What follows belongs to an exercise in optimizing a design on an open flow for small area; a production flow would make more cautious choices. The RTL was checked by simulation tests, not by an equivalence proof against the original design. Some runs may be left out. An edit can pass the tests and still lose a function that they never use. Power is estimated from default activity; no workload was simulated.

==> flow/design.v <==
module address_mem_encoder  #(  
        parameter int unsigned output_width = 5,
        parameter int unsigned input_width  = 32
    )(   
        input   logic                       clock, reset, we, clear,
        input   logic [input_width-1:0]     addr_in,
        output  logic [output_width-1:0]    addr_out,
        output  logic                       not_selected, address_conflict, free_space
    );
    logic                          init, end_init;
    logic [output_width-1:0]       pos, start_ptr, end_ptr;
    logic [output_width-1:0]       pos_vector[2**output_width-1:0];
    logic [output_width:0]         pos_start_ptr, pos_end_ptr;
    wire  [2**output_width-1:0]    sel_vector;
    wire  [2**output_width-2:0]    conflict_vector, sel;
    logic [2**output_width-1:0]    used_vector;
    wire  [2**output_width-1:0]    addr_out_comb[2**output_width-1:0];
    logic [input_width-1:0]        task_lookup_reg[2**output_width-1:0];
    assign start_ptr    = pos_start_ptr[output_width-1:0];
    assign end_ptr      = pos_end_ptr[output_width-1:0];
    assign pos          = pos_vector[start_ptr];
    assign end_init     = &end_ptr;
    always_ff @(posedge clock) 
        if (reset) begin
            used_vector                 <= 1'd0;
            init                        <= 1'd1;
            pos_start_ptr               <= {output_width{1'd0}};
            pos_end_ptr                 <= {output_width{1'd0}};
        end
        else if (we & free_space & ~init) begin
            used_vector[pos]            <= 1'd1;
            task_lookup_reg[pos]        <= addr_in;
            pos_start_ptr               <= pos_start_ptr + 1'd1; 
        end
        else if (clear & ~init & ~not_selected & ~address_conflict) begin
            used_vector[addr_out]       <= 1'd0;
            task_lookup_reg[addr_out]   <= {input_width{1'd0}};
            pos_vector[end_ptr]         <= addr_out;
            pos_end_ptr                 <= pos_end_ptr + 1'd1;
        end
        else if (init) begin
            init                        <= ~end_init;
            pos_vector[end_ptr]         <= pos_end_ptr[output_width-1:0];
            pos_end_ptr                 <= pos_end_ptr + 1'd1;
            task_lookup_reg[end_ptr]    <= {input_width{1'd0}};
        end
            assign sel_vector[0]    = used_vector[0] & (addr_in == task_lookup_reg[0]);
            assign addr_out_comb[0] = {output_width{1'd0}};
            genvar i;
            generate
            for(i=0; i < 2**output_width-1; i=i+1)
                begin
                    assign sel[i]               = used_vector[i+1] && (addr_in == task_lookup_reg[i+1]);
                    assign sel_vector[i+1]      = sel[i] | sel_vector[i];
                    assign addr_out_comb[i+1]   = addr_out_comb[i] | (sel[i] ? i+1 : {output_width{1'd0}});
                    assign conflict_vector[i]   = sel_vector[i] & sel[i];
                end
            endgenerate
    assign addr_out             = addr_out_comb[2**output_width-1];
    assign not_selected         = ~|sel_vector;
    assign address_conflict     = |conflict_vector;
    assign free_space           = ~&used_vector;
endmodule 
==> flow/run.sh <==
#!/bin/bash
# synth_recipe.tcl (not shown) runs the flow's synth.tcl, then flattens the netlist and writes it again
# the make line also repeats each setting of config.mk as NAME=value (left out here)
make -C /OpenROAD-flow-scripts/flow DESIGN_CONFIG=/design/flow/config.mk WORK_HOME=/design/flow/orfs CLKGATE_MAP_FILE= SYNTH_SCRIPT=/design/flow/synth_recipe.tcl finish
==> flow/config.mk <==
export PLATFORM = sky130hd
export DESIGN_NAME = address_mem_encoder
export DESIGN_NICKNAME = address_mem_encoder
export VERILOG_FILES = /design/flow/design.v
export SDC_FILE = /design/flow/constraint.sdc
export NUM_CORES = 4
export LEC_CHECK = 0
export CAP_MARGIN = 20
export CORE_MARGIN = 2
export CORE_UTILIZATION = 45
export PLACE_DENSITY = 0.6
export SETUP_SLACK_MARGIN = 0.15
export SLEW_MARGIN = 20
==> flow/constraint.sdc <==
create_clock -name core_clock -period 5.5 [get_ports {clock}]
set_input_delay 1.1000 -clock core_clock [delete_from_list [all_inputs] [get_ports {clock}]]
set_output_delay 1.1000 -clock core_clock [all_outputs]
set_load 0.01 [all_outputs]
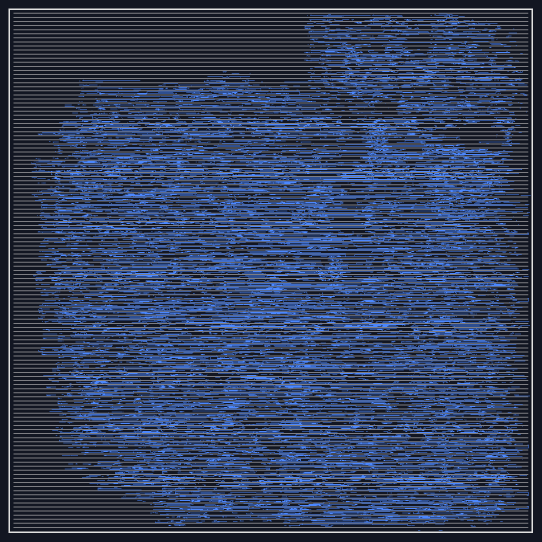
Fig. 1. Metal 1 (run 1).
Drawn at 1.5 px/um. Supply wires on this layer in grey.
longest straight run: 98.4 um
share of all routed wire: 40%
main direction: horizontal
nets with wire on the layer: 3837
Routed WL: 181000 um
Vias: 32600
met1 GRT Util: 41.9%

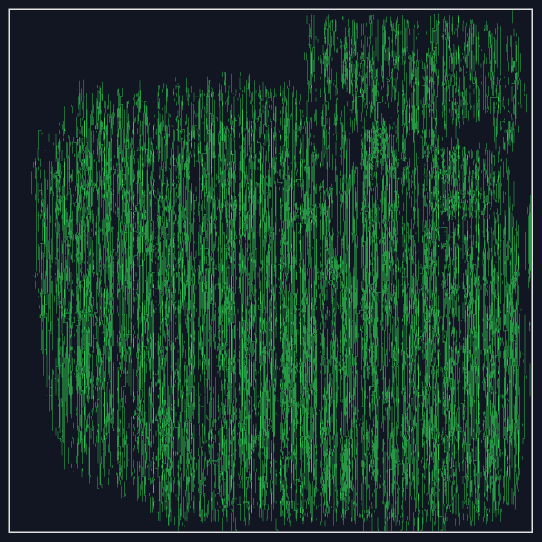
Fig. 2. Metal 2 (run 1).
Drawn at 1.5 px/um.
longest straight run: 166 um
main direction: vertical
GR Util met2: 47.8%

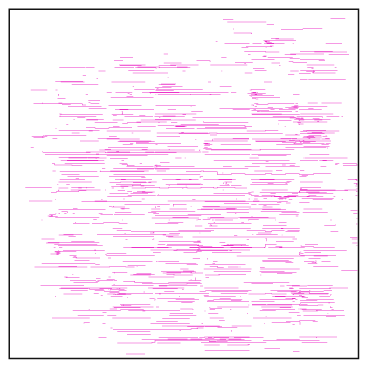
Fig. 3. Signal wires on met3 (run 1).
Drawn at 1 px/um.
longest straight run: 135 um
share of all routed wire: 9.7%
wire length on this layer: 17400 um
main direction: horizontal

## run 1: layout make-up
type | instances | share of cell area, %
Antenna cell | 1 | 0.00378
Clock buffer | 167 | 5.45
Clock inverter | 74 | 1.00
Inverter | 26 | 0.147
Multi-Input combinational cell | 1915 | 24.8
Sequential cell | 1232 | 55.1
Tap cell | 1536 | 2.90
Timing Repair Buffer | 608 | 10.6
## run 1: per-layer routing
layer	GRT usage, %	wire length, um
met3	4.79	17400
met2	47.8	85300
met5	0	15
met4	9.52	5650
met1	41.9	72400
## run 1: synth_stat cells (39+ instances only)
master,count
edfxtp_1,1184
xor2_1,935
nor4_1,235
xnor2_1,98
buf_4,69
nand4_1,69
nand3_1,64
nor3_1,58
nor2_1,56
mux4_2,50
dfxtp_1,48
nand2_1,47
and3_1,40
nor2b_1,39
## run 1: power groups by stage
stage               clock network (mW)  registers [mW]  logic (mW)
floorplan                            0            10.6       0.789
global placement                     0            10.6        1.74
detailed placement                   0            10.6        1.75
CTS                               8.93            10.4        1.78
global route                      9.28            10.4        1.85
finish                            8.83            10.4        1.81
==> results_dict.tcl, run 1 <==
set metrics [dict create \
    async_reset_ff_share_pct 0 \
    final.setup_skew_ns 0.0279 \
    cts_made_buffers 134 \
    status "finished clean" \
    power_frac_comb_pct 8.6 \
    routed_via_density 5.86 \
    start_util_pct 45.2 \
    worst_ep_arrival_time_ns 4.25 \
    final_common_cell "edfxtp_1" \
    dpl_cell_area_sq_um 61500 \
    largest_reg_flops 1024 \
    ant_nets 0 \
    synth.net_count 3390 \
    multi_input_area_sq_um 16400 \
    r2r_end "task_lookup_reg[19][27]" \
    setup_slack_ns 0.153 \
    slew_viol_final 0 \
    setup_viol 0 \
    cts_max_level 4 \
    crit_top_cell "buf_4" \
    dr.pass1.iters 6 \
    drtIter0Drc 4686 \
    clockRootBuffer "clkbuf_16" \
    crit_cells 13 \
    synth_top_cell_area_share_pct 66.9 \
    netlist_area_sq_um 53100 \
    post_synth_num_cell_types 73 \
    crit_chain "buf_2 > buf_4 > buf_12 > xor2_1 > nor4_1 > buf_4 > nand4_1 > or4_4 > buf_4 > nand4_1 > nor4_2 > inv_1 > clkdlybuf4s50_1" \
    power_mw 21.0 \
    post-place-ws_ns -0.457 \
    fin_crit_sh_pct 97.2 \
    p_sw_mw 4.87 \
    num_rows 126 \
    io_buffers 43 \
    synth.area.top_cells "edfxtp_1 67%, xor2_1 15%, nor4_1 2.8%" \
    crit_required_ns 4.40 \
    yosys.area.top_type "edfxtp_1" \
    whs_path_depth 2 \
    ys_ff_latch 1232 \
    end_kind "output pin" \
    hold_path.class "flop to flop" \
    die_w_um 348 \
    drc_errors 0 \
    synth_top_family_by_area "XOR/XNOR gates" \
    cpPeakStageDelay_ns 0.59 \
    synth_compound_gate_area_share_pct 1.63 \
    synth_warnings 1 \
    grt_max_degree 41 \
    p_int_mw 16.2 \
    tightest_slew_ns 0.826 \
    cts_sinks 1232 \
    seq_area_frac_synth_pct 68.7 \
    r2r_cells 19 \
    dieHeight_um 348 \
    avgSynthCellArea_sq_um 15.9 \
    critPathCapture "addr_out[4]" \
    clock_latency_ns 0.75 \
    leakage_nw 23.5 \
    relSlewSlack_pct 44.8 \
    cts.hold.buffers_added 0 \
    switching_share_pct 23.1 \
    ff_latch_area_sq_um 36500 \
    num-nets-final 3965 \
    hold_viol_final 0 \
    cp_top_family "buffers and inverters" \
    synthMuxAreaShare_pct 2.31 \
    drive_above_1_share_pct 25.0 \
    fillers 9139 \
    power.density_nw_per_um2 318 \
    synth_fa_ha_area_share_pct 0.304 \
    final_util_pct 56.4 \
    clockBufferDepth 3 \
    track_usage_pct 29.9 \
    holdWs_ns 0.547 \
    cts_tree "built" \
    finalSetupTns_ns 0 \
    fmax_mhz 187 \
    synth-edff-count 1184 \
    fin_crit_ns 5.35 \
    reg2reg_slack_ns 0.71 \
    stdcell_count 5559 \
    synthXorXnorAreaFrac_pct 17.0 \
    critPathBufInv 7 \
    vdd_drop_max_mv 0.314 \
    dpl.cell_count 5291 \
    path_clk_slew_ns 0.06 \
    timing.rr.start "task_lookup_reg[7][23]" \
    cp_max_fo 9 \
    crit_start "addr_in[7]" \
    min_from "pos_start_ptr[4]" \
    area_growth_pct 24.7 \
    gp_congestion 0.940 \
    dpl.hpwl_um 120000 \
    antenna_found_initial 18 \
    seq_power_share_pct 49.5 \
    critPathLaunchType "input port" \
    synthCells 3342 \
    maxCapViolCount 0 \
    critPathSlowestCell "nor4_2" \
    wire_per_inst_um 32.5 \
    final_area_sq_um 66300 \
    clockPowerShare_pct 42.0 \
    core_area_sq_um 118000 \
    cts_setup_buffers 18 \
    synth-simple-area-share_pct 7.52 \
    synth_top_flop_cell "edfxtp_1" \
    grt_pass1_vias 32200 \
    crit_type "input port to output pin" \
    grt_overflow_total 0 \
    final_cell_mix "1184 x edfxtp_1, 933 x xor2_1, 366 x buf_4" \
    design.die.area_sq_um 121000 \
    ios 44 \
    grt_pass1_wl_um 251000 \
    rsz0062_at_grt "yes" \
    cts_resized 35 \
]
==> run 2, diff against run 1 <==
==> flow/design.v (replaced) <==
module address_mem_encoder  #(
        parameter int unsigned output_width = 5,
        parameter int unsigned input_width  = 32
    )(
        input   logic                       clock, reset, we, clear,
        input   logic [input_width-1:0]     addr_in,
        output  logic [output_width-1:0]    addr_out,
        output  logic                       not_selected, address_conflict, free_space
    );
    localparam int unsigned N = 2**output_width;
    logic                       init;
    logic [output_width-1:0]    start_ptr, end_ptr;
    logic [N-1:0]               used;
    logic [output_width-1:0]    seq [N-1:0];
    logic [input_width-1:0]     data[N-1:0];
    logic [N-1:0]               sel, head, wsel, csel;
    logic                       do_write, do_clear;
    genvar i;
    generate
        for (i = 0; i < N; i = i + 1) begin : g_cmp
            assign sel[i]  = used[i] & (addr_in == data[i]);
            assign head[i] = ~used[i] & (seq[i] == start_ptr);
        end
    endgenerate
    logic [N-1:0] any_l [output_width:0];
    logic [N-1:0] mul_l [output_width:0];
    assign any_l[0] = sel;
    assign mul_l[0] = '0;
    genvar l, k;
    generate
        for (l = 0; l < output_width; l = l + 1) begin : g_lvl
            for (k = 0; k < (N >> (l+1)); k = k + 1) begin : g_node
                assign any_l[l+1][k] = any_l[l][2*k] | any_l[l][2*k+1];
                assign mul_l[l+1][k] = mul_l[l][2*k] | mul_l[l][2*k+1] |
                                       (any_l[l][2*k] & any_l[l][2*k+1]);
            end
            for (k = (N >> (l+1)); k < N; k = k + 1) begin : g_pad
                assign any_l[l+1][k] = 1'b0;
                assign mul_l[l+1][k] = 1'b0;
            end
        end
    endgenerate
    always_comb begin
        addr_out = '0;
        for (int j = 0; j < N; j = j + 1)
            if (sel[j]) addr_out = addr_out | j[output_width-1:0];
    end
    assign not_selected     = ~any_l[output_width][0];
    assign address_conflict = mul_l[output_width][0];
    assign free_space       = ~&used;
    assign do_write = we & ~init & free_space;
    assign do_clear = clear & ~init & ~do_write & ~not_selected & ~address_conflict;
    assign wsel     = head & {N{we & ~init}};
    assign csel     = sel  & {N{do_clear}};
    always_ff @(posedge clock)
        if (reset) begin
            init      <= 1'b1;
            start_ptr <= '0;
            end_ptr   <= '0;
        end else begin
            if (init) begin
                init    <= ~&end_ptr;
                end_ptr <= end_ptr + 1'b1;
            end else if (do_clear)
                end_ptr <= end_ptr + 1'b1;
            if (do_write)
                start_ptr <= start_ptr + 1'b1;
        end
    always_ff @(posedge clock)
        used <= reset ? '0 : ((used | wsel) & ~csel);
    logic [output_width-1:0] seq_d;
    logic [N-1:0]            seq_keep, seq_load;
    assign seq_keep = ~used & {N{~reset}};
    assign seq_load = csel | {N{reset}};
    generate
        for (i = 0; i < N; i = i + 1) begin : g_seq
            logic [output_width-1:0] ld;
            assign ld = reset ? i[output_width-1:0] : end_ptr;
            always_ff @(posedge clock)
                seq[i] <= (seq[i] & {output_width{seq_keep[i]}}) |
                          (ld     & {output_width{seq_load[i]}});
        end
    endgenerate
    generate
        for (i = 0; i < N; i = i + 1) begin : g_data
            always_ff @(posedge clock)
                data[i] <= (data[i] & {input_width{used[i]}}) |
                           (addr_in & {input_width{wsel[i]}});
        end
    endgenerate
endmodule
==> flow/config.mk (replaced) <==
export PLATFORM = sky130hd
export DESIGN_NAME = address_mem_encoder
export DESIGN_NICKNAME = address_mem_encoder
export VERILOG_FILES = /design/flow/design.v
export SDC_FILE = /design/flow/constraint.sdc
export NUM_CORES = 4
export LEC_CHECK = 0
export CAP_MARGIN = 0
export CORE_MARGIN = 2
export CORE_UTILIZATION = 65
export CTS_BUF_LIST = sky130_fd_sc_hd__clkbuf_4
export PLACE_DENSITY = 0.8
export SETUP_SLACK_MARGIN = 0.05
export SLEW_MARGIN = 0
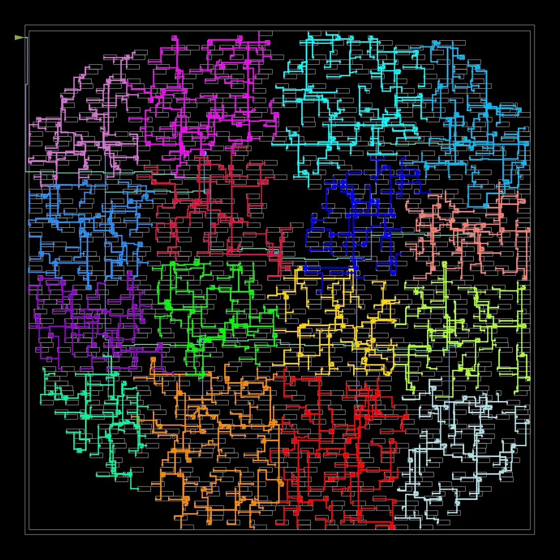
Fig. 4. CTS result over the die (run 2).
seq_cells: 1227
htree depth: 5

==> results_dict.tcl, run 2 <==
set metrics [dict create \
    status "finished clean" \
    power_leader "registers" \
    clockBufferDepth 4 \
    cts.hold.buffers_added 0 \
    fillers 5618 \
    synth.most_common_cell "dfxtp_1" \
    grt_max_degree 130 \
    grt_overflow_total 0 \
    critPathLaunchType "flop" \
    avgSynthCellArea_sq_um 10.6 \
    seq_area_frac_synth_pct 46.5 \
    crit_chain "xor2_1 > nor4_2 > buf_4 > nand4_1 > or4_4 > a22oi_1 > nor4_1 > o2111ai_1 > nor2_2 > nand2_1 > clkdlybuf4s50_1" \
    synth-edff-count 0 \
    cts_sinks 1227 \
    maxCapViolCount 0 \
    grt_pass1_vias 40000 \
    min_from "addr_in[17]" \
    synth_top_flop_cell "dfxtp_1" \
    cp_top_family "simple AND/OR/NAND/NOR gates" \
    ios 44 \
    cpPeakStageDelay_ns 0.60 \
    holdWs_ns 0.256 \
    whs_path_depth 2 \
    synth_warnings 5 \
    fin_crit_sh_pct 98.8 \
    dieHeight_um 289 \
    yosys.area.top_type "dfxtp_1" \
    critPathSlowestCell "or4_4" \
    wire_per_inst_um 24.0 \
    seq_power_share_pct 50.8 \
    p_sw_mw 4.29 \
    dr.pass1.iters 5 \
    synthCells 5002 \
    critPathBufInv 2 \
    switching_share_pct 24.5 \
    hold_path.class "input port to flop" \
    area_growth_pct 11.2 \
    min_to "data[23][17]" \
    setup_viol 0 \
    start_util_pct 65.6 \
    yosys-top-cells-count "1227 x dfxtp_1, 1020 x a22o_1, 947 x xnor2_1, 372 x clkbuf_1, 252 x nand4_1" \
    synth_top_cell_area_share_pct 46.5 \
    power_mw 17.5 \
    synth.area.top_cells "dfxtp_1 47%, a22o_1 17%, xnor2_1 16%" \
    clock_latency_ns 1.25 \
    design.die.area_sq_um 83500 \
    cts_setup_buffers 0 \
    worst_ep_arrival_time_ns 4.34 \
    cts_made_buffers 324 \
    cp_max_fo 4 \
    final_cell_mix "1214 x dfxtp_1, 1020 x a22o_1, 947 x xnor2_1" \
    slew_viol_final 0 \
    p_int_mw 13.2 \
    timing.rr.start "used[12]" \
    reg2reg_slack_ns 0.95 \
    power_frac_comb_pct 6.1 \
    final.setup_skew_ns 0.123 \
    r2r_end "seq[6][4]" \
    dpl.cell_count 5879 \
    comb-power_mw 1.06 \
    track_usage_pct 36.5 \
    drtIter0Drc 4365 \
    critPathCapture "address_conflict" \
    final_common_cell "dfxtp_1" \
    io_buffers 43 \
    ys_ff_latch 1227 \
    post_synth_num_cell_types 49 \
    drc_errors 0 \
    finalSetupTns_ns 0 \
    dpl.hpwl_um 96300 \
    antenna_found_initial 2 \
    final_area_sq_um 58700 \
    multi_input_area_sq_um 25600 \
    grt_pass1_wl_um 237000 \
    crit_type "flop to output pin" \
    leakage_nw 21.1 \
    fin_crit_ns 5.44 \
    end_kind "output pin" \
    num-nets-final 5185 \
    ff_latch_area_sq_um 24600 \
    routed_via_density 6.40 \
    crit_cells 11 \
    crit_required_ns 4.40 \
    cts_tree "built" \
    largest_reg_flops 1024 \
    p_seq_mw 8.88 \
    gp_congestion 0.903 \
    path_clk_slew_ns 0.06 \
    crit_start "data[18][2]" \
    synth.net_count 5041 \
    ant_nets 0 \
    core_area_sq_um 80400 \
    power.density_nw_per_um2 298 \
    clockPowerShare_pct 43.2 \
    netlist_area_sq_um 52800 \
    dpl_cell_area_sq_um 54800 \
    die_w_um 289 \
    vdd_drop_max_mv 0.201 \
    hold_viol_final 0 \
    clockRootBuffer "clkbuf_4" \
    async_reset_ff_share_pct 0 \
    r2r_cells 9 \
    num_rows 104 \
    drive_above_1_share_pct 17.1 \
    p_clk_mw 7.55 \
    cts_resized 15 \
    rsz0062_at_grt "yes" \
    relSlewSlack_pct 27.2 \
    stdcell_count 6406 \
    fmax_mhz 184 \
    tightest_slew_ns 1.08 \
]
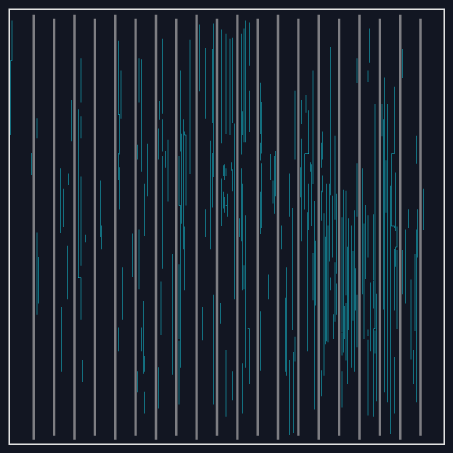
Fig. 5. Met4 routing (run 2).
Drawn at 1.5 px/um. Supply wires on this layer in grey.
wire length on this layer: 9160 um
longest straight run: 209 um
Routed WL: 153000 um
Vias: 41000

-- run 2: metrics by stage --
stage                     setup WS [ns]  util [%]
final                            0.0645      73.0
after floorplan                    1.31         -
after global routing            -0.0233      73.0
after detailed placement        -0.0175      68.2
after CTS                        0.0636      72.9
after global placement          0.00770      68.2
-- run 2: final cells by class --
class | instances | area share [%]
multi-input cells | 3203 | 43.5
flip-flops and latches | 1227 | 41.9
clock buffers | 470 | 6.01
repair buffers | 340 | 5.56
well taps | 1060 | 2.26
clock inverters | 48 | 0.388
inverters | 50 | 0.320
diodes | 8 | 0.0341
-- run 2: cells by family after synthesis --
family                     after synthesis  synth area share [%]
AOI/OAI and AO/OA                     1302                  20.3
DFF                                   1227                  46.5
xor gates and xnor gates              1177                  19.6
and+or+nand+nor                        718                  7.93
buffers and inverters                  572                  5.53
muxes                                    3                0.0569
adders and majority gates                3                0.0711
-- run 2: per-layer routing --
metal | wire [um] | part of all wire [%] | global-route usage, % | vias to the layer above
met5 | 0 | 0 | 0 | -
met4 | 9160 | 6.0 | 21.6 | 0
li1 | - | - | - | 18400
met3 | 12400 | 8.1 | 6.72 | 457
met1 | 61800 | 40 | 46.9 | 20200
met2 | 70100 | 46 | 57.5 | 1919
==> run 3, diff against run 2 <==
--- a/flow/config.mk
+++ b/flow/config.mk
@@ -7,8 +7,8 @@
 export LEC_CHECK = 0
 export CAP_MARGIN = 0
 export CORE_MARGIN = 2
-export CORE_UTILIZATION = 65
+export CORE_UTILIZATION = 45
 export CTS_BUF_LIST = sky130_fd_sc_hd__clkbuf_4
-export PLACE_DENSITY = 0.8
+export PLACE_DENSITY = 0.6
 export SETUP_SLACK_MARGIN = 0.05
 export SLEW_MARGIN = 0
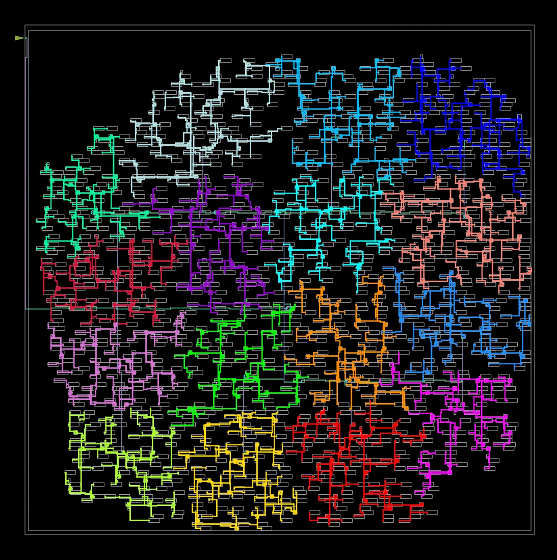
Fig. 6. CTS result over the die (run 3).
CTS buffer count: 340
root buf cell: clkbuf_4
CTS sink count: 1227

==> results_dict.tcl, run 3 <==
set metrics [dict create \
    status "finished clean" \
    synth-edff-count 0 \
    routed_wl_um 167000 \
    highest_layer "met4" \
    ios 44 \
    synth_compound_gate_area_share_pct 20.3 \
    clock_latency_ns 1.22 \
    p_int_mw 13.5 \
    critPathLaunchType "input port" \
    wire_per_inst_um 23.9 \
    yosys.area.top_type "dfxtp_1" \
    leakage_nw 21.8 \
    dpl.cell_count 6427 \
    setup_slack_ns 0.113 \
    seq_share_pct 40.6 \
    grt_pass1_wl_um 251000 \
    netlist_area_sq_um 52800 \
    seq_power_share_pct 49.4 \
    grt_overflow_total 0 \
    drtIter0Drc 3196 \
    dieHeight_um 346 \
    fin_crit_sh_pct 98.0 \
    tap_cells 1524 \
    track_usage_pct 27.2 \
    synth_warnings 5 \
    synthXorXnorAreaFrac_pct 19.6 \
    ant_nets 0 \
    seq_area_frac_synth_pct 46.5 \
    num-nets-final 5285 \
    fmax_mhz 186 \
    stdcell_count 6993 \
    rsz0062_at_grt "no" \
    busiest_layer "met2" \
    num_rows 125 \
    layout.cells.largest_class "multi-input combinational cells" \
    final_cell_mix "1222 x dfxtp_1, 1020 x a22o_1, 947 x xnor2_1" \
    cts_max_level 5 \
    power_frac_comb_pct 6.3 \
    ys_ff_latch 1227 \
    multiInputCombCellCount 3203 \
    hold_viol_final 0 \
    finalSetupTns_ns 0 \
    power.density_nw_per_um2 298 \
    synth.area.top_cells "dfxtp_1 47%, a22o_1 17%, xnor2_1 16%" \
    clock_cell_area_share_pct 6.65 \
    path_clk_slew_ns 0.06 \
    area_growth_pct 14.6 \
    crit_type "input port to output pin" \
    yosys-top-cells-count "1227 x dfxtp_1, 1020 x a22o_1, 947 x xnor2_1, 372 x clkbuf_1, 252 x nand4_1" \
    start_util_pct 45.4 \
    p_sw_mw 4.49 \
    synth-simple-area-share_pct 7.93 \
    met2_usage_pct 44.3 \
    synthMuxAreaShare_pct 0.0569 \
    synth_top_flop_cell "dfxtp_1" \
    antenna_found_initial 2 \
    synth_top_family_by_area "compound AO/OA/AOI/OAI gates" \
    wl_met1_um 73900 \
    crit_required_ns 4.40 \
    met3_usage_pct 4.18 \
    power_mw 18.0 \
    met3_length_um 9200 \
    holdWs_ns 0.186 \
    nFlopsAndLatches 1227 \
    async_reset_ff_share_pct 0 \
    largest_reg_flops 1024 \
    dpl_cell_area_sq_um 56400 \
    final.setup_skew_ns 0.0697 \
    post-place-ws_ns -0.229 \
    setup_viol 0 \
    vdd_drop_max_mv 0.253 \
    cts.hold.buffers_added 0 \
    core_area_sq_um 116000 \
    design.die.area_sq_um 120000 \
    avgSynthCellArea_sq_um 10.6 \
    dr_total_vias 40500 \
    buffers 424 \
    final_area_sq_um 60500 \
    tightest_slew_ns 0.990 \
    fin_crit_ns 5.39 \
    synth.most_common_cell "dfxtp_1" \
    inv_count 50 \
    reg2reg_slack_ns 1.61 \
    clockPowerShare_pct 44.3 \
    relSlewSlack_pct 33.5 \
    n_antenna_cell 6 \
    die_w_um 346 \
    gr-usage-met1_pct 36.0 \
    hold_path.class "input port to flop" \
    end_kind "output pin" \
    final_util_pct 52.1 \
    routed_via_density 5.79 \
    synth_fa_ha_area_share_pct 0.0711 \
    fillers 10700 \
    drive_above_1_share_pct 18.5 \
    dpl.hpwl_um 106000 \
    met2WireLength_um 78300 \
    worst_ep_arrival_time_ns 4.29 \
    multi_input_area_sq_um 25500 \
    synthCells 5002 \
    dr.pass1.iters 5 \
    n_clock_buffer 497 \
    cp_max_fo 17 \
    gp_congestion 0.848 \
    ff_latch_area_sq_um 24600 \
    io_buffers 43 \
    clockBufferDepth 4 \
]
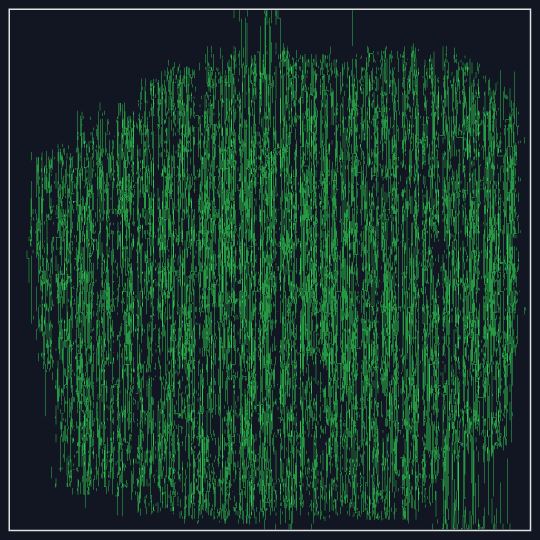
Fig. 7. Metal 2 (run 3).
Drawn at 1.5 px/um.
share of all routed wire: 47%
nets with wire on the layer: 4456
wire length on this layer: 78.3 mm

[run 3: cell counts after synthesis]
Identical to the previous run, type by type.
[run 3: repair_timing]
action	CTS	global route
gates resized for setup	6	2
gates cloned	0	0
endpoints found under the setup margin	4	1
buffers inserted	1	0
pin swaps	4	0
[run 3: path summary, 6_finish.rpt]
path,start,endpoint,depth (start not counted)
hold / removal,addr_in[14],data[19][14],2
setup reg to reg,used[11],seq[30][0],11
hold reg to reg,seq[19][3],seq[19][3],2
setup / recovery,addr_in[26],not_selected,13
[run 3: power groups by stage]
stage	registers, mW	logic, mW	clock network, mW
2_1_floorplan	9.09	0.674	0
3_3_place_gp	9.09	1.13	0
3_5_place_dp	9.09	1.12	0
4_1_cts	8.89	1.13	8.15
5_1_grt	8.88	1.19	8.63
6_report	8.89	1.14	7.98
[run 3: worst max-delay path, cell delays in order]
cell	delay, ns
buf_4	0.43
buf_12	0.21
xnor2_1	0.08
nand4_1	0.10
nor4_1	0.09
nand4_1	0.09
buf_4	0.21
nand4_1	0.27
buf_4	0.24
or4_4	0.51
buf_4	0.16
nor2_1	0.18
clkdlybuf4s50_1	0.58
==> run 4, diff against run 3 <==
==> flow/config.mk (replaced) <==
export PLATFORM = sky130hd
export DESIGN_NAME = address_mem_encoder
export DESIGN_NICKNAME = address_mem_encoder
export VERILOG_FILES = /design/flow/design.v
export SDC_FILE = /design/flow/constraint.sdc
export NUM_CORES = 4
export LEC_CHECK = 0
export CAP_MARGIN = 20
export CORE_MARGIN = 2
export CORE_UTILIZATION = 45
export PLACE_DENSITY = 0.6
export SETUP_SLACK_MARGIN = 0.15
export SLEW_MARGIN = 20
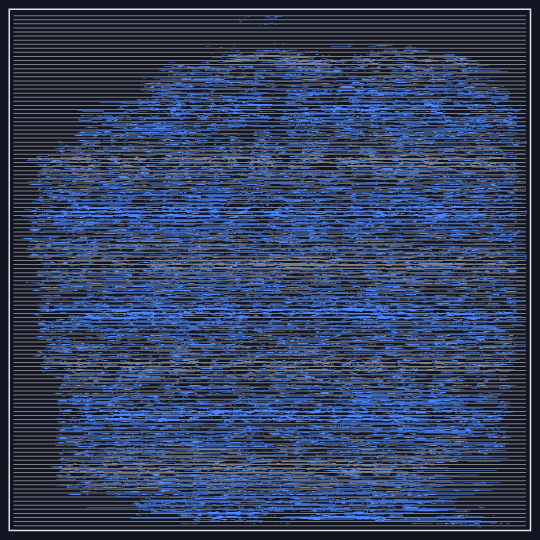
Fig. 8. Metal 1 (run 4).
Drawn at 1.5 px/um. Supply wires on this layer in grey.
longest straight run: 59.3 um
share of all routed wire: 45%
nets with wire on the layer: 4922
main direction: horizontal
wire length on this layer: 74.2 mm

==> results_dict.tcl, run 4 <==
set metrics [dict create \
    final_common_cell "dfxtp_1" \
    min_from "seq[12][4]" \
    setup_viol 0 \
    path_clk_slew_ns 0.05 \
    cts.hold.buffers_added 0 \
    clockRootBuffer "clkbuf_16" \
    ios 44 \
    r2r_end "seq[14][0]" \
    critPathSlowestCell "clkdlybuf4s50_1" \
    routed_via_density 5.87 \
    grt_overflow_total 0 \
    num_rows 125 \
    cts_sinks 1227 \
    netlist_area_sq_um 52800 \
    drc_errors 0 \
    final_area_sq_um 61000 \
    start_util_pct 45.4 \
    critPathCapture "not_selected" \
    finalSetupTns_ns 0 \
    status "finished clean" \
    cts_setup_buffers 2 \
    synth_warnings 5 \
    crit_cells 13 \
    clockBufferDepth 3 \
    end_kind "output pin" \
    n_antenna_cell 0 \
    r2r_cells 11 \
    cts_max_level 4 \
    ff_latch_area_sq_um 24600 \
    num-nets-final 5084 \
    worst_ep_arrival_time_ns 4.20 \
    slew_viol_final 0 \
    synth.area.top_cells "dfxtp_1 47%, a22o_1 17%, xnor2_1 16%" \
    cpPeakStageDelay_ns 0.58 \
    ys_ff_latch 1227 \
    reg2reg_slack_ns 1.60 \
    final.setup_skew_ns 0.0303 \
    hold_viol_final 0 \
    synth_top_flop_cell "dfxtp_1" \
    holdWs_ns 0.486 \
    crit_chain "buf_4 > buf_12 > xor2_1 > nor2_1 > nand4_1 > buf_4 > nand4_1 > buf_4 > buf_4 > or4_4 > buf_4 > nor2_1 > clkdlybuf4s50_1" \
    final_cell_mix "1222 x dfxtp_1, 1020 x a22o_1, 947 x xnor2_1" \
    core_area_sq_um 116000 \
    dr.pass1.iters 6 \
    largest_reg_flops 1024 \
    busiest_layer "met2" \
    leakage_nw 21.6 \
    synth-edff-count 0 \
    antenna_found_initial 0 \
    timing.rr.start "used[11]" \
    stdcell_count 6672 \
    gr-usage-met1_pct 36.6 \
    grt_pass1_vias 37600 \
    cp_max_fo 26 \
    setup_slack_ns 0.203 \
    tightest_slew_ns 0.990 \
    critPathBufInv 7 \
    rsz0062_at_grt "no" \
    relSlewSlack_pct 33.5 \
    track_usage_pct 26.9 \
    io_buffers 43 \
    post-place-ws_ns -0.229 \
    crit_top_cell "buf_4" \
    dr_total_vias 39100 \
    avgSynthCellArea_sq_um 10.6 \
    critPathLaunchType "input port" \
    routed_wl_um 165000 \
    grt_max_degree 116 \
    wire_per_inst_um 24.7 \
    dieHeight_um 346 \
    clock_latency_ns 0.76 \
    vdd_drop_max_mv 0.289 \
    cts_tree "built" \
    fin_crit_ns 5.30 \
    whs_path_depth 2 \
    cts_made_buffers 133 \
    yosys.area.top_type "dfxtp_1" \
    fillers 10300 \
    ant_nets 0 \
    synth.most_common_cell "dfxtp_1" \
    met3_usage_pct 3.50 \
    yosys-top-cells-count "1227 x dfxtp_1, 1020 x a22o_1, 947 x xnor2_1, 372 x clkbuf_1, 252 x nand4_1" \
    met3_length_um 8410 \
    synthCells 5002 \
    area_growth_pct 15.6 \
    maxCapViolCount 0 \
    synth_top_cell_area_share_pct 46.5 \
    met2WireLength_um 77100 \
    dpl.hpwl_um 106000 \
    crit_start "addr_in[3]" \
    post_synth_num_cell_types 49 \
    crit_required_ns 4.40 \
    dpl.cell_count 6427 \
    highest_layer "met4" \
    cts_resized 5 \
    drive_above_1_share_pct 14.0 \
    wl_met1_um 74200 \
    crit_type "input port to output pin" \
    cp_top_family "buffers and inverters" \
    multi_input_area_sq_um 25600 \
    final_util_pct 52.5 \
    dpl_cell_area_sq_um 56400 \
    design.die.area_sq_um 120000 \
    drtIter0Drc 3328 \
    seq_area_frac_synth_pct 46.5 \
    async_reset_ff_share_pct 0 \
    met2_usage_pct 44.0 \
    fmax_mhz 189 \
    power_mw 19.2 \
    gp_congestion 0.848 \
    synth.net_count 5041 \
    fin_crit_sh_pct 96.3 \
    die_w_um 346 \
    grt_pass1_wl_um 248000 \
    hold_path.class "flop to flop" \
    power.density_nw_per_um2 315 \
    min_to "seq[12][4]" \
]
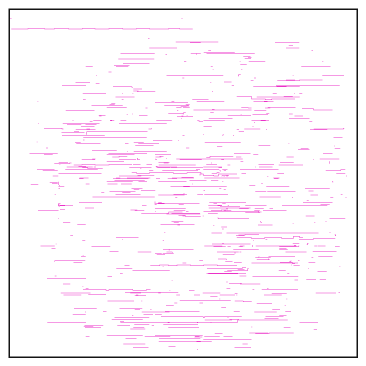
Fig. 9. Signal wires on met3 (run 4).
Drawn at 1 px/um.
share of all routed wire: 5.1%
nets with wire on the layer: 300
longest straight run: 117 um
wire length on this layer: 8410 um

[run 4: cell counts after synthesis]
Identical to the previous run, type by type.
[run 4: where the power goes]
part | internal (mW) | switching, mW | leakage (nW)
logic | 0.441 | 0.699 | 9.55
registers | 8.89 | 0.00178 | 9.88
clock network | 5.43 | 3.75 | 2.21
total | 14.8 | 4.45 | 21.6
[run 4: logic make-up (layout without fill, tap and decap cells)]
group | after synthesis | count (layout) | share of synthesized area (%)
AOI/OAI and AO/OA | 1302 | 1302 | 20.3
DFF | 1227 | 1227 | 46.5
xor gates and xnor gates | 1177 | 1177 | 19.6
and+or+nand+nor | 718 | 718 | 7.93
buffers and inverters | 572 | 718 | 5.53
adders and majority gates | 3 | 3 | 0.0711
muxes | 3 | 3 | 0.0569
[run 4: cell type report]
| class | instances | share of cell area [%] |
|---|---|---|
| clock inverters | 43 | 0.883 |
| inverters | 50 | 0.307 |
| repair buffers | 430 | 7.07 |
| well taps | 1524 | 3.12 |
| clock buffers | 195 | 6.43 |
| multi-input cells | 3203 | 41.9 |
| flip-flops and latches | 1227 | 40.3 |
==> run 5, diff against run 4 <==
--- a/flow/design.v
+++ b/flow/design.v
@@ -7,11 +7,11 @@
         output  logic [output_width-1:0]    addr_out,
         output  logic                       not_selected, address_conflict, free_space
     );
-    localparam int unsigned N = 2**output_width;
+    localparam int unsigned N  = 2**output_width;
+    localparam int unsigned SW = output_width;
     logic                       init;
-    logic [output_width-1:0]    start_ptr, end_ptr;
+    logic [SW-1:0]              start_ptr, end_ptr;
     logic [N-1:0]               used;
-    logic [output_width-1:0]    seq [N-1:0];
     logic [input_width-1:0]     data[N-1:0];
     logic [N-1:0]               sel, head, wsel, csel;
     logic                       do_write, do_clear;
@@ -19,7 +19,7 @@
     generate
         for (i = 0; i < N; i = i + 1) begin : g_cmp
             assign sel[i]  = used[i] & (addr_in == data[i]);
-            assign head[i] = ~used[i] & (seq[i] == start_ptr);
+            assign head[i] = ~used[i] & (data[i][SW-1:0] == start_ptr);
         end
     endgenerate
     logic [N-1:0] any_l [output_width:0];
@@ -68,24 +68,26 @@
         end
     always_ff @(posedge clock)
         used <= reset ? '0 : ((used | wsel) & ~csel);
-    logic [output_width-1:0] seq_d;
-    logic [N-1:0]            seq_keep, seq_load;
-    assign seq_keep = ~used & {N{~reset}};
-    assign seq_load = csel | {N{reset}};
-    generate
-        for (i = 0; i < N; i = i + 1) begin : g_seq
-            logic [output_width-1:0] ld;
-            assign ld = reset ? i[output_width-1:0] : end_ptr;
-            always_ff @(posedge clock)
-                seq[i] <= (seq[i] & {output_width{seq_keep[i]}}) |
-                          (ld     & {output_width{seq_load[i]}});
-        end
-    endgenerate
+    logic [SW-1:0] lo_bus, lo_bus0, lo_bus1;
+    logic [N-1:0]  lo_keep, lo_load;
+    assign lo_bus  = do_write ? addr_in[SW-1:0] : end_ptr;
+    assign lo_bus0 = lo_bus & {SW{~reset}};
+    assign lo_bus1 = lo_bus | {SW{reset}};
+    assign lo_load = wsel | csel | {N{reset}};
+    assign lo_keep = ~{N{reset}} & ~(used & csel) & ~(~used & wsel);
     generate
         for (i = 0; i < N; i = i + 1) begin : g_data
+            logic [SW-1:0] bus;
+            for (k = 0; k < SW; k = k + 1) begin : g_bit
+                assign bus[k] = ((i >> k) & 1) ? lo_bus1[k] : lo_bus0[k];
+            end
             always_ff @(posedge clock)
-                data[i] <= (data[i] & {input_width{used[i]}}) |
-                           (addr_in & {input_width{wsel[i]}});
+                data[i][input_width-1:SW] <=
+                    (data[i][input_width-1:SW] & {(input_width-SW){used[i]}}) |
+                    (addr_in[input_width-1:SW] & {(input_width-SW){wsel[i]}});
+            always_ff @(posedge clock)
+                data[i][SW-1:0] <= (data[i][SW-1:0] & {SW{lo_keep[i]}}) |
+                                   (bus & {SW{lo_load[i]}});
         end
     endgenerate
 endmodule
==> flow/config.mk (replaced) <==
export PLATFORM = sky130hd
export DESIGN_NAME = address_mem_encoder
export DESIGN_NICKNAME = address_mem_encoder
export VERILOG_FILES = /design/flow/design.v
export SDC_FILE = /design/flow/constraint.sdc
export NUM_CORES = 4
export LEC_CHECK = 0
export CAP_MARGIN = 0
export CORE_MARGIN = 2
export CORE_UTILIZATION = 70
export PLACE_DENSITY = 0.85
export SETUP_SLACK_MARGIN = 0.05
export SLEW_MARGIN = 0
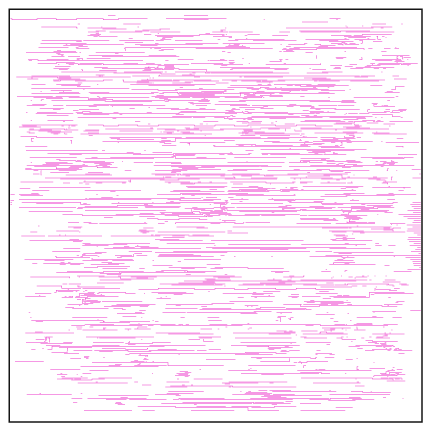
Fig. 10. Signal wires on met3 (run 5).
Drawn at 1.5 px/um.
longest straight run: 134 um
nets with wire on the layer: 716
wire length on this layer: 23.3 mm

==> results_dict.tcl, run 5 <==
set metrics [dict create \
    cp_max_fo 21 \
    whs_path_depth 2 \
    maxCapViolCount 0 \
    grt_max_degree 61 \
    ant_nets 0 \
    end_kind "output pin" \
    grt_pass1_wl_um 265000 \
    yosys.area.top_type "dfxtp_1" \
    cts_setup_buffers 0 \
    p_sw_mw 4.17 \
    num_rows 99 \
    finalSetupTns_ns 0 \
    avgSynthCellArea_sq_um 10.1 \
    power_leader "clock" \
    antenna_found_initial 1 \
    post_synth_num_cell_types 70 \
    drtIter0Drc 5490 \
    switching_share_pct 24.0 \
    num-nets-final 5108 \
    dr.pass1.iters 6 \
    grt_overflow_total 0 \
    wl_met1_um 69200 \
    design.die.area_sq_um 75200 \
    worst_ep_arrival_time_ns 4.26 \
    fin_crit_ns 5.36 \
    yosys-top-cells-count "1067 x dfxtp_1, 867 x a22o_1, 599 x xor2_1, 585 x xnor2_1, 317 x nor4_1" \
    synth.most_common_cell "dfxtp_1" \
    tightest_slew_ns 1.28 \
    comb-power_mw 1.38 \
    crit_cells 12 \
    rsz0062_at_grt "no" \
    r2r_cells 8 \
    async_reset_ff_share_pct 0 \
    synth-edff-count 0 \
    slew_viol_final 0 \
    power.density_nw_per_um2 301 \
    p_int_mw 13.2 \
    path_clk_slew_ns 0.06 \
    cp_top_family "simple AND/OR/NAND/NOR gates" \
    io_buffers 43 \
    dpl.hpwl_um 118000 \
    setup_viol 0 \
    drc_errors 0 \
    relSlewSlack_pct 13.7 \
    hold_viol_final 0 \
    dieHeight_um 274 \
    ys_ff_latch 1067 \
    busiest_layer "met2" \
    crit_chain "buf_4 > buf_12 > xor2_1 > nor4_1 > nand4_1 > or4_1 > o22ai_1 > nor4_1 > nand2_1 > nor3_1 > nand2_1 > clkdlybuf4s50_1" \
    cts_max_level 3 \
    met3_usage_pct 11.9 \
    core_area_sq_um 72600 \
    highest_layer "met5" \
    synth.area.top_cells "dfxtp_1 42%, a22o_1 15%, xor2_1 10%" \
    r2r_end "used[13]" \
    clockPowerShare_pct 47.4 \
    met2_usage_pct 68.5 \
    cts_resized 0 \
    grt_pass1_vias 42000 \
    min_to "data[9][3]" \
    clockRootBuffer "clkbuf_16" \
    cts.hold.buffers_added 0 \
    die_w_um 274 \
    hold_path.class "flop to flop" \
    cts_made_buffers 107 \
    leakage_nw 21.7 \
    seq_area_frac_synth_pct 41.8 \
    final_cell_mix "1061 x dfxtp_1, 867 x a22o_1, 599 x xor2_1" \
    clockBufferDepth 3 \
    synth_warnings 4 \
    crit_start "addr_in[27]" \
    gr-usage-met1_pct 62.2 \
    p_seq_mw 7.73 \
    status "finished clean" \
    largest_reg_flops 1024 \
    cts_tree "built" \
    min_from "data[9][3]" \
    final_common_cell "dfxtp_1" \
    drive_above_1_share_pct 13.1 \
    crit_type "input port to output pin" \
    critPathCapture "address_conflict" \
    final.setup_skew_ns 0.0324 \
    power_frac_comb_pct 7.9 \
    netlist_area_sq_um 51100 \
    ios 44 \
    holdWs_ns 0.493 \
    track_usage_pct 46.5 \
    vdd_drop_max_mv 0.437 \
    fin_crit_sh_pct 97.4 \
    met3_length_um 23300 \
    gp_congestion 1.04 \
    met2WireLength_um 74800 \
    reg2reg_slack_ns 1.09 \
    clock_latency_ns 0.69 \
    cpPeakStageDelay_ns 0.69 \
    critPathLaunchType "input port" \
    cts_sinks 1067 \
    timing.rr.start "used[15]" \
    seq_power_share_pct 44.6 \
    critPathSlowestCell "or4_1" \
    crit_required_ns 4.40 \
    area_growth_pct 12.9 \
    synthCells 5043 \
    p_clk_mw 8.22 \
    synth_top_cell_area_share_pct 41.8 \
    critPathBufInv 3 \
    fmax_mhz 187 \
    synth_top_flop_cell "dfxtp_1" \
    routed_via_density 7.16 \
    synth.net_count 5082 \
    wire_per_inst_um 29.3 \
    start_util_pct 70.4 \
]
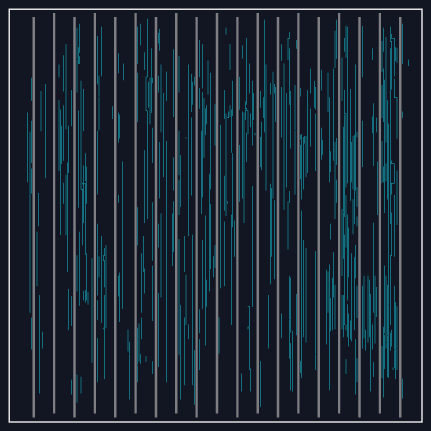
Fig. 11. Met4 routing (run 5).
Drawn at 1.5 px/um. Supply wires on this layer in grey.
share of all routed wire: 6.6%
longest straight run: 161 um
wire length on this layer: 11800 um
main direction: vertical
Vias: 43800
Routed WL: 179000 um

-- run 5: final cells by class --
cell class / count / area [sq um]
tap: 959 / 1200
inverter: 114 / 428
multi-input combinational: 3390 / 26900
timing repair buffer: 389 / 3810
sequential: 1067 / 21400
fill: 4602 / 14900
clock buffer: 139 / 3020
antenna: 3 / 7.51
clock inverter: 57 / 918
-- run 5: cells by family (layout without fill, tap and decap cells) --
family	count (synthesis)	count (layout)	share of synthesized area, %
AO/OA/AOI/OAI	1197	1197	20.0
XOR/XNOR	1184	1184	20.3
flip-flops	1067	1067	41.8
AND/OR/NAND/NOR	1000	1000	11.8
buffers and inverters	586	699	5.96
multiplexers	6	6	0.118
adder cells (fa/ha/maj)	3	3	0.0735
other	0	3	0
-- run 5: stage by stage --
step	setup WS, ns	instance area [sq um]	instances	total power [mW]	util (%)
after floorplan	1.42	51100	5043	8.69	-
after global placement	0.0720	53600	5919	9.18	73.9
after detailed placement	0.0929	53600	5919	9.20	73.9
after CTS	0.0830	57600	6115	17.2	79.3
after global routing	0.0652	57700	6115	17.6	79.4
final	0.142	57700	6118	17.3	79.4
-- run 5: worst min-delay path: stages (launching register included) --
cell	delay, ns
dfxtp_1	0.34
inv_1	0.06
a2bb2oi_1	0.05
==> run 6, diff against run 5 <==
--- a/flow/config.mk
+++ b/flow/config.mk
@@ -8,6 +8,8 @@
 export CAP_MARGIN = 0
 export CORE_MARGIN = 2
 export CORE_UTILIZATION = 70
+export CTS_CLUSTER_DIAMETER = 100
+export CTS_CLUSTER_SIZE = 30
 export PLACE_DENSITY = 0.85
 export SETUP_SLACK_MARGIN = 0.05
 export SLEW_MARGIN = 0
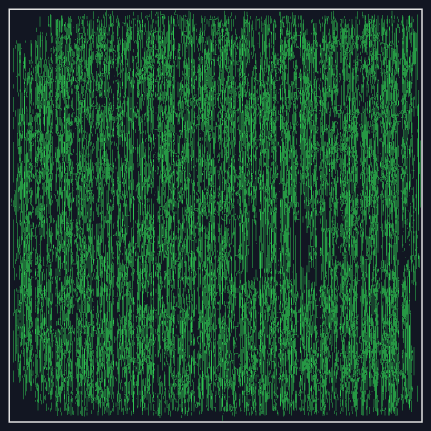
Fig. 12. Metal 2 (run 6).
Drawn at 1.5 px/um.
wire length on this layer: 73.0 mm
share of all routed wire: 42%
main direction: vertical

==> results_dict.tcl, run 6 <==
set metrics [dict create \
    status "finished clean" \
    critPathLaunchType "input port" \
    start_util_pct 70.4 \
    dpl.hpwl_um 118000 \
    final_util_pct 75.6 \
    clockPowerShare_pct 30.2 \
    p_clk_mw 3.94 \
    ys_ff_latch 1067 \
    finalSetupTns_ns 0 \
    dr.pass1.iters 8 \
    grt_pass1_wl_um 256000 \
    rsz0062_at_grt "no" \
    seq_area_frac_synth_pct 41.8 \
    ios 44 \
    post_synth_num_cell_types 70 \
    synth.most_common_cell "dfxtp_1" \
    holdWs_ns 0.499 \
    critPathBufInv 3 \
    synth.area.top_cells "dfxtp_1 42%, a22o_1 15%, xor2_1 10%" \
    seq_power_share_pct 59.3 \
    track_usage_pct 44.9 \
    synthMuxAreaShare_pct 0.118 \
    crit_chain "buf_4 > buf_12 > xor2_1 > nor4_1 > nand4_1 > or4_1 > o22ai_1 > nor4_1 > nand2_1 > nor3_1 > nand2_1 > clkdlybuf4s50_1" \
    stdcell_count 5975 \
    avgSynthCellArea_sq_um 10.1 \
    synth_warnings 4 \
    vdd_drop_max_mv 0.322 \
    hold_viol_final 0 \
    p_int_mw 9.64 \
    p_sw_mw 3.40 \
    synth.net_count 5082 \
    dpl_cell_area_sq_um 53600 \
    clockBufferDepth 3 \
    critPathSlowestCell "or4_1" \
    grt_overflow_total 0 \
    cp_top_family "simple AND/OR/NAND/NOR gates" \
    drc_errors 0 \
    clock_latency_ns 0.67 \
    dieHeight_um 274 \
    drive_above_1_share_pct 10.8 \
    worst_ep_arrival_time_ns 4.27 \
    power_mw 13.0 \
    cp_max_fo 21 \
    largest_reg_flops 1024 \
    fin_crit_sh_pct 97.7 \
    hold_path.class "flop to flop" \
    crit_required_ns 4.40 \
    post-place-ws_ns 0.0929 \
    gp_congestion 1.04 \
    maxCapViolCount 0 \
    netlist_area_sq_um 51100 \
    cts_max_level 2 \
    io_buffers 43 \
    power.density_nw_per_um2 238 \
    setup_viol 0 \
    path_clk_slew_ns 0.10 \
    busiest_layer "met2" \
    num_rows 99 \
    synth_compound_gate_area_share_pct 20.0 \
    area_growth_pct 7.38 \
    fin_crit_ns 5.37 \
    power_leader "registers" \
    wire_per_inst_um 29.0 \
    routed_wl_um 173000 \
    core_area_sq_um 72600 \
    final_cell_mix "1061 x dfxtp_1, 867 x a22o_1, 599 x xor2_1" \
    met3_usage_pct 9.65 \
    final_area_sq_um 54900 \
    met2_usage_pct 66.6 \
    grt_pass1_vias 40500 \
    routed_via_density 7.17 \
    ant_nets 0 \
    crit_type "input port to output pin" \
    synth-simple-area-share_pct 11.8 \
    slew_viol_final 0 \
    relSlewSlack_pct 15.6 \
    synth_top_cell_area_share_pct 41.8 \
    synthCells 5043 \
    num-nets-final 5043 \
    gr-usage-met1_pct 62.1 \
    comb-power_mw 1.37 \
    cts_tree "built" \
    leakage_nw 20.4 \
    dr_total_vias 42800 \
    cts.hold.buffers_added 0 \
    antenna_found_initial 3 \
    power_frac_comb_pct 10.5 \
    dpl.cell_count 5919 \
    cpPeakStageDelay_ns 0.69 \
    design.die.area_sq_um 75200 \
    end_kind "output pin" \
    yosys-top-cells-count "1067 x dfxtp_1, 867 x a22o_1, 599 x xor2_1, 585 x xnor2_1, 317 x nor4_1" \
    setup_slack_ns 0.126 \
    drtIter0Drc 5558 \
    synth_top_family_by_area "XOR/XNOR gates" \
    tightest_slew_ns 1.26 \
    final.setup_skew_ns 0.0510 \
    async_reset_ff_share_pct 0 \
    final_common_cell "dfxtp_1" \
    p_seq_mw 7.73 \
    die_w_um 274 \
    synthXorXnorAreaFrac_pct 20.3 \
    fmax_mhz 186 \
    yosys.area.top_type "dfxtp_1" \
    synth_fa_ha_area_share_pct 0.0735 \
    switching_share_pct 26.1 \
    synth_top_flop_cell "dfxtp_1" \
    grt_max_degree 61 \
    synth-edff-count 0 \
]
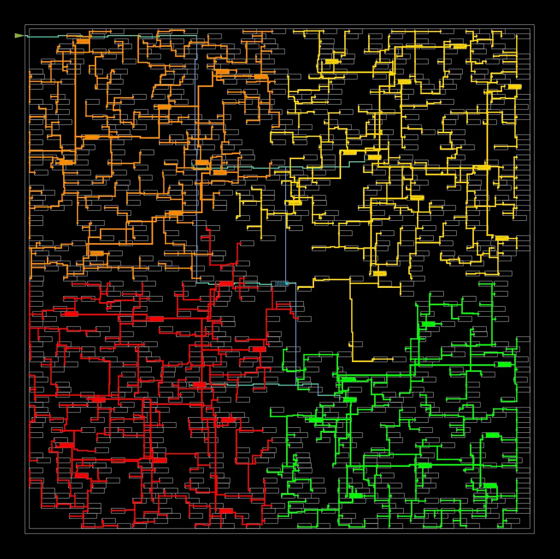
Fig. 13. CTS result over the die (run 6).
CTS sink count: 1067
CTS buffer count: 42
root buf cell: clkbuf_16

## run 6: final timing paths
kind | end | depth (start not counted) | slack, ns | startpoint
worst max-delay path | address_conflict | 12 | 0.13 | addr_in[27]
worst min-delay path | data[9][3] | 2 | 0.50 | data[9][3]
worst max register to register | used[13] | 8 | 1.25 | used[15]
worst min register to register | data[9][3] | 2 | 0.50 | data[9][3]
## run 6: layout make-up
class,instances,area [sq um]
clock inverter,7,60.1
inverter,114,428
fill,5124,17700
sequential,1067,21400
multi-input combinational,3390,26900
clock buffer,45,1090
timing repair buffer,389,3800
antenna,4,10.0
tap,959,1200
## run 6: timing repair
item                                    CTS  global route
endpoints found under the setup margin    0             3
resized for setup                         0            14
buffers inserted                          0             0
## run 6: kinds of logic after synthesis
group,count (synthesis)
AO/OA/AOI/OAI,1197
XOR/XNOR,1184
adder cells (fa/ha/maj),3
buffers and inverters,586
flip-flops,1067
multiplexers,6
AND/OR/NAND/NOR,1000
## run 6: layer usage
layer / vias up / routed length (um)
met5: - / 13
met4: 2 / 9690
met3: 620 / 21900
met2: 2810 / 73000
met1: 20900 / 68900
li1: 18500 / -
==> run 7, diff against run 6 <==
--- a/flow/config.mk
+++ b/flow/config.mk
@@ -8,8 +8,8 @@
 export CAP_MARGIN = 0
 export CORE_MARGIN = 2
 export CORE_UTILIZATION = 70
-export CTS_CLUSTER_DIAMETER = 100
-export CTS_CLUSTER_SIZE = 30
+export CTS_CLUSTER_DIAMETER = 80
+export CTS_CLUSTER_SIZE = 24
 export PLACE_DENSITY = 0.85
 export SETUP_SLACK_MARGIN = 0.05
 export SLEW_MARGIN = 0
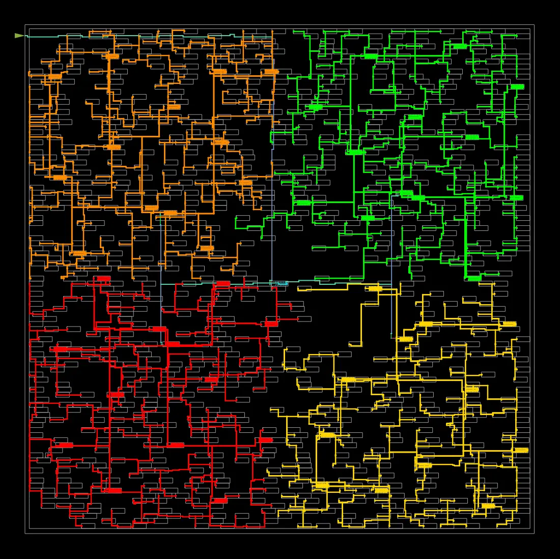
Fig. 14. CTS result over the die (run 7).
htree depth: 2
CTS buffer count: 52

==> results_dict.tcl, run 7 <==
set metrics [dict create \
    status "finished clean" \
    setup_viol 0 \
    worst_ep_arrival_time_ns 4.27 \
    gr-usage-met1_pct 61.7 \
    routed_wl_um 175000 \
    busiest_layer "met2" \
    die_w_um 274 \
    final_cell_mix "1061 x dfxtp_1, 867 x a22o_1, 599 x xor2_1" \
    hold_viol_final 0 \
    netlist_area_sq_um 51100 \
    path_clk_slew_ns 0.09 \
    yosys-top-cells-count "1067 x dfxtp_1, 867 x a22o_1, 599 x xor2_1, 585 x xnor2_1, 317 x nor4_1" \
    stdcell_count 5986 \
    fmax_mhz 186 \
    power.density_nw_per_um2 247 \
    ys_ff_latch 1067 \
    final.setup_skew_ns 0.0343 \
    async_reset_ff_share_pct 0 \
    met2WireLength_um 72900 \
    cts_resized 0 \
    r2r_cells 8 \
    num-nets-final 5053 \
    cts.hold.buffers_added 0 \
    maxCapViolCount 0 \
    met2_usage_pct 67.0 \
    core_area_sq_um 72600 \
    wire_per_inst_um 29.2 \
    critPathCapture "address_conflict" \
    ios 44 \
    dpl.hpwl_um 118000 \
    power_mw 13.6 \
    met3_length_um 22400 \
    grt_overflow_total 0 \
    hold_path.class "flop to flop" \
    start_util_pct 70.4 \
    post_synth_num_cell_types 70 \
    min_from "data[10][1]" \
    routed_via_density 7.18 \
    synth_top_cell_area_share_pct 41.8 \
    crit_type "input port to output pin" \
    grt_pass1_vias 40700 \
    setup_slack_ns 0.126 \
    r2r_end "used[14]" \
    dieHeight_um 274 \
    min_to "data[10][1]" \
    fin_crit_ns 5.37 \
    critPathLaunchType "input port" \
    gp_congestion 1.04 \
    fin_crit_sh_pct 97.7 \
    grt_max_degree 61 \
    drtIter0Drc 5472 \
    seq_area_frac_synth_pct 41.8 \
    leakage_nw 20.5 \
    vdd_drop_max_mv 0.350 \
    post-place-ws_ns 0.0929 \
    cts_setup_buffers 0 \
    synth-edff-count 0 \
    end_kind "output pin" \
    synth.most_common_cell "dfxtp_1" \
    drc_errors 0 \
    final_util_pct 76.1 \
    track_usage_pct 45.1 \
    dpl_cell_area_sq_um 53600 \
    slew_viol_final 0 \
    rsz0062_at_grt "no" \
    met3_usage_pct 10.3 \
    reg2reg_slack_ns 1.25 \
    cts_tree "built" \
    synth.net_count 5082 \
    highest_layer "met5" \
    final_common_cell "dfxtp_1" \
    crit_start "addr_in[14]" \
    dpl.cell_count 5919 \
    yosys.area.top_type "dfxtp_1" \
    holdWs_ns 0.499 \
    num_rows 99 \
    timing.rr.start "used[15]" \
    finalSetupTns_ns 0 \
    synth_warnings 4 \
    clockBufferDepth 3 \
    whs_path_depth 2 \
    relSlewSlack_pct 14.6 \
    dr.pass1.iters 6 \
    antenna_found_initial 4 \
    synth_top_flop_cell "dfxtp_1" \
]
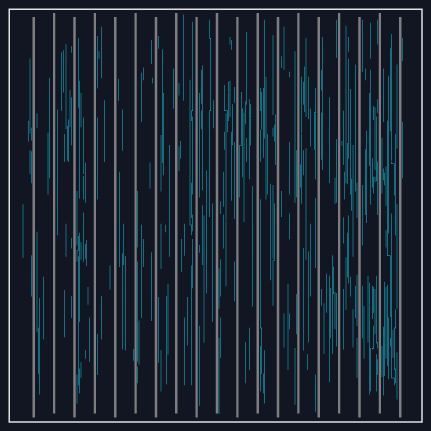
Fig. 15. Met4 routing (run 7).
Drawn at 1.5 px/um. Supply wires on this layer in grey.
main direction: vertical
share of all routed wire: 6.1%

run 7: cell counts after synthesis:
No cell type changed its count.
run 7: cell families after synthesis:
kind of cell    synth area share (%)
compound gates                  20.0
xor+xnor                        20.3
flops                           41.8
simple gates                    11.8
buf+inv                         5.96
mux                            0.118
fa+ha+maj                     0.0735
run 7: report_power, final:
| group | switching, mW | leakage, nW | total (mW) | internal (mW) |
|---|---|---|---|---|
| registers | 0.00234 | 8.60 | 7.72 | 7.72 |
| clock network | 2.59 | 0.747 | 4.55 | 1.96 |
| logic | 0.918 | 11.2 | 1.37 | 0.449 |
run 7: worst max-delay path, cell delays in order:
cell             delay [ns]
buf_4                  0.38
buf_12                 0.24
buf_4                  0.19
xor2_1                 0.23
nor4_1                 0.08
nand4_1                0.08
or3_1                  0.30
o22ai_1                0.12
nor4_1                 0.38
nand2_1                0.09
nor3_1                 0.34
nand2_1                0.19
clkdlybuf4s50_1        0.52
run 7: layout make-up:
type | count | area, sq um
flip-flops and latches | 1067 | 21400
fillers | 5082 | 17400
well taps | 959 | 1200
clock buffers | 56 | 1350
multi-input cells | 3390 | 26900
inverters | 114 | 428
repair buffers | 389 | 3790
clock inverters | 9 | 170
diodes | 2 | 5.00
==> run 8, diff against run 7 <==
==> flow/flow/run.sh (new file) <==
#!/bin/bash
set -euo pipefail
bash standard.sh \
  "CTS_ARGS=-sink_clustering_enable -repair_clock_nets -dont_use_dummy_load -sink_clustering_size 24 -sink_clustering_max_diameter 80" \
  "BUFFER_PORTS_ARGS=-buffer_cell sky130_fd_sc_hd__buf_2" \
  finish > flow_make.log 2>&1
==> flow/standard.sh (new file) <==
#!/bin/bash
# synth_recipe.tcl (not shown) runs the flow's synth.tcl, then flattens the netlist and writes it again
# the make line also repeats each setting of config.mk as NAME=value (left out here)
make -C /OpenROAD-flow-scripts/flow DESIGN_CONFIG=/design/flow/config.mk WORK_HOME=/design/flow/orfs CLKGATE_MAP_FILE= SYNTH_SCRIPT=/design/flow/synth_recipe.tcl "${@:-finish}"
--- a/flow/config.mk
+++ b/flow/config.mk
@@ -7,9 +7,7 @@
 export LEC_CHECK = 0
 export CAP_MARGIN = 0
 export CORE_MARGIN = 2
-export CORE_UTILIZATION = 70
-export CTS_CLUSTER_DIAMETER = 80
-export CTS_CLUSTER_SIZE = 24
+export CORE_UTILIZATION = 68
 export PLACE_DENSITY = 0.85
 export SETUP_SLACK_MARGIN = 0.05
 export SLEW_MARGIN = 0
removed: flow/run.sh
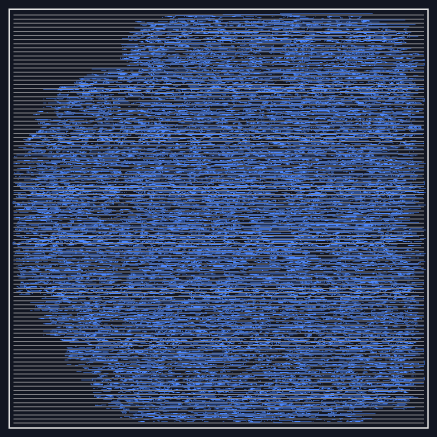
Fig. 16. Metal 1 (run 8).
Drawn at 1.5 px/um. Supply wires on this layer in grey.
wire length on this layer: 62.1 mm
main direction: horizontal
share of all routed wire: 39%

==> results_dict.tcl, run 8 <==
set metrics [dict create \
    p_int_mw 9.78 \
    area_growth_pct 5.70 \
    synth_top_flop_cell "dfxtp_1" \
    buffer_area_share_pct 5.24 \
    r2r_cells 10 \
    wire_per_inst_um 27.3 \
    highest_layer "met5" \
    core_area_sq_um 74400 \
    met3_usage_pct 8.80 \
    layout.cells.largest_class "multi-input combinational cells" \
    clockPowerShare_pct 31.4 \
    final.setup_skew_ns 0.0560 \
    design.die.area_sq_um 77300 \
    final_area_sq_um 54000 \
    slew_viol_final 0 \
    antenna_found_initial 5 \
    buffers 285 \
    wl_met1_um 62100 \
    synth_top_cell_area_share_pct 41.8 \
    cp_max_fo 35 \
    p_sw_mw 3.33 \
    cpPeakStageDelay_ns 0.64 \
    gp_congestion 1.03 \
    yosys.area.top_type "dfxtp_1" \
    grt_pass1_wl_um 242000 \
    tap_cells 969 \
    n_clock_buffer 51 \
    r2r_end "used[27]" \
    clock_cell_area_share_pct 2.36 \
    num_rows 100 \
    setup_viol 0 \
    cts_setup_buffers 0 \
    path_clk_slew_ns 0.05 \
    synth_warnings 4 \
    cts_sinks 1067 \
    post-place-ws_ns 0.470 \
    clockBufferDepth 3 \
    grt_overflow_total 0 \
    met2_usage_pct 58.8 \
    stdcell_count 5877 \
    comb-power_mw 1.27 \
    crit_chain "buf_4 > buf_4 > xor2_1 > nor4_1 > nand4_1 > or3_1 > nand2_1 > nor3_1 > nand2_1 > nor2_1 > buf_2" \
    end_kind "output pin" \
    gr-usage-met1_pct 54.9 \
    critPathSlowestCell "buf_4" \
    fmax_mhz 191 \
    io_buffers 43 \
    busiest_layer "met2" \
    power_leader "registers" \
    power.density_nw_per_um2 243 \
    hold_viol_final 0 \
    seq_power_share_pct 58.9 \
    p_seq_mw 7.72 \
    dpl_cell_area_sq_um 52700 \
    ys_ff_latch 1067 \
    vdd_drop_max_mv 0.270 \
    fillers 5233 \
    relSlewSlack_pct 9.28 \
    inv_count 114 \
    met2WireLength_um 66300 \
    rsz0062_at_grt "no" \
    multiInputCombCellCount 3390 \
    power_frac_comb_pct 9.7 \
    die_w_um 278 \
    crit_type "input port to output pin" \
    p_clk_mw 4.12 \
    post_synth_num_cell_types 70 \
    ios 44 \
    timing.rr.start "data[4][0]" \
    power_mw 13.1 \
    grt_pass1_vias 39800 \
    drtIter0Drc 5812 \
    dpl.hpwl_um 107000 \
    synth.net_count 5082 \
    ff_latch_area_sq_um 21400 \
    final_util_pct 72.5 \
    largest_reg_flops 1024 \
    track_usage_pct 40.1 \
    num-nets-final 4948 \
    nFlopsAndLatches 1067 \
    clock_latency_ns 0.66 \
    dieHeight_um 278 \
    synth-edff-count 0 \
    crit_required_ns 4.40 \
    leakage_nw 19.9 \
    final_cell_mix "1062 x dfxtp_1, 867 x a22o_1, 599 x xor2_1" \
    cts_tree "built" \
    hold_path.class "flop to flop" \
    seq_area_frac_synth_pct 41.8 \
    critPathCapture "not_selected" \
    reg2reg_slack_ns 1.72 \
    crit_start "addr_in[6]" \
    yosys-top-cells-count "1067 x dfxtp_1, 867 x a22o_1, 599 x xor2_1, 585 x xnor2_1, 317 x nor4_1" \
    ant_nets 0 \
    start_util_pct 68.6 \
    avgSynthCellArea_sq_um 10.1 \
    grt_max_degree 51 \
    final_common_cell "dfxtp_1" \
    status "finished clean" \
    multi_input_area_sq_um 26900 \
    finalSetupTns_ns 0 \
    async_reset_ff_share_pct 0 \
    n_antenna_cell 1 \
    drive_above_1_share_pct 9.07 \
    seq_share_pct 39.6 \
    fin_crit_ns 5.23 \
    worst_ep_arrival_time_ns 4.13 \
    cts_resized 0 \
    switching_share_pct 25.4 \
    cts_max_level 2 \
    maxCapViolCount 0 \
    cts.hold.buffers_added 0 \
    synthCells 5043 \
    netlist_area_sq_um 51100 \
    synth.area.top_cells "dfxtp_1 42%, a22o_1 15%, xor2_1 10%" \
    met3_length_um 21500 \
    routed_via_density 7.13 \
    fin_crit_sh_pct 95.0 \
    cts_made_buffers 51 \
    dr.pass1.iters 8 \
    clockRootBuffer "clkbuf_16" \
    multi_input_area_share_pct 49.8 \
    drc_errors 0 \
    synth.most_common_cell "dfxtp_1" \
    dpl.cell_count 5825 \
    tightest_slew_ns 1.36 \
    holdWs_ns 0.500 \
    setup_slack_ns 0.272 \
    critPathLaunchType "input port" \
]
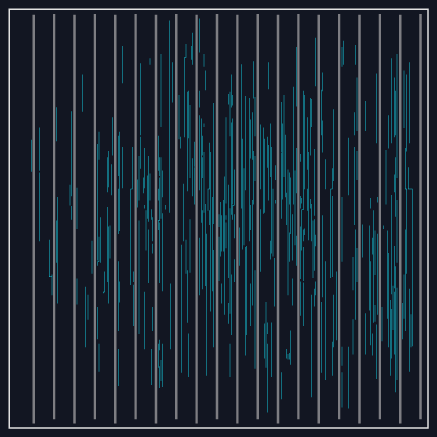
Fig. 17. Met4 routing (run 8).
Drawn at 1.5 px/um. Supply wires on this layer in grey.
wire length on this layer: 10400 um
longest straight run: 128 um
main direction: vertical
share of all routed wire: 6.5%
nets with wire on the layer: 179
Routed WL: 160000 um
Vias: 41900

-- run 8: worst max-delay path: cells and delay by family --
kind                      cells  cell delay [ns]
buffers and inverters         3             1.19
and+or+nand+nor               7             1.50
xor gates and xnor gates      1             0.30
-- run 8: logic make-up (layout without fill, tap and decap cells) --
kind of cell / Yosys count / count (layout) / synth area share (%)
other cells: 0 / 1 / 0
simple gates: 1000 / 1000 / 11.8
flops: 1067 / 1067 / 41.8
buf+inv: 586 / 450 / 5.96
compound gates: 1197 / 1197 / 20.0
xor+xnor: 1184 / 1184 / 20.3
fa+ha+maj: 3 / 3 / 0.0735
mux: 6 / 6 / 0.118
-- run 8: how the worst min path moves through the flow --
| stage | from | to | slack, ns | depth (start not counted) |
|---|---|---|---|---|
| final | data[8][29] | data[8][29] | 0.50 | 1 |
| after global routing | data[8][21] | data[8][21] | 0.52 | 1 |
| after floorplan | data[17][0] | data[17][0] | 0.46 | 2 |
| after global placement | data[17][0] | data[17][0] | 0.47 | 2 |
| after CTS | data[17][0] | data[17][0] | 0.50 | 2 |
| after detailed placement | data[17][19] | data[17][19] | 0.48 | 1 |
==> run 9, diff against run 8 <==
--- a/flow/design.v
+++ b/flow/design.v
@@ -13,13 +13,18 @@
     logic [SW-1:0]              start_ptr, end_ptr;
     logic [N-1:0]               used;
     logic [input_width-1:0]     data[N-1:0];
-    logic [N-1:0]               sel, head, wsel, csel;
+    logic [N-1:0]               sel, head, wsel, csel, hi_keep;
+    logic [input_width-1:0]     diff[N-1:0];
     logic                       do_write, do_clear;
     genvar i;
     generate
         for (i = 0; i < N; i = i + 1) begin : g_cmp
-            assign sel[i]  = used[i] & (addr_in == data[i]);
-            assign head[i] = ~used[i] & (data[i][SW-1:0] == start_ptr);
+            address_mem_encoder_diff #(.W(input_width)) u_diff (
+                .a(addr_in), .b(data[i]), .d(diff[i]));
+            address_mem_encoder_match #(.W(input_width)) u_sel (
+                .x(diff[i]), .en(used[i]), .m(sel[i]));
+            address_mem_encoder_head #(.W(SW)) u_head (
+                .q(data[i][SW-1:0]), .p(start_ptr), .used(used[i]), .h(head[i]));
         end
     endgenerate
     logic [N-1:0] any_l [output_width:0];
@@ -74,6 +79,7 @@
     assign lo_bus0 = lo_bus & {SW{~reset}};
     assign lo_bus1 = lo_bus | {SW{reset}};
     assign lo_load = wsel | csel | {N{reset}};
+    assign hi_keep = used & ~csel;
     assign lo_keep = ~{N{reset}} & ~(used & csel) & ~(~used & wsel);
     generate
         for (i = 0; i < N; i = i + 1) begin : g_data
@@ -81,13 +87,53 @@
             for (k = 0; k < SW; k = k + 1) begin : g_bit
                 assign bus[k] = ((i >> k) & 1) ? lo_bus1[k] : lo_bus0[k];
             end
+            logic [input_width-1:SW] hi_d;
+            address_mem_encoder_hold #(.W(input_width-SW)) u_hi (
+                .q(data[i][input_width-1:SW]), .keep(hi_keep[i]),
+                .x(diff[i][input_width-1:SW]), .load(wsel[i]), .d(hi_d));
             always_ff @(posedge clock)
-                data[i][input_width-1:SW] <=
-                    (data[i][input_width-1:SW] & {(input_width-SW){used[i]}}) |
-                    (addr_in[input_width-1:SW] & {(input_width-SW){wsel[i]}});
+                data[i][input_width-1:SW] <= hi_d;
+            logic [SW-1:0] lo_d;
+            address_mem_encoder_hold #(.W(SW)) u_lo (
+                .q(data[i][SW-1:0]), .keep(lo_keep[i]),
+                .x(bus), .load(lo_load[i]), .d(lo_d));
             always_ff @(posedge clock)
-                data[i][SW-1:0] <= (data[i][SW-1:0] & {SW{lo_keep[i]}}) |
-                                   (bus & {SW{lo_load[i]}});
+                data[i][SW-1:0] <= lo_d;
         end
     endgenerate
 endmodule
+module address_mem_encoder_diff #(
+        parameter int unsigned W = 32
+    )(
+        input  logic [W-1:0] a, b,
+        output logic [W-1:0] d
+    );
+    assign d = a ^ b;
+endmodule
+module address_mem_encoder_hold #(
+        parameter int unsigned W = 32
+    )(
+        input  logic [W-1:0] q, x,
+        input  logic         keep, load,
+        output logic [W-1:0] d
+    );
+    assign d = (q & {W{keep}}) | (x & {W{load}});
+endmodule
+module address_mem_encoder_match #(
+        parameter int unsigned W = 32
+    )(
+        input  logic [W-1:0] x,
+        input  logic         en,
+        output logic         m
+    );
+    assign m = en & ~|x;
+endmodule
+module address_mem_encoder_head #(
+        parameter int unsigned W = 5
+    )(
+        input  logic [W-1:0] q, p,
+        input  logic         used,
+        output logic         h
+    );
+    assign h = ~used & (q == p);
+endmodule
--- a/flow/config.mk
+++ b/flow/config.mk
@@ -9,5 +9,7 @@
 export CORE_MARGIN = 2
 export CORE_UTILIZATION = 68
 export PLACE_DENSITY = 0.85
-export SETUP_SLACK_MARGIN = 0.05
+export SETUP_SLACK_MARGIN = 0.15
 export SLEW_MARGIN = 0
+export SYNTH_HIERARCHICAL = 1
+export SYNTH_MINIMUM_KEEP_SIZE = 0
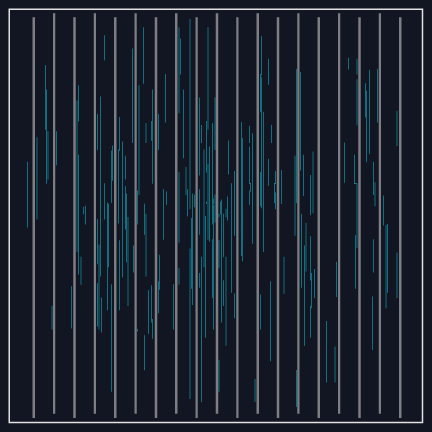
Fig. 18. Met4 routing (run 9).
Drawn at 1.5 px/um. Supply wires on this layer in grey.
wire length on this layer: 5920 um
longest straight run: 127 um
share of all routed wire: 4.5%

==> results_dict.tcl, run 9 <==
set metrics [dict create \
    status "finished clean" \
    synthCells 4336 \
    min_to "data[25][27]" \
    reg2reg_slack_ns 1.40 \
    synth_top_flop_cell "dfxtp_1" \
    dpl.hpwl_um 81900 \
    met2WireLength_um 58900 \
    critPathBufInv 6 \
    synth_fa_ha_area_share_pct 0.0755 \
    setup_viol 0 \
    whs_path_depth 1 \
    ys_ff_latch 1067 \
    cp_top_family "simple AND/OR/NAND/NOR gates" \
    tightest_slew_ns 1.26 \
    met2_usage_pct 54.0 \
    synth_warnings 14 \
    switching_share_pct 25.1 \
    grt_pass1_vias 34600 \
    grt_overflow_total 0 \
    cp_max_fo 29 \
    num-nets-final 4396 \
    design.die.area_sq_um 75300 \
    min_from "data[25][27]" \
    critPathSlowestCell "nor3_2" \
    yosys-top-cells-count "1067 x dfxtp_1, 1059 x xor2_1, 800 x a22o_1, 224 x a22o_2, 193 x buf_6" \
    drtIter0Drc 3288 \
    core_area_sq_um 72700 \
    avgSynthCellArea_sq_um 11.5 \
    p_seq_mw 7.92 \
    crit_chain "buf_2 > buf_12 > buf_4 > xor2_1 > nor4_2 > nand4_1 > nor3_2 > nor4_1 > buf_4 > a22oi_1 > nor2_1 > o211ai_1 > buf_4 > buf_2" \
    critPathLaunchType "input port" \
    relSlewSlack_pct 15.7 \
    clockPowerShare_pct 31.1 \
    post-place-ws_ns 0.337 \
    maxCapViolCount 0 \
    synthMuxAreaShare_pct 0.121 \
    grt_max_degree 84 \
    synth_top_family_by_area "compound AO/OA/AOI/OAI gates" \
    ios 44 \
    slew_viol_final 0 \
    final.setup_skew_ns 0.0435 \
    async_reset_ff_share_pct 0 \
    start_util_pct 68.4 \
    seq_area_frac_synth_pct 43.0 \
    clockRootBuffer "clkbuf_16" \
    highest_layer "met4" \
    fin_crit_sh_pct 92.5 \
    io_buffers 43 \
    finalSetupTns_ns 0 \
    area_growth_pct 4.97 \
    synth_top_cell_area_share_pct 43.0 \
    fmax_mhz 197 \
    fin_crit_ns 5.09 \
    hold_viol_final 0 \
    end_kind "output pin" \
    synth.area.top_cells "dfxtp_1 43%, xor2_1 19%, a22o_1 14%" \
    routed_via_density 6.68 \
    cpPeakStageDelay_ns 0.52 \
    comb-power_mw 1.24 \
    r2r_end "data[0][10]" \
    timing.rr.start "data[10][1]" \
    grt_pass1_wl_um 202000 \
    yosys.area.top_type "dfxtp_1" \
    crit_required_ns 4.40 \
    rsz0062_at_grt "no" \
    p_int_mw 9.95 \
    crit_start "addr_in[10]" \
    synthXorXnorAreaFrac_pct 20.9 \
    n_antenna_cell 0 \
    track_usage_pct 34.2 \
    met3_usage_pct 5.00 \
    final_cell_mix "1062 x dfxtp_1, 1059 x xor2_1, 800 x a22o_1" \
    cts_setup_buffers 0 \
    post_synth_num_cell_types 44 \
    power.density_nw_per_um2 255 \
    final_common_cell "dfxtp_1" \
    seq_power_share_pct 59.6 \
    p_sw_mw 3.34 \
]
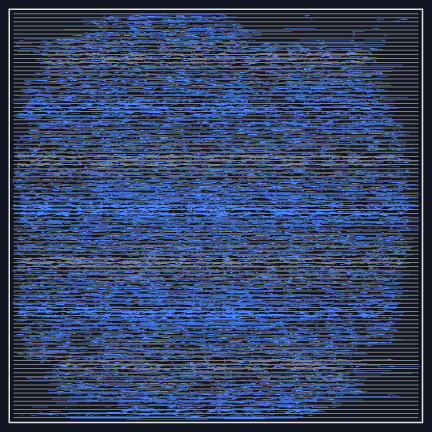
Fig. 19. Metal 1 (run 9).
Drawn at 1.5 px/um. Supply wires on this layer in grey.
main direction: horizontal
nets with wire on the layer: 4247
wire length on this layer: 55.8 mm
share of all routed wire: 42%
longest straight run: 61.2 um
met1 GRT Util: 47.1%
Vias: 35500
Routed WL: 131000 um

[run 9: cell count changes in the layout (fill, tap and decap cells not counted), moves of 58 or more]
| cell | change |
|---|---|
| buf_4 | -94 |
| a22o_1 | -67 |
| inv_1 | -112 |
| xor2_1 | +460 |
| o22a_1 | -71 |
| nor3_2 | +63 |
| nor4_2 | +68 |
| a22o_2 | +224 |
| o22ai_1 | -63 |
| nand3_1 | -58 |
| nand2_1 | -90 |
| nand4_1 | -136 |
| xnor2_1 | -456 |
| nor4_1 | -176 |
[run 9: layout make-up]
type,count,area [sq um]
multi-input combinational,3017,26100
sequential,1067,21400
fill,5099,20500
timing repair buffer,218,2260
clock buffer,52,1300
tap,959,1200
inverter,1,3.75
[run 9: metrics by stage]
step / util (%) / hold WS (ns) / power (mW) / cell area [sq um] / std cells
after floorplan: - / 0.475 / 8.76 / 49700 / 4336
after global placement: 70.0 / 0.485 / 9.27 / 50900 / 5262
after detailed placement: 70.0 / 0.490 / 9.30 / 50900 / 5262
after CTS: 71.8 / 0.507 / 13.3 / 52200 / 5314
after global routing: 71.8 / 0.516 / 13.7 / 52200 / 5314
final: 71.8 / 0.505 / 13.3 / 52200 / 5314
==> run 10, diff against run 9 <==
--- a/flow/design.v
+++ b/flow/design.v
@@ -13,10 +13,10 @@
     logic [SW-1:0]              start_ptr, end_ptr;
     logic [N-1:0]               used;
     logic [input_width-1:0]     data[N-1:0];
-    logic [N-1:0]               sel, head, wsel, csel, hi_keep;
+    logic [N-1:0]               sel, head, wsel, csel, hi_keep, lo_keep, lo_load;
     logic [input_width-1:0]     diff[N-1:0];
     logic                       do_write, do_clear;
-    genvar i;
+    genvar i, k, l;
     generate
         for (i = 0; i < N; i = i + 1) begin : g_cmp
             address_mem_encoder_diff #(.W(input_width)) u_diff (
@@ -31,7 +31,6 @@
     logic [N-1:0] mul_l [output_width:0];
     assign any_l[0] = sel;
     assign mul_l[0] = '0;
-    genvar l, k;
     generate
         for (l = 0; l < output_width; l = l + 1) begin : g_lvl
             for (k = 0; k < (N >> (l+1)); k = k + 1) begin : g_node
@@ -73,32 +72,29 @@
         end
     always_ff @(posedge clock)
         used <= reset ? '0 : ((used | wsel) & ~csel);
+    assign hi_keep = used & ~csel;
     logic [SW-1:0] lo_bus, lo_bus0, lo_bus1;
-    logic [N-1:0]  lo_keep, lo_load;
     assign lo_bus  = do_write ? addr_in[SW-1:0] : end_ptr;
     assign lo_bus0 = lo_bus & {SW{~reset}};
     assign lo_bus1 = lo_bus | {SW{reset}};
     assign lo_load = wsel | csel | {N{reset}};
-    assign hi_keep = used & ~csel;
-    assign lo_keep = ~{N{reset}} & ~(used & csel) & ~(~used & wsel);
+    assign lo_keep = ~lo_load;
     generate
         for (i = 0; i < N; i = i + 1) begin : g_data
-            logic [SW-1:0] bus;
-            for (k = 0; k < SW; k = k + 1) begin : g_bit
-                assign bus[k] = ((i >> k) & 1) ? lo_bus1[k] : lo_bus0[k];
+            logic [input_width-1:0] d, x;
+            for (k = 0; k < input_width; k = k + 1) begin : g_bit
+                if (k < SW) begin : g_lo
+                    assign x[k] = ((i >> k) & 1) ? lo_bus1[k] : lo_bus0[k];
+                    address_mem_encoder_hold u_hold (
+                        .q(data[i][k]), .keep(lo_keep[i]), .x(x[k]), .load(lo_load[i]), .d(d[k]));
+                end else begin : g_hi
+                    assign x[k] = diff[i][k];
+                    address_mem_encoder_hold u_hold (
+                        .q(data[i][k]), .keep(hi_keep[i]), .x(x[k]), .load(wsel[i]), .d(d[k]));
+                end
             end
-            logic [input_width-1:SW] hi_d;
-            address_mem_encoder_hold #(.W(input_width-SW)) u_hi (
-                .q(data[i][input_width-1:SW]), .keep(hi_keep[i]),
-                .x(diff[i][input_width-1:SW]), .load(wsel[i]), .d(hi_d));
             always_ff @(posedge clock)
-                data[i][input_width-1:SW] <= hi_d;
-            logic [SW-1:0] lo_d;
-            address_mem_encoder_hold #(.W(SW)) u_lo (
-                .q(data[i][SW-1:0]), .keep(lo_keep[i]),
-                .x(bus), .load(lo_load[i]), .d(lo_d));
-            always_ff @(posedge clock)
-                data[i][SW-1:0] <= lo_d;
+                data[i] <= d;
         end
     endgenerate
 endmodule
@@ -110,14 +106,11 @@
     );
     assign d = a ^ b;
 endmodule
-module address_mem_encoder_hold #(
-        parameter int unsigned W = 32
-    )(
-        input  logic [W-1:0] q, x,
-        input  logic         keep, load,
-        output logic [W-1:0] d
+module address_mem_encoder_zero4 (
+        input  logic [3:0] x,
+        output logic       z
     );
-    assign d = (q & {W{keep}}) | (x & {W{load}});
+    assign z = ~|x;
 endmodule
 module address_mem_encoder_match #(
         parameter int unsigned W = 32
@@ -126,7 +119,14 @@
         input  logic         en,
         output logic         m
     );
-    assign m = en & ~|x;
+    logic [W/4-1:0] z;
+    genvar g;
+    generate
+        for (g = 0; g < W/4; g = g + 1) begin : g_z
+            address_mem_encoder_zero4 u_z (.x(x[4*g +: 4]), .z(z[g]));
+        end
+    endgenerate
+    assign m = en & &z;
 endmodule
 module address_mem_encoder_head #(
         parameter int unsigned W = 5
@@ -137,3 +137,9 @@
     );
     assign h = ~used & (q == p);
 endmodule
+module address_mem_encoder_hold (
+        input  logic q, x, keep, load,
+        output logic d
+    );
+    assign d = (q & keep) | (x & load);
+endmodule
==> flow/flow/run.sh (replaced) <==
#!/bin/bash
set -euo pipefail
bash standard.sh \
  "ABC_LOAD_IN_FF=1" \
  "CTS_ARGS=-sink_clustering_enable -repair_clock_nets -dont_use_dummy_load -sink_clustering_size 24 -sink_clustering_max_diameter 80" \
  "BUFFER_PORTS_ARGS=-buffer_cell sky130_fd_sc_hd__buf_2" \
  finish > flow_make.log 2>&1
--- a/flow/config.mk
+++ b/flow/config.mk
@@ -7,8 +7,8 @@
 export LEC_CHECK = 0
 export CAP_MARGIN = 0
 export CORE_MARGIN = 2
-export CORE_UTILIZATION = 68
-export PLACE_DENSITY = 0.85
+export CORE_UTILIZATION = 76
+export PLACE_DENSITY = 0.9
 export SETUP_SLACK_MARGIN = 0.15
 export SLEW_MARGIN = 0
 export SYNTH_HIERARCHICAL = 1
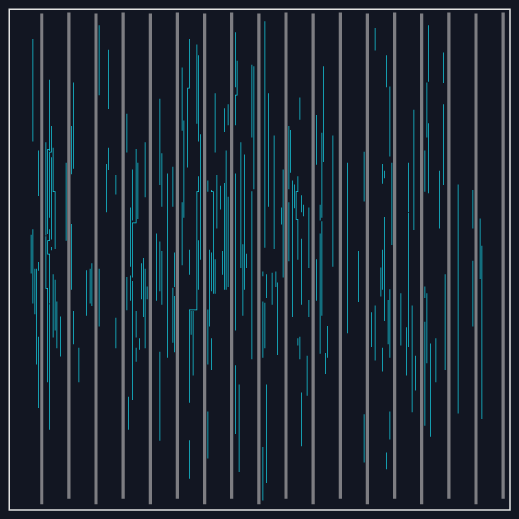
Fig. 20. Met4 routing (run 10).
Drawn at 2 px/um. Supply wires on this layer in grey.
longest straight run: 114 um
main direction: vertical
wire length on this layer: 6160 um
nets with wire on the layer: 107

==> results_dict.tcl, run 10 <==
set metrics [dict create \
    drive_above_1_share_pct 6.05 \
    synth.area.top_cells "dfxtp_1 47%, xor2_1 20%, a22o_1 20%" \
    grt_pass1_wl_um 198000 \
    final_cell_mix "1062 x dfxtp_1, 1059 x xor2_1, 1024 x a22o_1" \
    path_clk_slew_ns 0.06 \
    stdcell_count 5044 \
    tightest_slew_ns 1.30 \
    track_usage_pct 39.8 \
    holdWs_ns 0.503 \
    post_synth_num_cell_types 40 \
    start_util_pct 76.4 \
    yosys-top-cells-count "1067 x dfxtp_1, 1059 x xor2_1, 1024 x a22o_1, 267 x nor4_1, 129 x xnor2_1" \
    fin_crit_ns 5.24 \
    ys_ff_latch 1067 \
    synthXorXnorAreaFrac_pct 22.7 \
    wire_per_inst_um 25.3 \
    grt_pass1_vias 35400 \
    critPathLaunchType "input port" \
    finalSetupTns_ns 0 \
    critPathBufInv 5 \
    area_growth_pct 8.25 \
    seq_area_frac_synth_pct 46.6 \
    final_util_pct 82.7 \
    io_buffers 43 \
    core_area_sq_um 60000 \
    design.die.area_sq_um 62300 \
    drtIter0Drc 3680 \
    synth_fa_ha_area_share_pct 0.0819 \
    hold_viol_final 0 \
    gr-usage-met1_pct 53.2 \
    end_kind "output pin" \
    largest_reg_flops 1024 \
    setup_viol 0 \
    p_seq_mw 7.92 \
    status "finished clean" \
    cp_max_fo 17 \
    clockPowerShare_pct 30.8 \
    cts_setup_buffers 0 \
    power.density_nw_per_um2 265 \
    highest_layer "met5" \
    critPathSlowestCell "nor3_1" \
    p_sw_mw 3.23 \
    r2r_cells 14 \
    post-place-ws_ns 0.0141 \
    synth_top_family_by_area "XOR/XNOR gates" \
    power_leader "registers" \
    whs_path_depth 1 \
    routed_wl_um 128000 \
    async_reset_ff_share_pct 0 \
    cp_top_family "simple AND/OR/NAND/NOR gates" \
    fmax_mhz 191 \
    met2_usage_pct 63.7 \
    final_common_cell "dfxtp_1" \
    final_area_sq_um 49600 \
    routed_via_density 7.09 \
    fin_crit_sh_pct 95.2 \
    crit_required_ns 4.40 \
    multi_input_area_sq_um 24300 \
    reg2reg_slack_ns 1.12 \
    clockBufferDepth 3 \
    final.setup_skew_ns 0.0411 \
    maxCapViolCount 0 \
    min_to "data[2][13]" \
    dpl.cell_count 4993 \
    seq_power_share_pct 60.3 \
    n_antenna_cell 0 \
    fillers 3524 \
    synthMuxAreaShare_pct 0.131 \
    synth_top_cell_area_share_pct 46.6 \
    power_mw 13.1 \
    dpl.hpwl_um 80200 \
    met2WireLength_um 57200 \
    synthCells 4112 \
    slew_viol_final 0 \
    min_from "data[2][13]" \
    avgSynthCellArea_sq_um 11.1 \
    switching_share_pct 24.6 \
    ios 44 \
    synth_warnings 14 \
    grt_max_degree 77 \
    cpPeakStageDelay_ns 0.67 \
    cts.hold.buffers_added 0 \
    dr_total_vias 35800 \
    ff_latch_area_sq_um 21400 \
    p_int_mw 9.90 \
    crit_chain "buf_2 > buf_12 > xor2_1 > nor4_1 > nand3_1 > nor3_1 > buf_4 > o22ai_1 > nand4_1 > nor4_1 > o211ai_1 > buf_4 > buf_2" \
    comb-power_mw 1.17 \
    relSlewSlack_pct 12.8 \
    rsz0062_at_grt "no" \
    clockRootBuffer "clkbuf_16" \
    met3_usage_pct 6.83 \
    grt_overflow_total 0 \
    synth_top_flop_cell "dfxtp_1" \
    r2r_end "data[13][21]" \
    num-nets-final 4303 \
    timing.rr.start "data[13][21]" \
    yosys.area.top_type "dfxtp_1" \
    dpl_cell_area_sq_um 48300 \
]
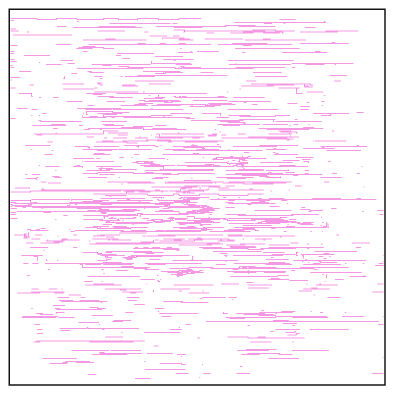
Fig. 21. Signal wires on met3 (run 10).
Drawn at 1.5 px/um.
nets with wire on the layer: 381
wire length on this layer: 12900 um
main direction: horizontal
longest straight run: 115 um

==> run 10: cell families (layout without fill, tap and decap cells) <==
family          after synthesis  count (layout)
fa+ha+maj                     3               3
mux                           6               6
buf+inv                      60             210
simple gates                606             606
flops                      1067            1067
compound gates             1182            1182
xor+xnor                   1188            1188
==> run 10: worst max-delay path by stage <==
stage                startpoint  depth (start not counted)                to  slack [ns]
global route        addr_in[17]                         14  address_conflict        0.24
CTS                 addr_in[17]                         13  address_conflict        0.36
global placement    addr_in[17]                         16        data[3][8]        0.07
detailed placement  addr_in[17]                         16      data[13][21]        0.01
floorplan           addr_in[25]                         13       data[0][10]        0.50
finish              addr_in[20]                         13  address_conflict        0.26
==> run 10: layout make-up <==
| cell class | instances | area share (%) |
|---|---|---|
| Clock buffer | 51 | 2.57 |
| Timing Repair Buffer | 158 | 3.34 |
| Inverter | 1 | 0.00757 |
| Multi-Input combinational cell | 2985 | 49.0 |
| Tap cell | 782 | 1.97 |
| Sequential cell | 1067 | 43.1 |
==> run 10: Yosys stat by module (local to each module, per instance), excerpt <==
module / area [sq um] / cells
address_mem_encoder: 23900 / 1456
address_mem_encoder_hold: 8.76 / 1
address_mem_encoder_zero4: 6.26 / 1
==> run 11, diff against run 10 <==
--- a/flow/config.mk
+++ b/flow/config.mk
@@ -7,8 +7,9 @@
 export LEC_CHECK = 0
 export CAP_MARGIN = 0
 export CORE_MARGIN = 2
-export CORE_UTILIZATION = 76
-export PLACE_DENSITY = 0.9
+export CORE_UTILIZATION = 68
+export GPL_TIMING_DRIVEN = 0
+export PLACE_DENSITY = 0.85
 export SETUP_SLACK_MARGIN = 0.15
 export SLEW_MARGIN = 0
 export SYNTH_HIERARCHICAL = 1
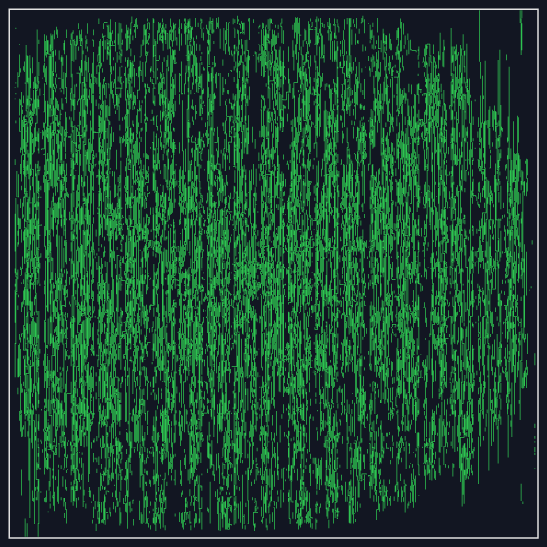
Fig. 22. Metal 2 (run 11).
Drawn at 2 px/um.
wire length on this layer: 53.2 mm
longest straight run: 75.2 um
nets with wire on the layer: 3935
share of all routed wire: 44%
Routed WL: 122000 um
Vias: 34900
GR Util met2: 52.6%

==> results_dict.tcl, run 11 <==
set metrics [dict create \
    status "finished clean" \
    synth_top_cell_area_share_pct 46.6 \
    vdd_drop_max_mv 0.334 \
    final_util_pct 74.2 \
    io_buffers 43 \
    grt_max_degree 34 \
    cts_max_level 2 \
    grt_pass1_wl_um 192000 \
    highest_layer "met5" \
    post-place-ws_ns -2.27 \
    fmax_mhz 190 \
    final_area_sq_um 49600 \
    crit_required_ns 4.40 \
    timing.rr.start "data[24][0]" \
    synth_compound_gate_area_share_pct 22.2 \
    gr-usage-met1_pct 47.7 \
    synthMuxAreaShare_pct 0.131 \
    drc_errors 0 \
    min_to "data[1][10]" \
    async_reset_ff_share_pct 0 \
    ant_nets 0 \
    clockBufferDepth 3 \
    yosys-top-cells-count "1067 x dfxtp_1, 1059 x xor2_1, 1024 x a22o_1, 267 x nor4_1, 129 x xnor2_1" \
    final_cell_mix "1062 x dfxtp_1, 1059 x xor2_1, 1024 x a22o_1" \
    drtIter0Drc 3507 \
    ios 44 \
    gp_congestion 0.977 \
    area_growth_pct 8.32 \
    worst_ep_arrival_time_ns 4.16 \
    critPathCapture "address_conflict" \
    power_mw 13.0 \
    critPathLaunchType "input port" \
    yosys.area.top_type "dfxtp_1" \
    setup_viol 0 \
    leakage_nw 21.3 \
    clock_latency_ns 0.67 \
    fin_crit_ns 5.26 \
    dpl.hpwl_um 74500 \
    hold_path.class "flop to flop" \
    drive_above_1_share_pct 5.74 \
    cts_tree "built" \
    met3_usage_pct 5.50 \
    synth.net_count 4151 \
    routed_via_density 6.81 \
    stdcell_count 5129 \
    critPathSlowestCell "buf_6" \
    grt_pass1_vias 34400 \
    synth.most_common_cell "dfxtp_1" \
    synth_top_flop_cell "dfxtp_1" \
    wl_met1_um 52900 \
    min_from "data[1][10]" \
    busiest_layer "met2" \
    maxCapViolCount 0 \
    cts_sinks 1067 \
    power.density_nw_per_um2 262 \
    ys_ff_latch 1067 \
    met2WireLength_um 53200 \
    grt_overflow_total 0 \
    dr.pass1.iters 5 \
    fin_crit_sh_pct 95.6 \
    post_synth_num_cell_types 40 \
    rsz0062_at_grt "no" \
    r2r_end "data[3][9]" \
    cts.hold.buffers_added 0 \
    synth-edff-count 0 \
    end_kind "output pin" \
    finalSetupTns_ns 0 \
    whs_path_depth 1 \
    slew_viol_final 0 \
    synth.area.top_cells "dfxtp_1 47%, xor2_1 20%, a22o_1 20%" \
    design.die.area_sq_um 69500 \
    r2r_cells 15 \
    cpPeakStageDelay_ns 0.43 \
    netlist_area_sq_um 45800 \
    die_w_um 264 \
    synth_top_family_by_area "XOR/XNOR gates" \
    met3_length_um 10200 \
    relSlewSlack_pct 8.06 \
    avgSynthCellArea_sq_um 11.1 \
    antenna_found_initial 3 \
    clockRootBuffer "clkbuf_16" \
    final_common_cell "dfxtp_1" \
    setup_slack_ns 0.241 \
    seq_area_frac_synth_pct 46.6 \
    synthXorXnorAreaFrac_pct 22.7 \
    synth_fa_ha_area_share_pct 0.0819 \
    reg2reg_slack_ns 0.79 \
    largest_reg_flops 1024 \
    synthCells 4112 \
    num_rows 95 \
    wire_per_inst_um 23.7 \
    num-nets-final 4295 \
    fillers 4596 \
    dpl_cell_area_sq_um 47900 \
    track_usage_pct 34.1 \
    synth_warnings 14 \
    path_clk_slew_ns 0.04 \
    tightest_slew_ns 1.38 \
    holdWs_ns 0.502 \
    crit_start "addr_in[19]" \
    hold_viol_final 0 \
    cp_max_fo 32 \
    dpl.cell_count 5070 \
    dieHeight_um 264 \
    final.setup_skew_ns 0.0654 \
    start_util_pct 68.5 \
    crit_chain "buf_6 > xor2_1 > nor4_1 > nand4_1 > nor3_1 > clkbuf_2 > nor4_2 > nand4_1 > nor2_1 > o211ai_1 > clkbuf_2 > buf_2" \
    core_area_sq_um 66900 \
]
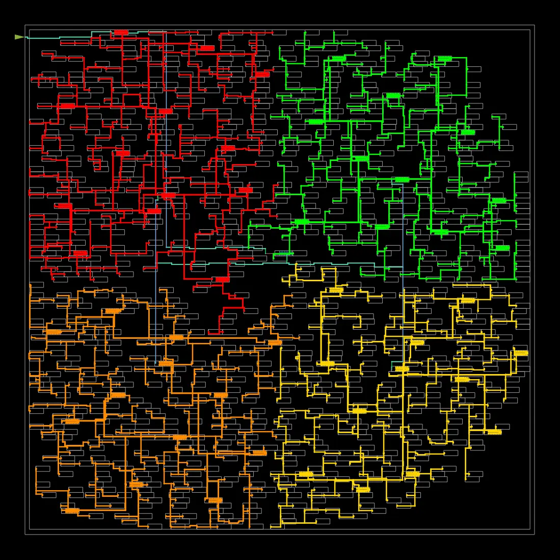
Fig. 23. CTS result over the die (run 11).
seq_cells: 1067
CTS buffer count: 51

==> run 11: cell count changes in the layout (fill, tap and decap cells not counted), sizes merged <==
cell / before / now
buf: 157 / 115
clkbuf: 52 / 86
diode: 0 / 2
==> run 11: critical path: cells and delay by family <==
kind,cells,cell delay (ns)
AND/OR/NAND/NOR,6,1.25
buffers and inverters,4,1.24
AO/OA/AOI/OAI,1,0.33
XOR/XNOR,1,0.18
==> run 11: power breakdown <==
part           total [mW]  internal, mW  switching (mW)
Clock                4.04          1.66            2.39
Combinational        1.06         0.378           0.687
Sequential           7.92          7.81           0.104
Total                13.0          9.84            3.18
==> run 11: area by class of cell <==
cell class / instances / area, sq um / share of cell area [%]
Clock buffer: 51 / 1280 / 2.57
Timing Repair Buffer: 91 / 1200 / 2.42
Multi-Input combinational cell: 2985 / 24400 / 49.2
Tap cell: 873 / 1090 / 2.20
Inverter: 1 / 3.75 / 0.00756
Sequential cell: 1067 / 21400 / 43.0
Buffer: 59 / 278 / 0.560
Antenna cell: 2 / 5.00 / 0.0101
==> run 11: timing repair <==
item,in CTS,in global routing
pin swaps,1,3
resized for setup,80,17
setup buffers,2,4
setup endpoints to repair,1065,49
==> run 12, diff against run 11 <==
--- a/flow/config.mk
+++ b/flow/config.mk
@@ -8,7 +8,6 @@
 export CAP_MARGIN = 0
 export CORE_MARGIN = 2
 export CORE_UTILIZATION = 68
-export GPL_TIMING_DRIVEN = 0
 export PLACE_DENSITY = 0.85
 export SETUP_SLACK_MARGIN = 0.15
 export SLEW_MARGIN = 0
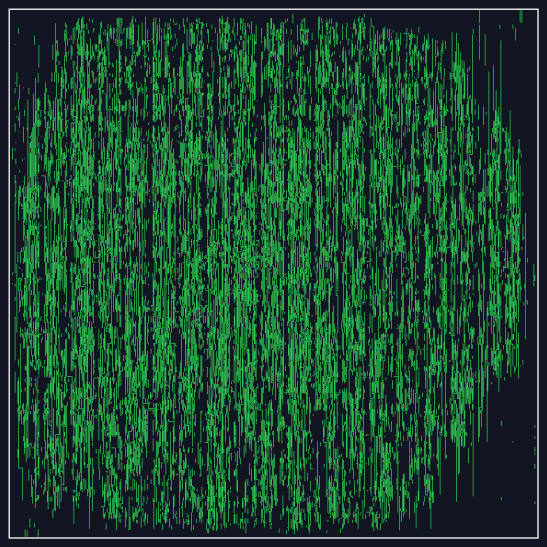
Fig. 24. Metal 2 (run 12).
Drawn at 2 px/um.
wire length on this layer: 53.7 mm
nets with wire on the layer: 3871
longest straight run: 79.4 um
GR Util met2: 52.8%
Routed WL: 122000 um
Vias: 34900

==> results_dict.tcl, run 12 <==
set metrics [dict create \
    post_synth_num_cell_types 40 \
    leakage_nw 21.4 \
    crit_cells 12 \
    synth.net_count 4151 \
    r2r_end "data[31][30]" \
    power_frac_comb_pct 8.7 \
    crit_required_ns 4.40 \
    status "finished clean" \
    end_kind "output pin" \
    core_area_sq_um 66900 \
    stdcell_count 5147 \
    final_util_pct 74.4 \
    r2r_cells 13 \
    die_w_um 264 \
    whs_path_depth 1 \
    slew_viol_final 0 \
    ys_ff_latch 1067 \
    cp_max_fo 32 \
    synth_top_cell_area_share_pct 46.6 \
    drc_errors 0 \
    worst_ep_arrival_time_ns 4.06 \
    vdd_drop_max_mv 0.293 \
    crit_chain "buf_2 > buf_12 > xor2_1 > nor4_1 > nand4_1 > nor3_1 > nor4_2 > nand4_1 > buf_4 > nor2_1 > o211ai_1 > buf_2" \
    routed_via_density 6.78 \
    comb-power_mw 1.14 \
    critPathSlowestCell "nor3_1" \
    seq_power_share_pct 60.4 \
    cts_resized 0 \
    area_growth_pct 8.65 \
    p_clk_mw 4.05 \
    netlist_area_sq_um 45800 \
    drtIter0Drc 3493 \
    cts.hold.buffers_added 0 \
    grt_max_degree 92 \
    setup_viol 0 \
    dpl.cell_count 5096 \
    grt_pass1_vias 34000 \
    io_buffers 43 \
    num_rows 95 \
    reg2reg_slack_ns 1.20 \
    clockRootBuffer "clkbuf_16" \
    p_seq_mw 7.92 \
    maxCapViolCount 0 \
    fmax_mhz 194 \
    cts_max_level 2 \
    critPathCapture "address_conflict" \
    clockBufferDepth 3 \
    multi_input_area_sq_um 24300 \
    ios 44 \
    synth.area.top_cells "dfxtp_1 47%, xor2_1 20%, a22o_1 20%" \
    synth-edff-count 0 \
    min_to "data[12][15]" \
    async_reset_ff_share_pct 0 \
    synth_warnings 14 \
    grt_overflow_total 0 \
    p_sw_mw 3.21 \
    critPathBufInv 4 \
    clockPowerShare_pct 30.9 \
    hold_viol_final 0 \
    rsz0062_at_grt "no" \
    cts_sinks 1067 \
]
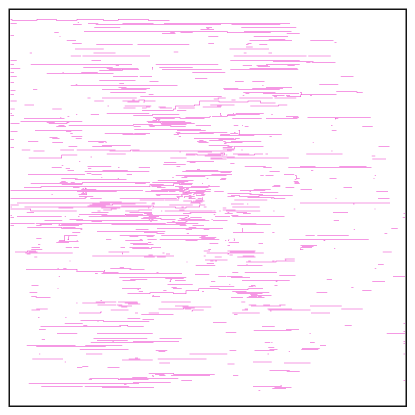
Fig. 25. Signal wires on met3 (run 12).
Drawn at 1.5 px/um.
main direction: horizontal
longest straight run: 95.5 um
share of all routed wire: 8.2%
nets with wire on the layer: 373

-- run 12: cell types whose count changed in the layout (fill, tap and decap cells not counted), sizes merged --
cell,change
diode,-2
clkbuf,-35
buf,+55
-- run 12: area by class of cell --
cell class | count | area share [%]
inverter | 1 | 0.00754
sequential | 1067 | 42.9
multi-input combinational | 2985 | 48.8
clock buffer | 51 | 2.56
tap | 873 | 2.19
timing repair buffer | 170 | 3.48
-- run 12: stage by stage --
stage	worst slack, ns	hold WS, ns	instance area [sq um]	power [mW]
CTS	0.459	0.505	49800	13.1
floorplan	0.497	0.475	45800	8.68
finish	0.343	0.502	49800	13.1
detailed placement	0.292	0.490	48500	9.19
global route	0.287	0.519	49800	13.5
global placement	0.368	0.485	48500	9.16
-- run 12: metal layers --
layer / track usage, % / wire (um) / vias up
li1: - / - / 15900
met1: 49.2 / 54200 / 17200
met5: 0 / 0 / -
met3: 4.84 / 10000 / 316
met2: 52.8 / 53700 / 1481
met4: 12.2 / 4360 / 0
-- run 12: cell families after synthesis --
family,synth area share (%)
xor gates and xnor gates,22.7
AOI/OAI and AO/OA,22.2
DFF,46.6
and+or+nand+nor,7.67
buffers and inverters,0.603
muxes,0.131
adders and majority gates,0.0819
==> run 13, diff against run 12 <==
==> flow/flow/run.sh (replaced) <==
#!/bin/bash
set -euo pipefail
bash standard.sh \
  "ABC_LOAD_IN_FF=1" \
  "CTS_ARGS=-sink_clustering_enable -repair_clock_nets -dont_use_dummy_load -sink_clustering_size 16 -sink_clustering_max_diameter 60 -buf_list sky130_fd_sc_hd__clkbuf_8" \
  "BUFFER_PORTS_ARGS=-buffer_cell sky130_fd_sc_hd__buf_2" \
  finish > flow_make.log 2>&1
--- a/flow/config.mk
+++ b/flow/config.mk
@@ -8,6 +8,7 @@
 export CAP_MARGIN = 0
 export CORE_MARGIN = 2
 export CORE_UTILIZATION = 68
+export GPL_TIMING_DRIVEN = 0
 export PLACE_DENSITY = 0.85
 export SETUP_SLACK_MARGIN = 0.15
 export SLEW_MARGIN = 0
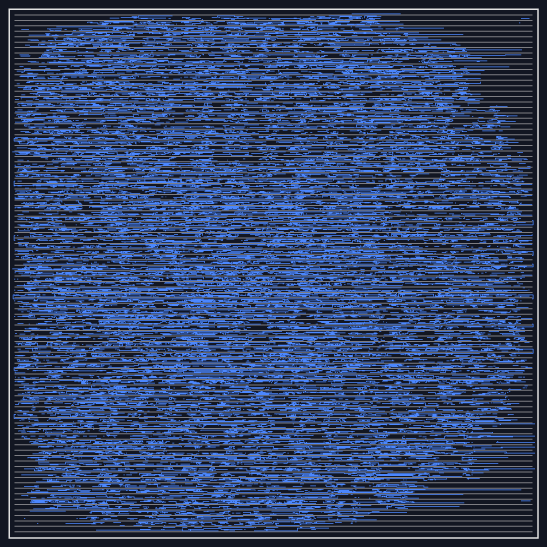
Fig. 26. Metal 1 (run 13).
Drawn at 2 px/um. Supply wires on this layer in grey.
share of all routed wire: 44%
nets with wire on the layer: 4226
longest straight run: 67.6 um

==> results_dict.tcl, run 13 <==
set metrics [dict create \
    tap_cells 873 \
    drc_errors 0 \
    synth_compound_gate_area_share_pct 22.2 \
    synth_top_family_by_area "XOR/XNOR gates" \
    cts_sinks 1067 \
    ios 44 \
    setup_viol 0 \
    async_reset_ff_share_pct 0 \
    synthXorXnorAreaFrac_pct 22.7 \
    final_util_pct 73.9 \
    end_kind "output pin" \
    buffer_area_share_pct 2.97 \
    crit_required_ns 4.40 \
    vdd_drop_max_mv 0.265 \
    synth_warnings 14 \
    stdcell_count 5157 \
    io_buffers 43 \
    critPathSlowestCell "nor3_4" \
    synth_fa_ha_area_share_pct 0.0819 \
    netlist_area_sq_um 45800 \
    post-place-ws_ns -2.27 \
    maxCapViolCount 0 \
    grt_max_degree 34 \
    cts.hold.buffers_added 0 \
    clockBufferDepth 3 \
    hold_viol_final 0 \
    worst_ep_arrival_time_ns 4.24 \
    slew_viol_final 0 \
    r2r_cells 15 \
    grt_overflow_total 0 \
    synth-simple-area-share_pct 7.67 \
    drtIter0Drc 3429 \
    multiInputCombCellCount 2985 \
    setup_slack_ns 0.164 \
    crit_chain "buf_6 > xor2_1 > nor4_1 > nand4_1 > nor3_4 > nor4_2 > nand4_1 > nor2_1 > o211ai_1 > clkbuf_2 > buf_2" \
    final_area_sq_um 49400 \
    cts_resized 79 \
    dr_total_vias 35000 \
    routed_wl_um 122000 \
    num_rows 95 \
    buffers 149 \
    seq_share_pct 43.2 \
    nFlopsAndLatches 1067 \
    r2r_end "data[3][9]" \
    ys_ff_latch 1067 \
    inv_count 1 \
    cp_max_fo 32 \
    multi_input_area_sq_um 24400 \
    critPathBufInv 3 \
    whs_path_depth 1 \
    holdWs_ns 0.501 \
    synth.net_count 4151 \
    core_area_sq_um 66900 \
    die_w_um 264 \
    fmax_mhz 187 \
    status "finished clean" \
    n_clock_buffer 79 \
    multi_input_area_share_pct 49.4 \
    reg2reg_slack_ns 0.74 \
    synth.area.top_cells "dfxtp_1 47%, xor2_1 20%, a22o_1 20%" \
    grt_pass1_vias 34500 \
    synth-edff-count 0 \
]
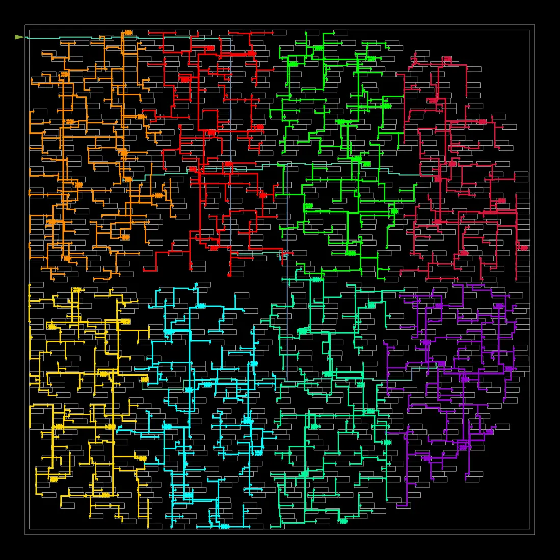
Fig. 27. CTS result over the die (run 13).
root buf cell: clkbuf_8
htree depth: 3

[run 13: report_power, final]
group	leakage, nW	internal [mW]	total, mW	switching (mW)
clock	0.568	1.29	3.69	2.40
sequential	8.63	7.81	7.92	0.105
combinational	12.1	0.377	1.06	0.687
[run 13: worst max-delay path by stage]
| stage | startpoint | to | slack (ns) | depth (start not counted) |
|---|---|---|---|---|
| floorplan | addr_in[25] | data[0][10] | 0.50 | 13 |
| global placement | addr_in[13] | data[5][11] | -2.90 | 14 |
| detailed placement | addr_in[13] | data[3][9] | -2.27 | 15 |
| CTS | addr_in[8] | address_conflict | 0.15 | 11 |
| global route | addr_in[13] | address_conflict | 0.13 | 12 |
| finish | addr_in[19] | address_conflict | 0.16 | 11 |
[run 13: layer usage]
metal / global-route usage [%] / vias up / wire, um
li1: - / 15900 / -
met1: 47.8 / 17200 / 53500
met2: 52.6 / 1516 / 53400
met3: 5.84 / 380 / 9840
met4: 13.5 / 0 / 5130
met5: 0 / - / 0
[run 13: modules after synthesis (local to each module, per instance), excerpt]
module	cells inside	flip-flops and latches
address_mem_encoder_hold	1	0
address_mem_encoder	1456	1067
address_mem_encoder_zero4	1	0
==> run 14, diff against run 13 <==
==> flow/flow/run.sh (replaced) <==
#!/bin/bash
set -euo pipefail
bash standard.sh \
  "ABC_LOAD_IN_FF=1" \
  "BUFFER_PORTS_ARGS=-buffer_cell sky130_fd_sc_hd__buf_2" \
  "PRE_RESIZE_TCL=$PWD/flow/upsize_inputs.tcl" \
  "CTS_ARGS=-sink_clustering_enable -repair_clock_nets -dont_use_dummy_load -sink_clustering_size 24 -sink_clustering_max_diameter 80" \
  finish > flow_make.log 2>&1
==> flow/flow/upsize_inputs.tcl (new file) <==
# Before repair_design: give each addr_in port buffer (which drives a lookup
# bit of every slot) a stronger cell, so that it drives the net alone.
foreach port [get_ports addr_in*] {
  set net [get_nets -of_objects $port]
  foreach pin [get_pins -of_objects $net -filter "direction == input"] {
    set inst [get_cells -of_objects $pin]
    if {[get_property $inst ref_name] eq "sky130_fd_sc_hd__buf_2"} {
      replace_cell $inst sky130_fd_sc_hd__buf_8
    }
  }
}
==> results_dict.tcl, run 14 <==
set metrics [dict create \
    synth.area.top_cells "dfxtp_1 47%, xor2_1 20%, a22o_1 20%" \
    status "did not finish" \
    haltStage "3_4_place_resized" \
    yosys.area.top_type "dfxtp_1" \
    ys_ff_latch 1067 \
    io_buffers 43 \
    avgSynthCellArea_sq_um 11.1 \
    dieHeight_um 264 \
    die_w_um 264 \
    synthCells 4112 \
    tool.error "[ERROR STA-0100] unsupported object type Port." \
    gp_congestion 0.977 \
    netlist_area_sq_um 45800 \
    async_reset_ff_share_pct 0 \
    num_rows 95 \
    synth_top_flop_cell "dfxtp_1" \
    synth_warnings 14 \
    ios 44 \
    synth.net_count 4151 \
    post_synth_num_cell_types 40 \
    synth-edff-count 0 \
    yosys-top-cells-count "1067 x dfxtp_1, 1059 x xor2_1, 1024 x a22o_1, 267 x nor4_1, 129 x xnor2_1" \
    start_util_pct 68.5 \
    synth_top_cell_area_share_pct 46.6 \
    seq_area_frac_synth_pct 46.6 \
    synth.most_common_cell "dfxtp_1" \
]
-- run 14: cell families after synthesis --
family                   count (synthesis)  synth area share, %
AO/OA/AOI/OAI                         1182                 22.2
XOR/XNOR                              1188                 22.7
adder cells (fa/ha/maj)                  3               0.0819
buffers and inverters                   60                0.603
flip-flops                            1067                 46.6
multiplexers                             6                0.131
AND/OR/NAND/NOR                        606                 7.67
-- run 14: worst min-delay path by stage --
stage,endpoint,cells past startpoint
floorplan,data[0][10],1
global placement,data[10][30],1
-- run 14: power by group through the flow --
stage / clock, mW / sequential (mW) / combinational, mW
after global placement: 0 / 8.09 / 0.979
after floorplan: 0 / 8.07 / 0.610
-- run 14: through the flow --
stage | instance area, sq um | hold slack (ns) | setup slack (ns)
after floorplan | 45800 | 0.475 | 0.497
after global placement | 47100 | 0.485 | -2.90
-- run 14: per-module statistics from Yosys, one instance, submodules excluded, excerpt --
module,cell area (sq um),cells,flops+latches
address_mem_encoder_hold,8.76,1,0
address_mem_encoder_zero4,6.26,1,0
address_mem_encoder,23900,1456,1067
==> run 15, diff against run 14 <==
==> flow/flow/upsize_inputs.tcl (replaced) <==
# Before repair_design: give each addr_in port buffer (which drives a lookup
# bit of every slot) a stronger cell, so that it drives the net alone.
foreach bterm [[ord::get_db_block] getBTerms] {
  if {![string match {addr_in*} [$bterm getName]]} { continue }
  foreach iterm [[$bterm getNet] getITerms] {
    set inst [$iterm getInst]
    if {[[$inst getMaster] getName] eq "sky130_fd_sc_hd__buf_2"} {
      replace_cell [get_cells [$inst getName]] sky130_fd_sc_hd__buf_8
    }
  }
}
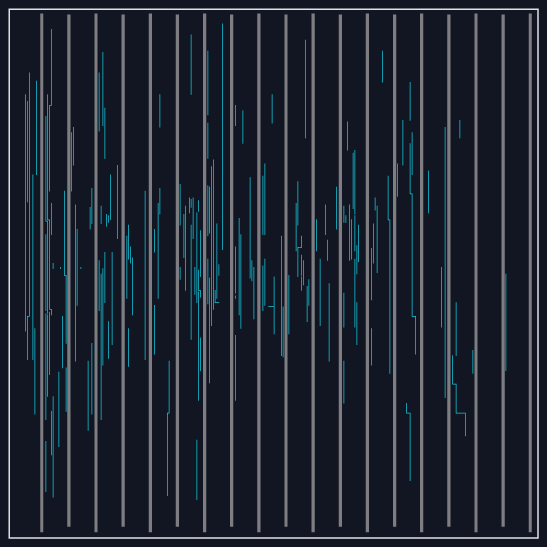
Fig. 28. Met4 routing (run 15).
Drawn at 2 px/um. Supply wires on this layer in grey.
nets with wire on the layer: 86
wire length on this layer: 5070 um
Vias: 34900
Routed WL: 123000 um

==> results_dict.tcl, run 15 <==
set metrics [dict create \
    largest_reg_flops 1024 \
    num_rows 95 \
    setup_viol 0 \
    gp_congestion 0.977 \
    synthCells 4112 \
    synth.net_count 4151 \
    grt_overflow_total 0 \
    end_kind "output pin" \
    critPathBufInv 3 \
    comb-power_mw 1.08 \
    cts_max_level 2 \
    grt_max_degree 34 \
    yosys.area.top_type "dfxtp_1" \
    area_growth_pct 8.54 \
    seq_area_frac_synth_pct 46.6 \
    fin_crit_ns 5.23 \
    crit_start "addr_in[9]" \
    drtIter0Drc 3781 \
    hold_viol_final 0 \
    ios 44 \
    synth_warnings 14 \
    whs_path_depth 1 \
    power_leader "registers" \
    drive_above_1_share_pct 5.71 \
    synth.area.top_cells "dfxtp_1 47%, xor2_1 20%, a22o_1 20%" \
    post_synth_num_cell_types 40 \
    r2r_end "data[3][8]" \
    yosys-top-cells-count "1067 x dfxtp_1, 1059 x xor2_1, 1024 x a22o_1, 267 x nor4_1, 129 x xnor2_1" \
    synth_top_cell_area_share_pct 46.6 \
    leakage_nw 21.4 \
    vdd_drop_max_mv 0.270 \
    avgSynthCellArea_sq_um 11.1 \
    drc_errors 0 \
    finalSetupTns_ns 0 \
    ys_ff_latch 1067 \
    dpl.cell_count 5070 \
    crit_type "input port to output pin" \
    min_from "data[22][8]" \
    cp_max_fo 32 \
    die_w_um 264 \
    dpl_cell_area_sq_um 48300 \
    relSlewSlack_pct 7.96 \
    routed_via_density 6.81 \
    track_usage_pct 34.3 \
    synth_top_flop_cell "dfxtp_1" \
    crit_required_ns 4.40 \
    reg2reg_slack_ns 0.77 \
    io_buffers 43 \
    antenna_found_initial 4 \
    core_area_sq_um 66900 \
    p_sw_mw 3.19 \
    num-nets-final 4295 \
    start_util_pct 68.5 \
    wire_per_inst_um 24.0 \
    ant_nets 0 \
    synth-edff-count 0 \
    async_reset_ff_share_pct 0 \
    crit_chain "buf_8 > xor2_1 > nor4_1 > nand2_1 > nor3_4 > nor4_1 > nand4_1 > nor2_1 > o211ai_1 > clkbuf_2 > buf_2" \
    hold_path.class "flop to flop" \
    netlist_area_sq_um 45800 \
    dpl.hpwl_um 74700 \
    grt_pass1_wl_um 192000 \
    post-place-ws_ns -1.52 \
    synth.most_common_cell "dfxtp_1" \
    p_clk_mw 4.04 \
    holdWs_ns 0.504 \
    final.setup_skew_ns 0.0470 \
    dieHeight_um 264 \
    seq_power_share_pct 60.7 \
    status "finished clean" \
    maxCapViolCount 0 \
    critPathCapture "address_conflict" \
    setup_slack_ns 0.266 \
    timing.rr.start "data[22][1]" \
    final_cell_mix "1062 x dfxtp_1, 1059 x xor2_1, 1024 x a22o_1" \
    fmax_mhz 191 \
]
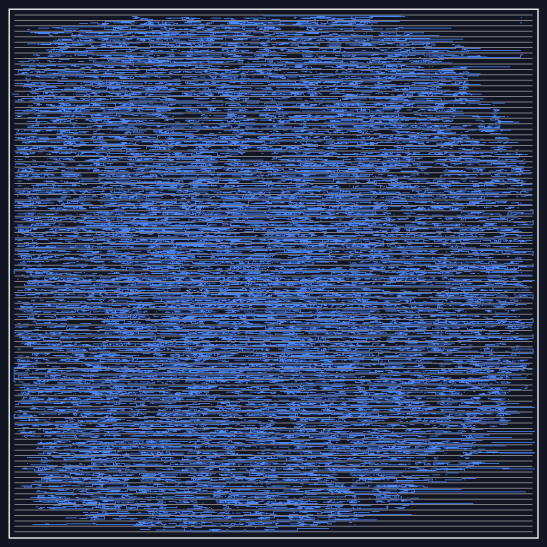
Fig. 29. Metal 1 (run 15).
Drawn at 2 px/um. Supply wires on this layer in grey.
nets with wire on the layer: 4203
share of all routed wire: 43%
met1 GRT Util: 47.2%

run 15: repair_timing:
item	CTS	global route
buffers inserted	0	6
pin swaps	0	4
hold buffers	0	0
endpoints found under the hold margin	0	0
endpoints found under the setup margin	904	134
gates resized for setup	15	7
run 15: cell type report:
class	count	area (sq um)
multi-input combinational	2985	24400
sequential	1067	21400
fill	4564	17200
timing repair buffer	91	1300
clock buffer	51	1280
tap	873	1090
buffer	59	278
antenna	2	5.00
inverter	1	3.75
run 15: routing by layer:
layer	vias to the layer above	wire length (um)	global-route usage, %
met5	-	30	0
met3	364	10800	6.13
met1	17100	52800	47.2
li1	15900	-	-
met4	6	5070	14.5
met2	1523	54100	53.1
run 15: logic make-up (layout without fill, tap and decap cells):
| logic type | after synthesis | count (layout) | synth area share, % |
|---|---|---|---|
| xor+xnor | 1188 | 1188 | 22.7 |
| fa+ha+maj | 3 | 3 | 0.0819 |
| simple gates | 606 | 606 | 7.67 |
| compound gates | 1182 | 1182 | 22.2 |
| other cells | 0 | 2 | 0 |
| mux | 6 | 6 | 0.131 |
| buf+inv | 60 | 202 | 0.603 |
| flops | 1067 | 1067 | 46.6 |

re-timing with driven ports:
How much do the figures lean on ideal ports? The routed layouts below were timed once more, with nothing changed but the port constraints.
Step 1, drivers: a clkbuf_16 drives clock and a buf_2 each remaining input, both assumed.
Step 2, shift: input delay + t, output delay - t, t = (earliest + latest rising clock arrival at the registers) / 2. This alone moves slack from input paths to output paths.
a / b / c = ideal ports / drivers / drivers and shift; a / b = the first two.
| run | t (ns) | setup slack, ns | worst hold slack (ns) | slew at the worst register clock pin (ns) |
|---|---|---|---|---|
| run 1 | 0.816 | 0.153 / 0.121 / -0.444 | 0.547 / 0.547 / 0.547 | 0.06 / 0.06 |
| run 2 | 1.244 | 0.065 / 0.000 / 0.157 | 0.256 / 0.216 / 0.478 | 0.08 / 0.08 |
| run 3 | 1.268 | 0.113 / 0.088 / 0.088 | 0.186 / 0.149 / 0.481 | 0.08 / 0.08 |
| run 4 | 0.826 | 0.203 / 0.175 / 0.175 | 0.486 / 0.486 / 0.486 | 0.06 / 0.06 |
| run 5 | 0.740 | 0.142 / 0.106 / 0.106 | 0.493 / 0.493 / 0.493 | 0.07 / 0.07 |
| run 6 | 0.712 | 0.126 / 0.097 / 0.097 | 0.499 / 0.499 / 0.499 | 0.12 / 0.12 |
| run 7 | 0.717 | 0.126 / 0.098 / 0.098 | 0.499 / 0.499 / 0.499 | 0.10 / 0.10 |
| run 8 | 0.704 | 0.272 / 0.245 / 0.245 | 0.500 / 0.500 / 0.500 | 0.10 / 0.10 |
| run 9 | 0.702 | 0.411 / 0.391 / 0.171 | 0.505 / 0.505 / 0.505 | 0.10 / 0.10 |
| run 10 | 0.699 | 0.265 / 0.244 / -0.142 | 0.503 / 0.503 / 0.503 | 0.10 / 0.10 |
| run 11 | 0.699 | 0.241 / 0.154 / -0.428 | 0.502 / 0.502 / 0.502 | 0.11 / 0.11 |
| run 12 | 0.697 | 0.343 / 0.317 / 0.022 | 0.502 / 0.502 / 0.502 | 0.10 / 0.10 |
| run 13 | 0.741 | 0.164 / 0.107 / -0.463 | 0.501 / 0.501 / 0.501 | 0.11 / 0.11 |
| run 15 | 0.691 | 0.266 / 0.187 / -0.384 | 0.504 / 0.504 / 0.504 | 0.10 / 0.10 |
Met with ideal ports but missed after step 2: setup timing in 5 of these runs. The setup slack of run 11, which loses most, moves by -0.087 ns with the drivers and by -0.669 ns with both steps.
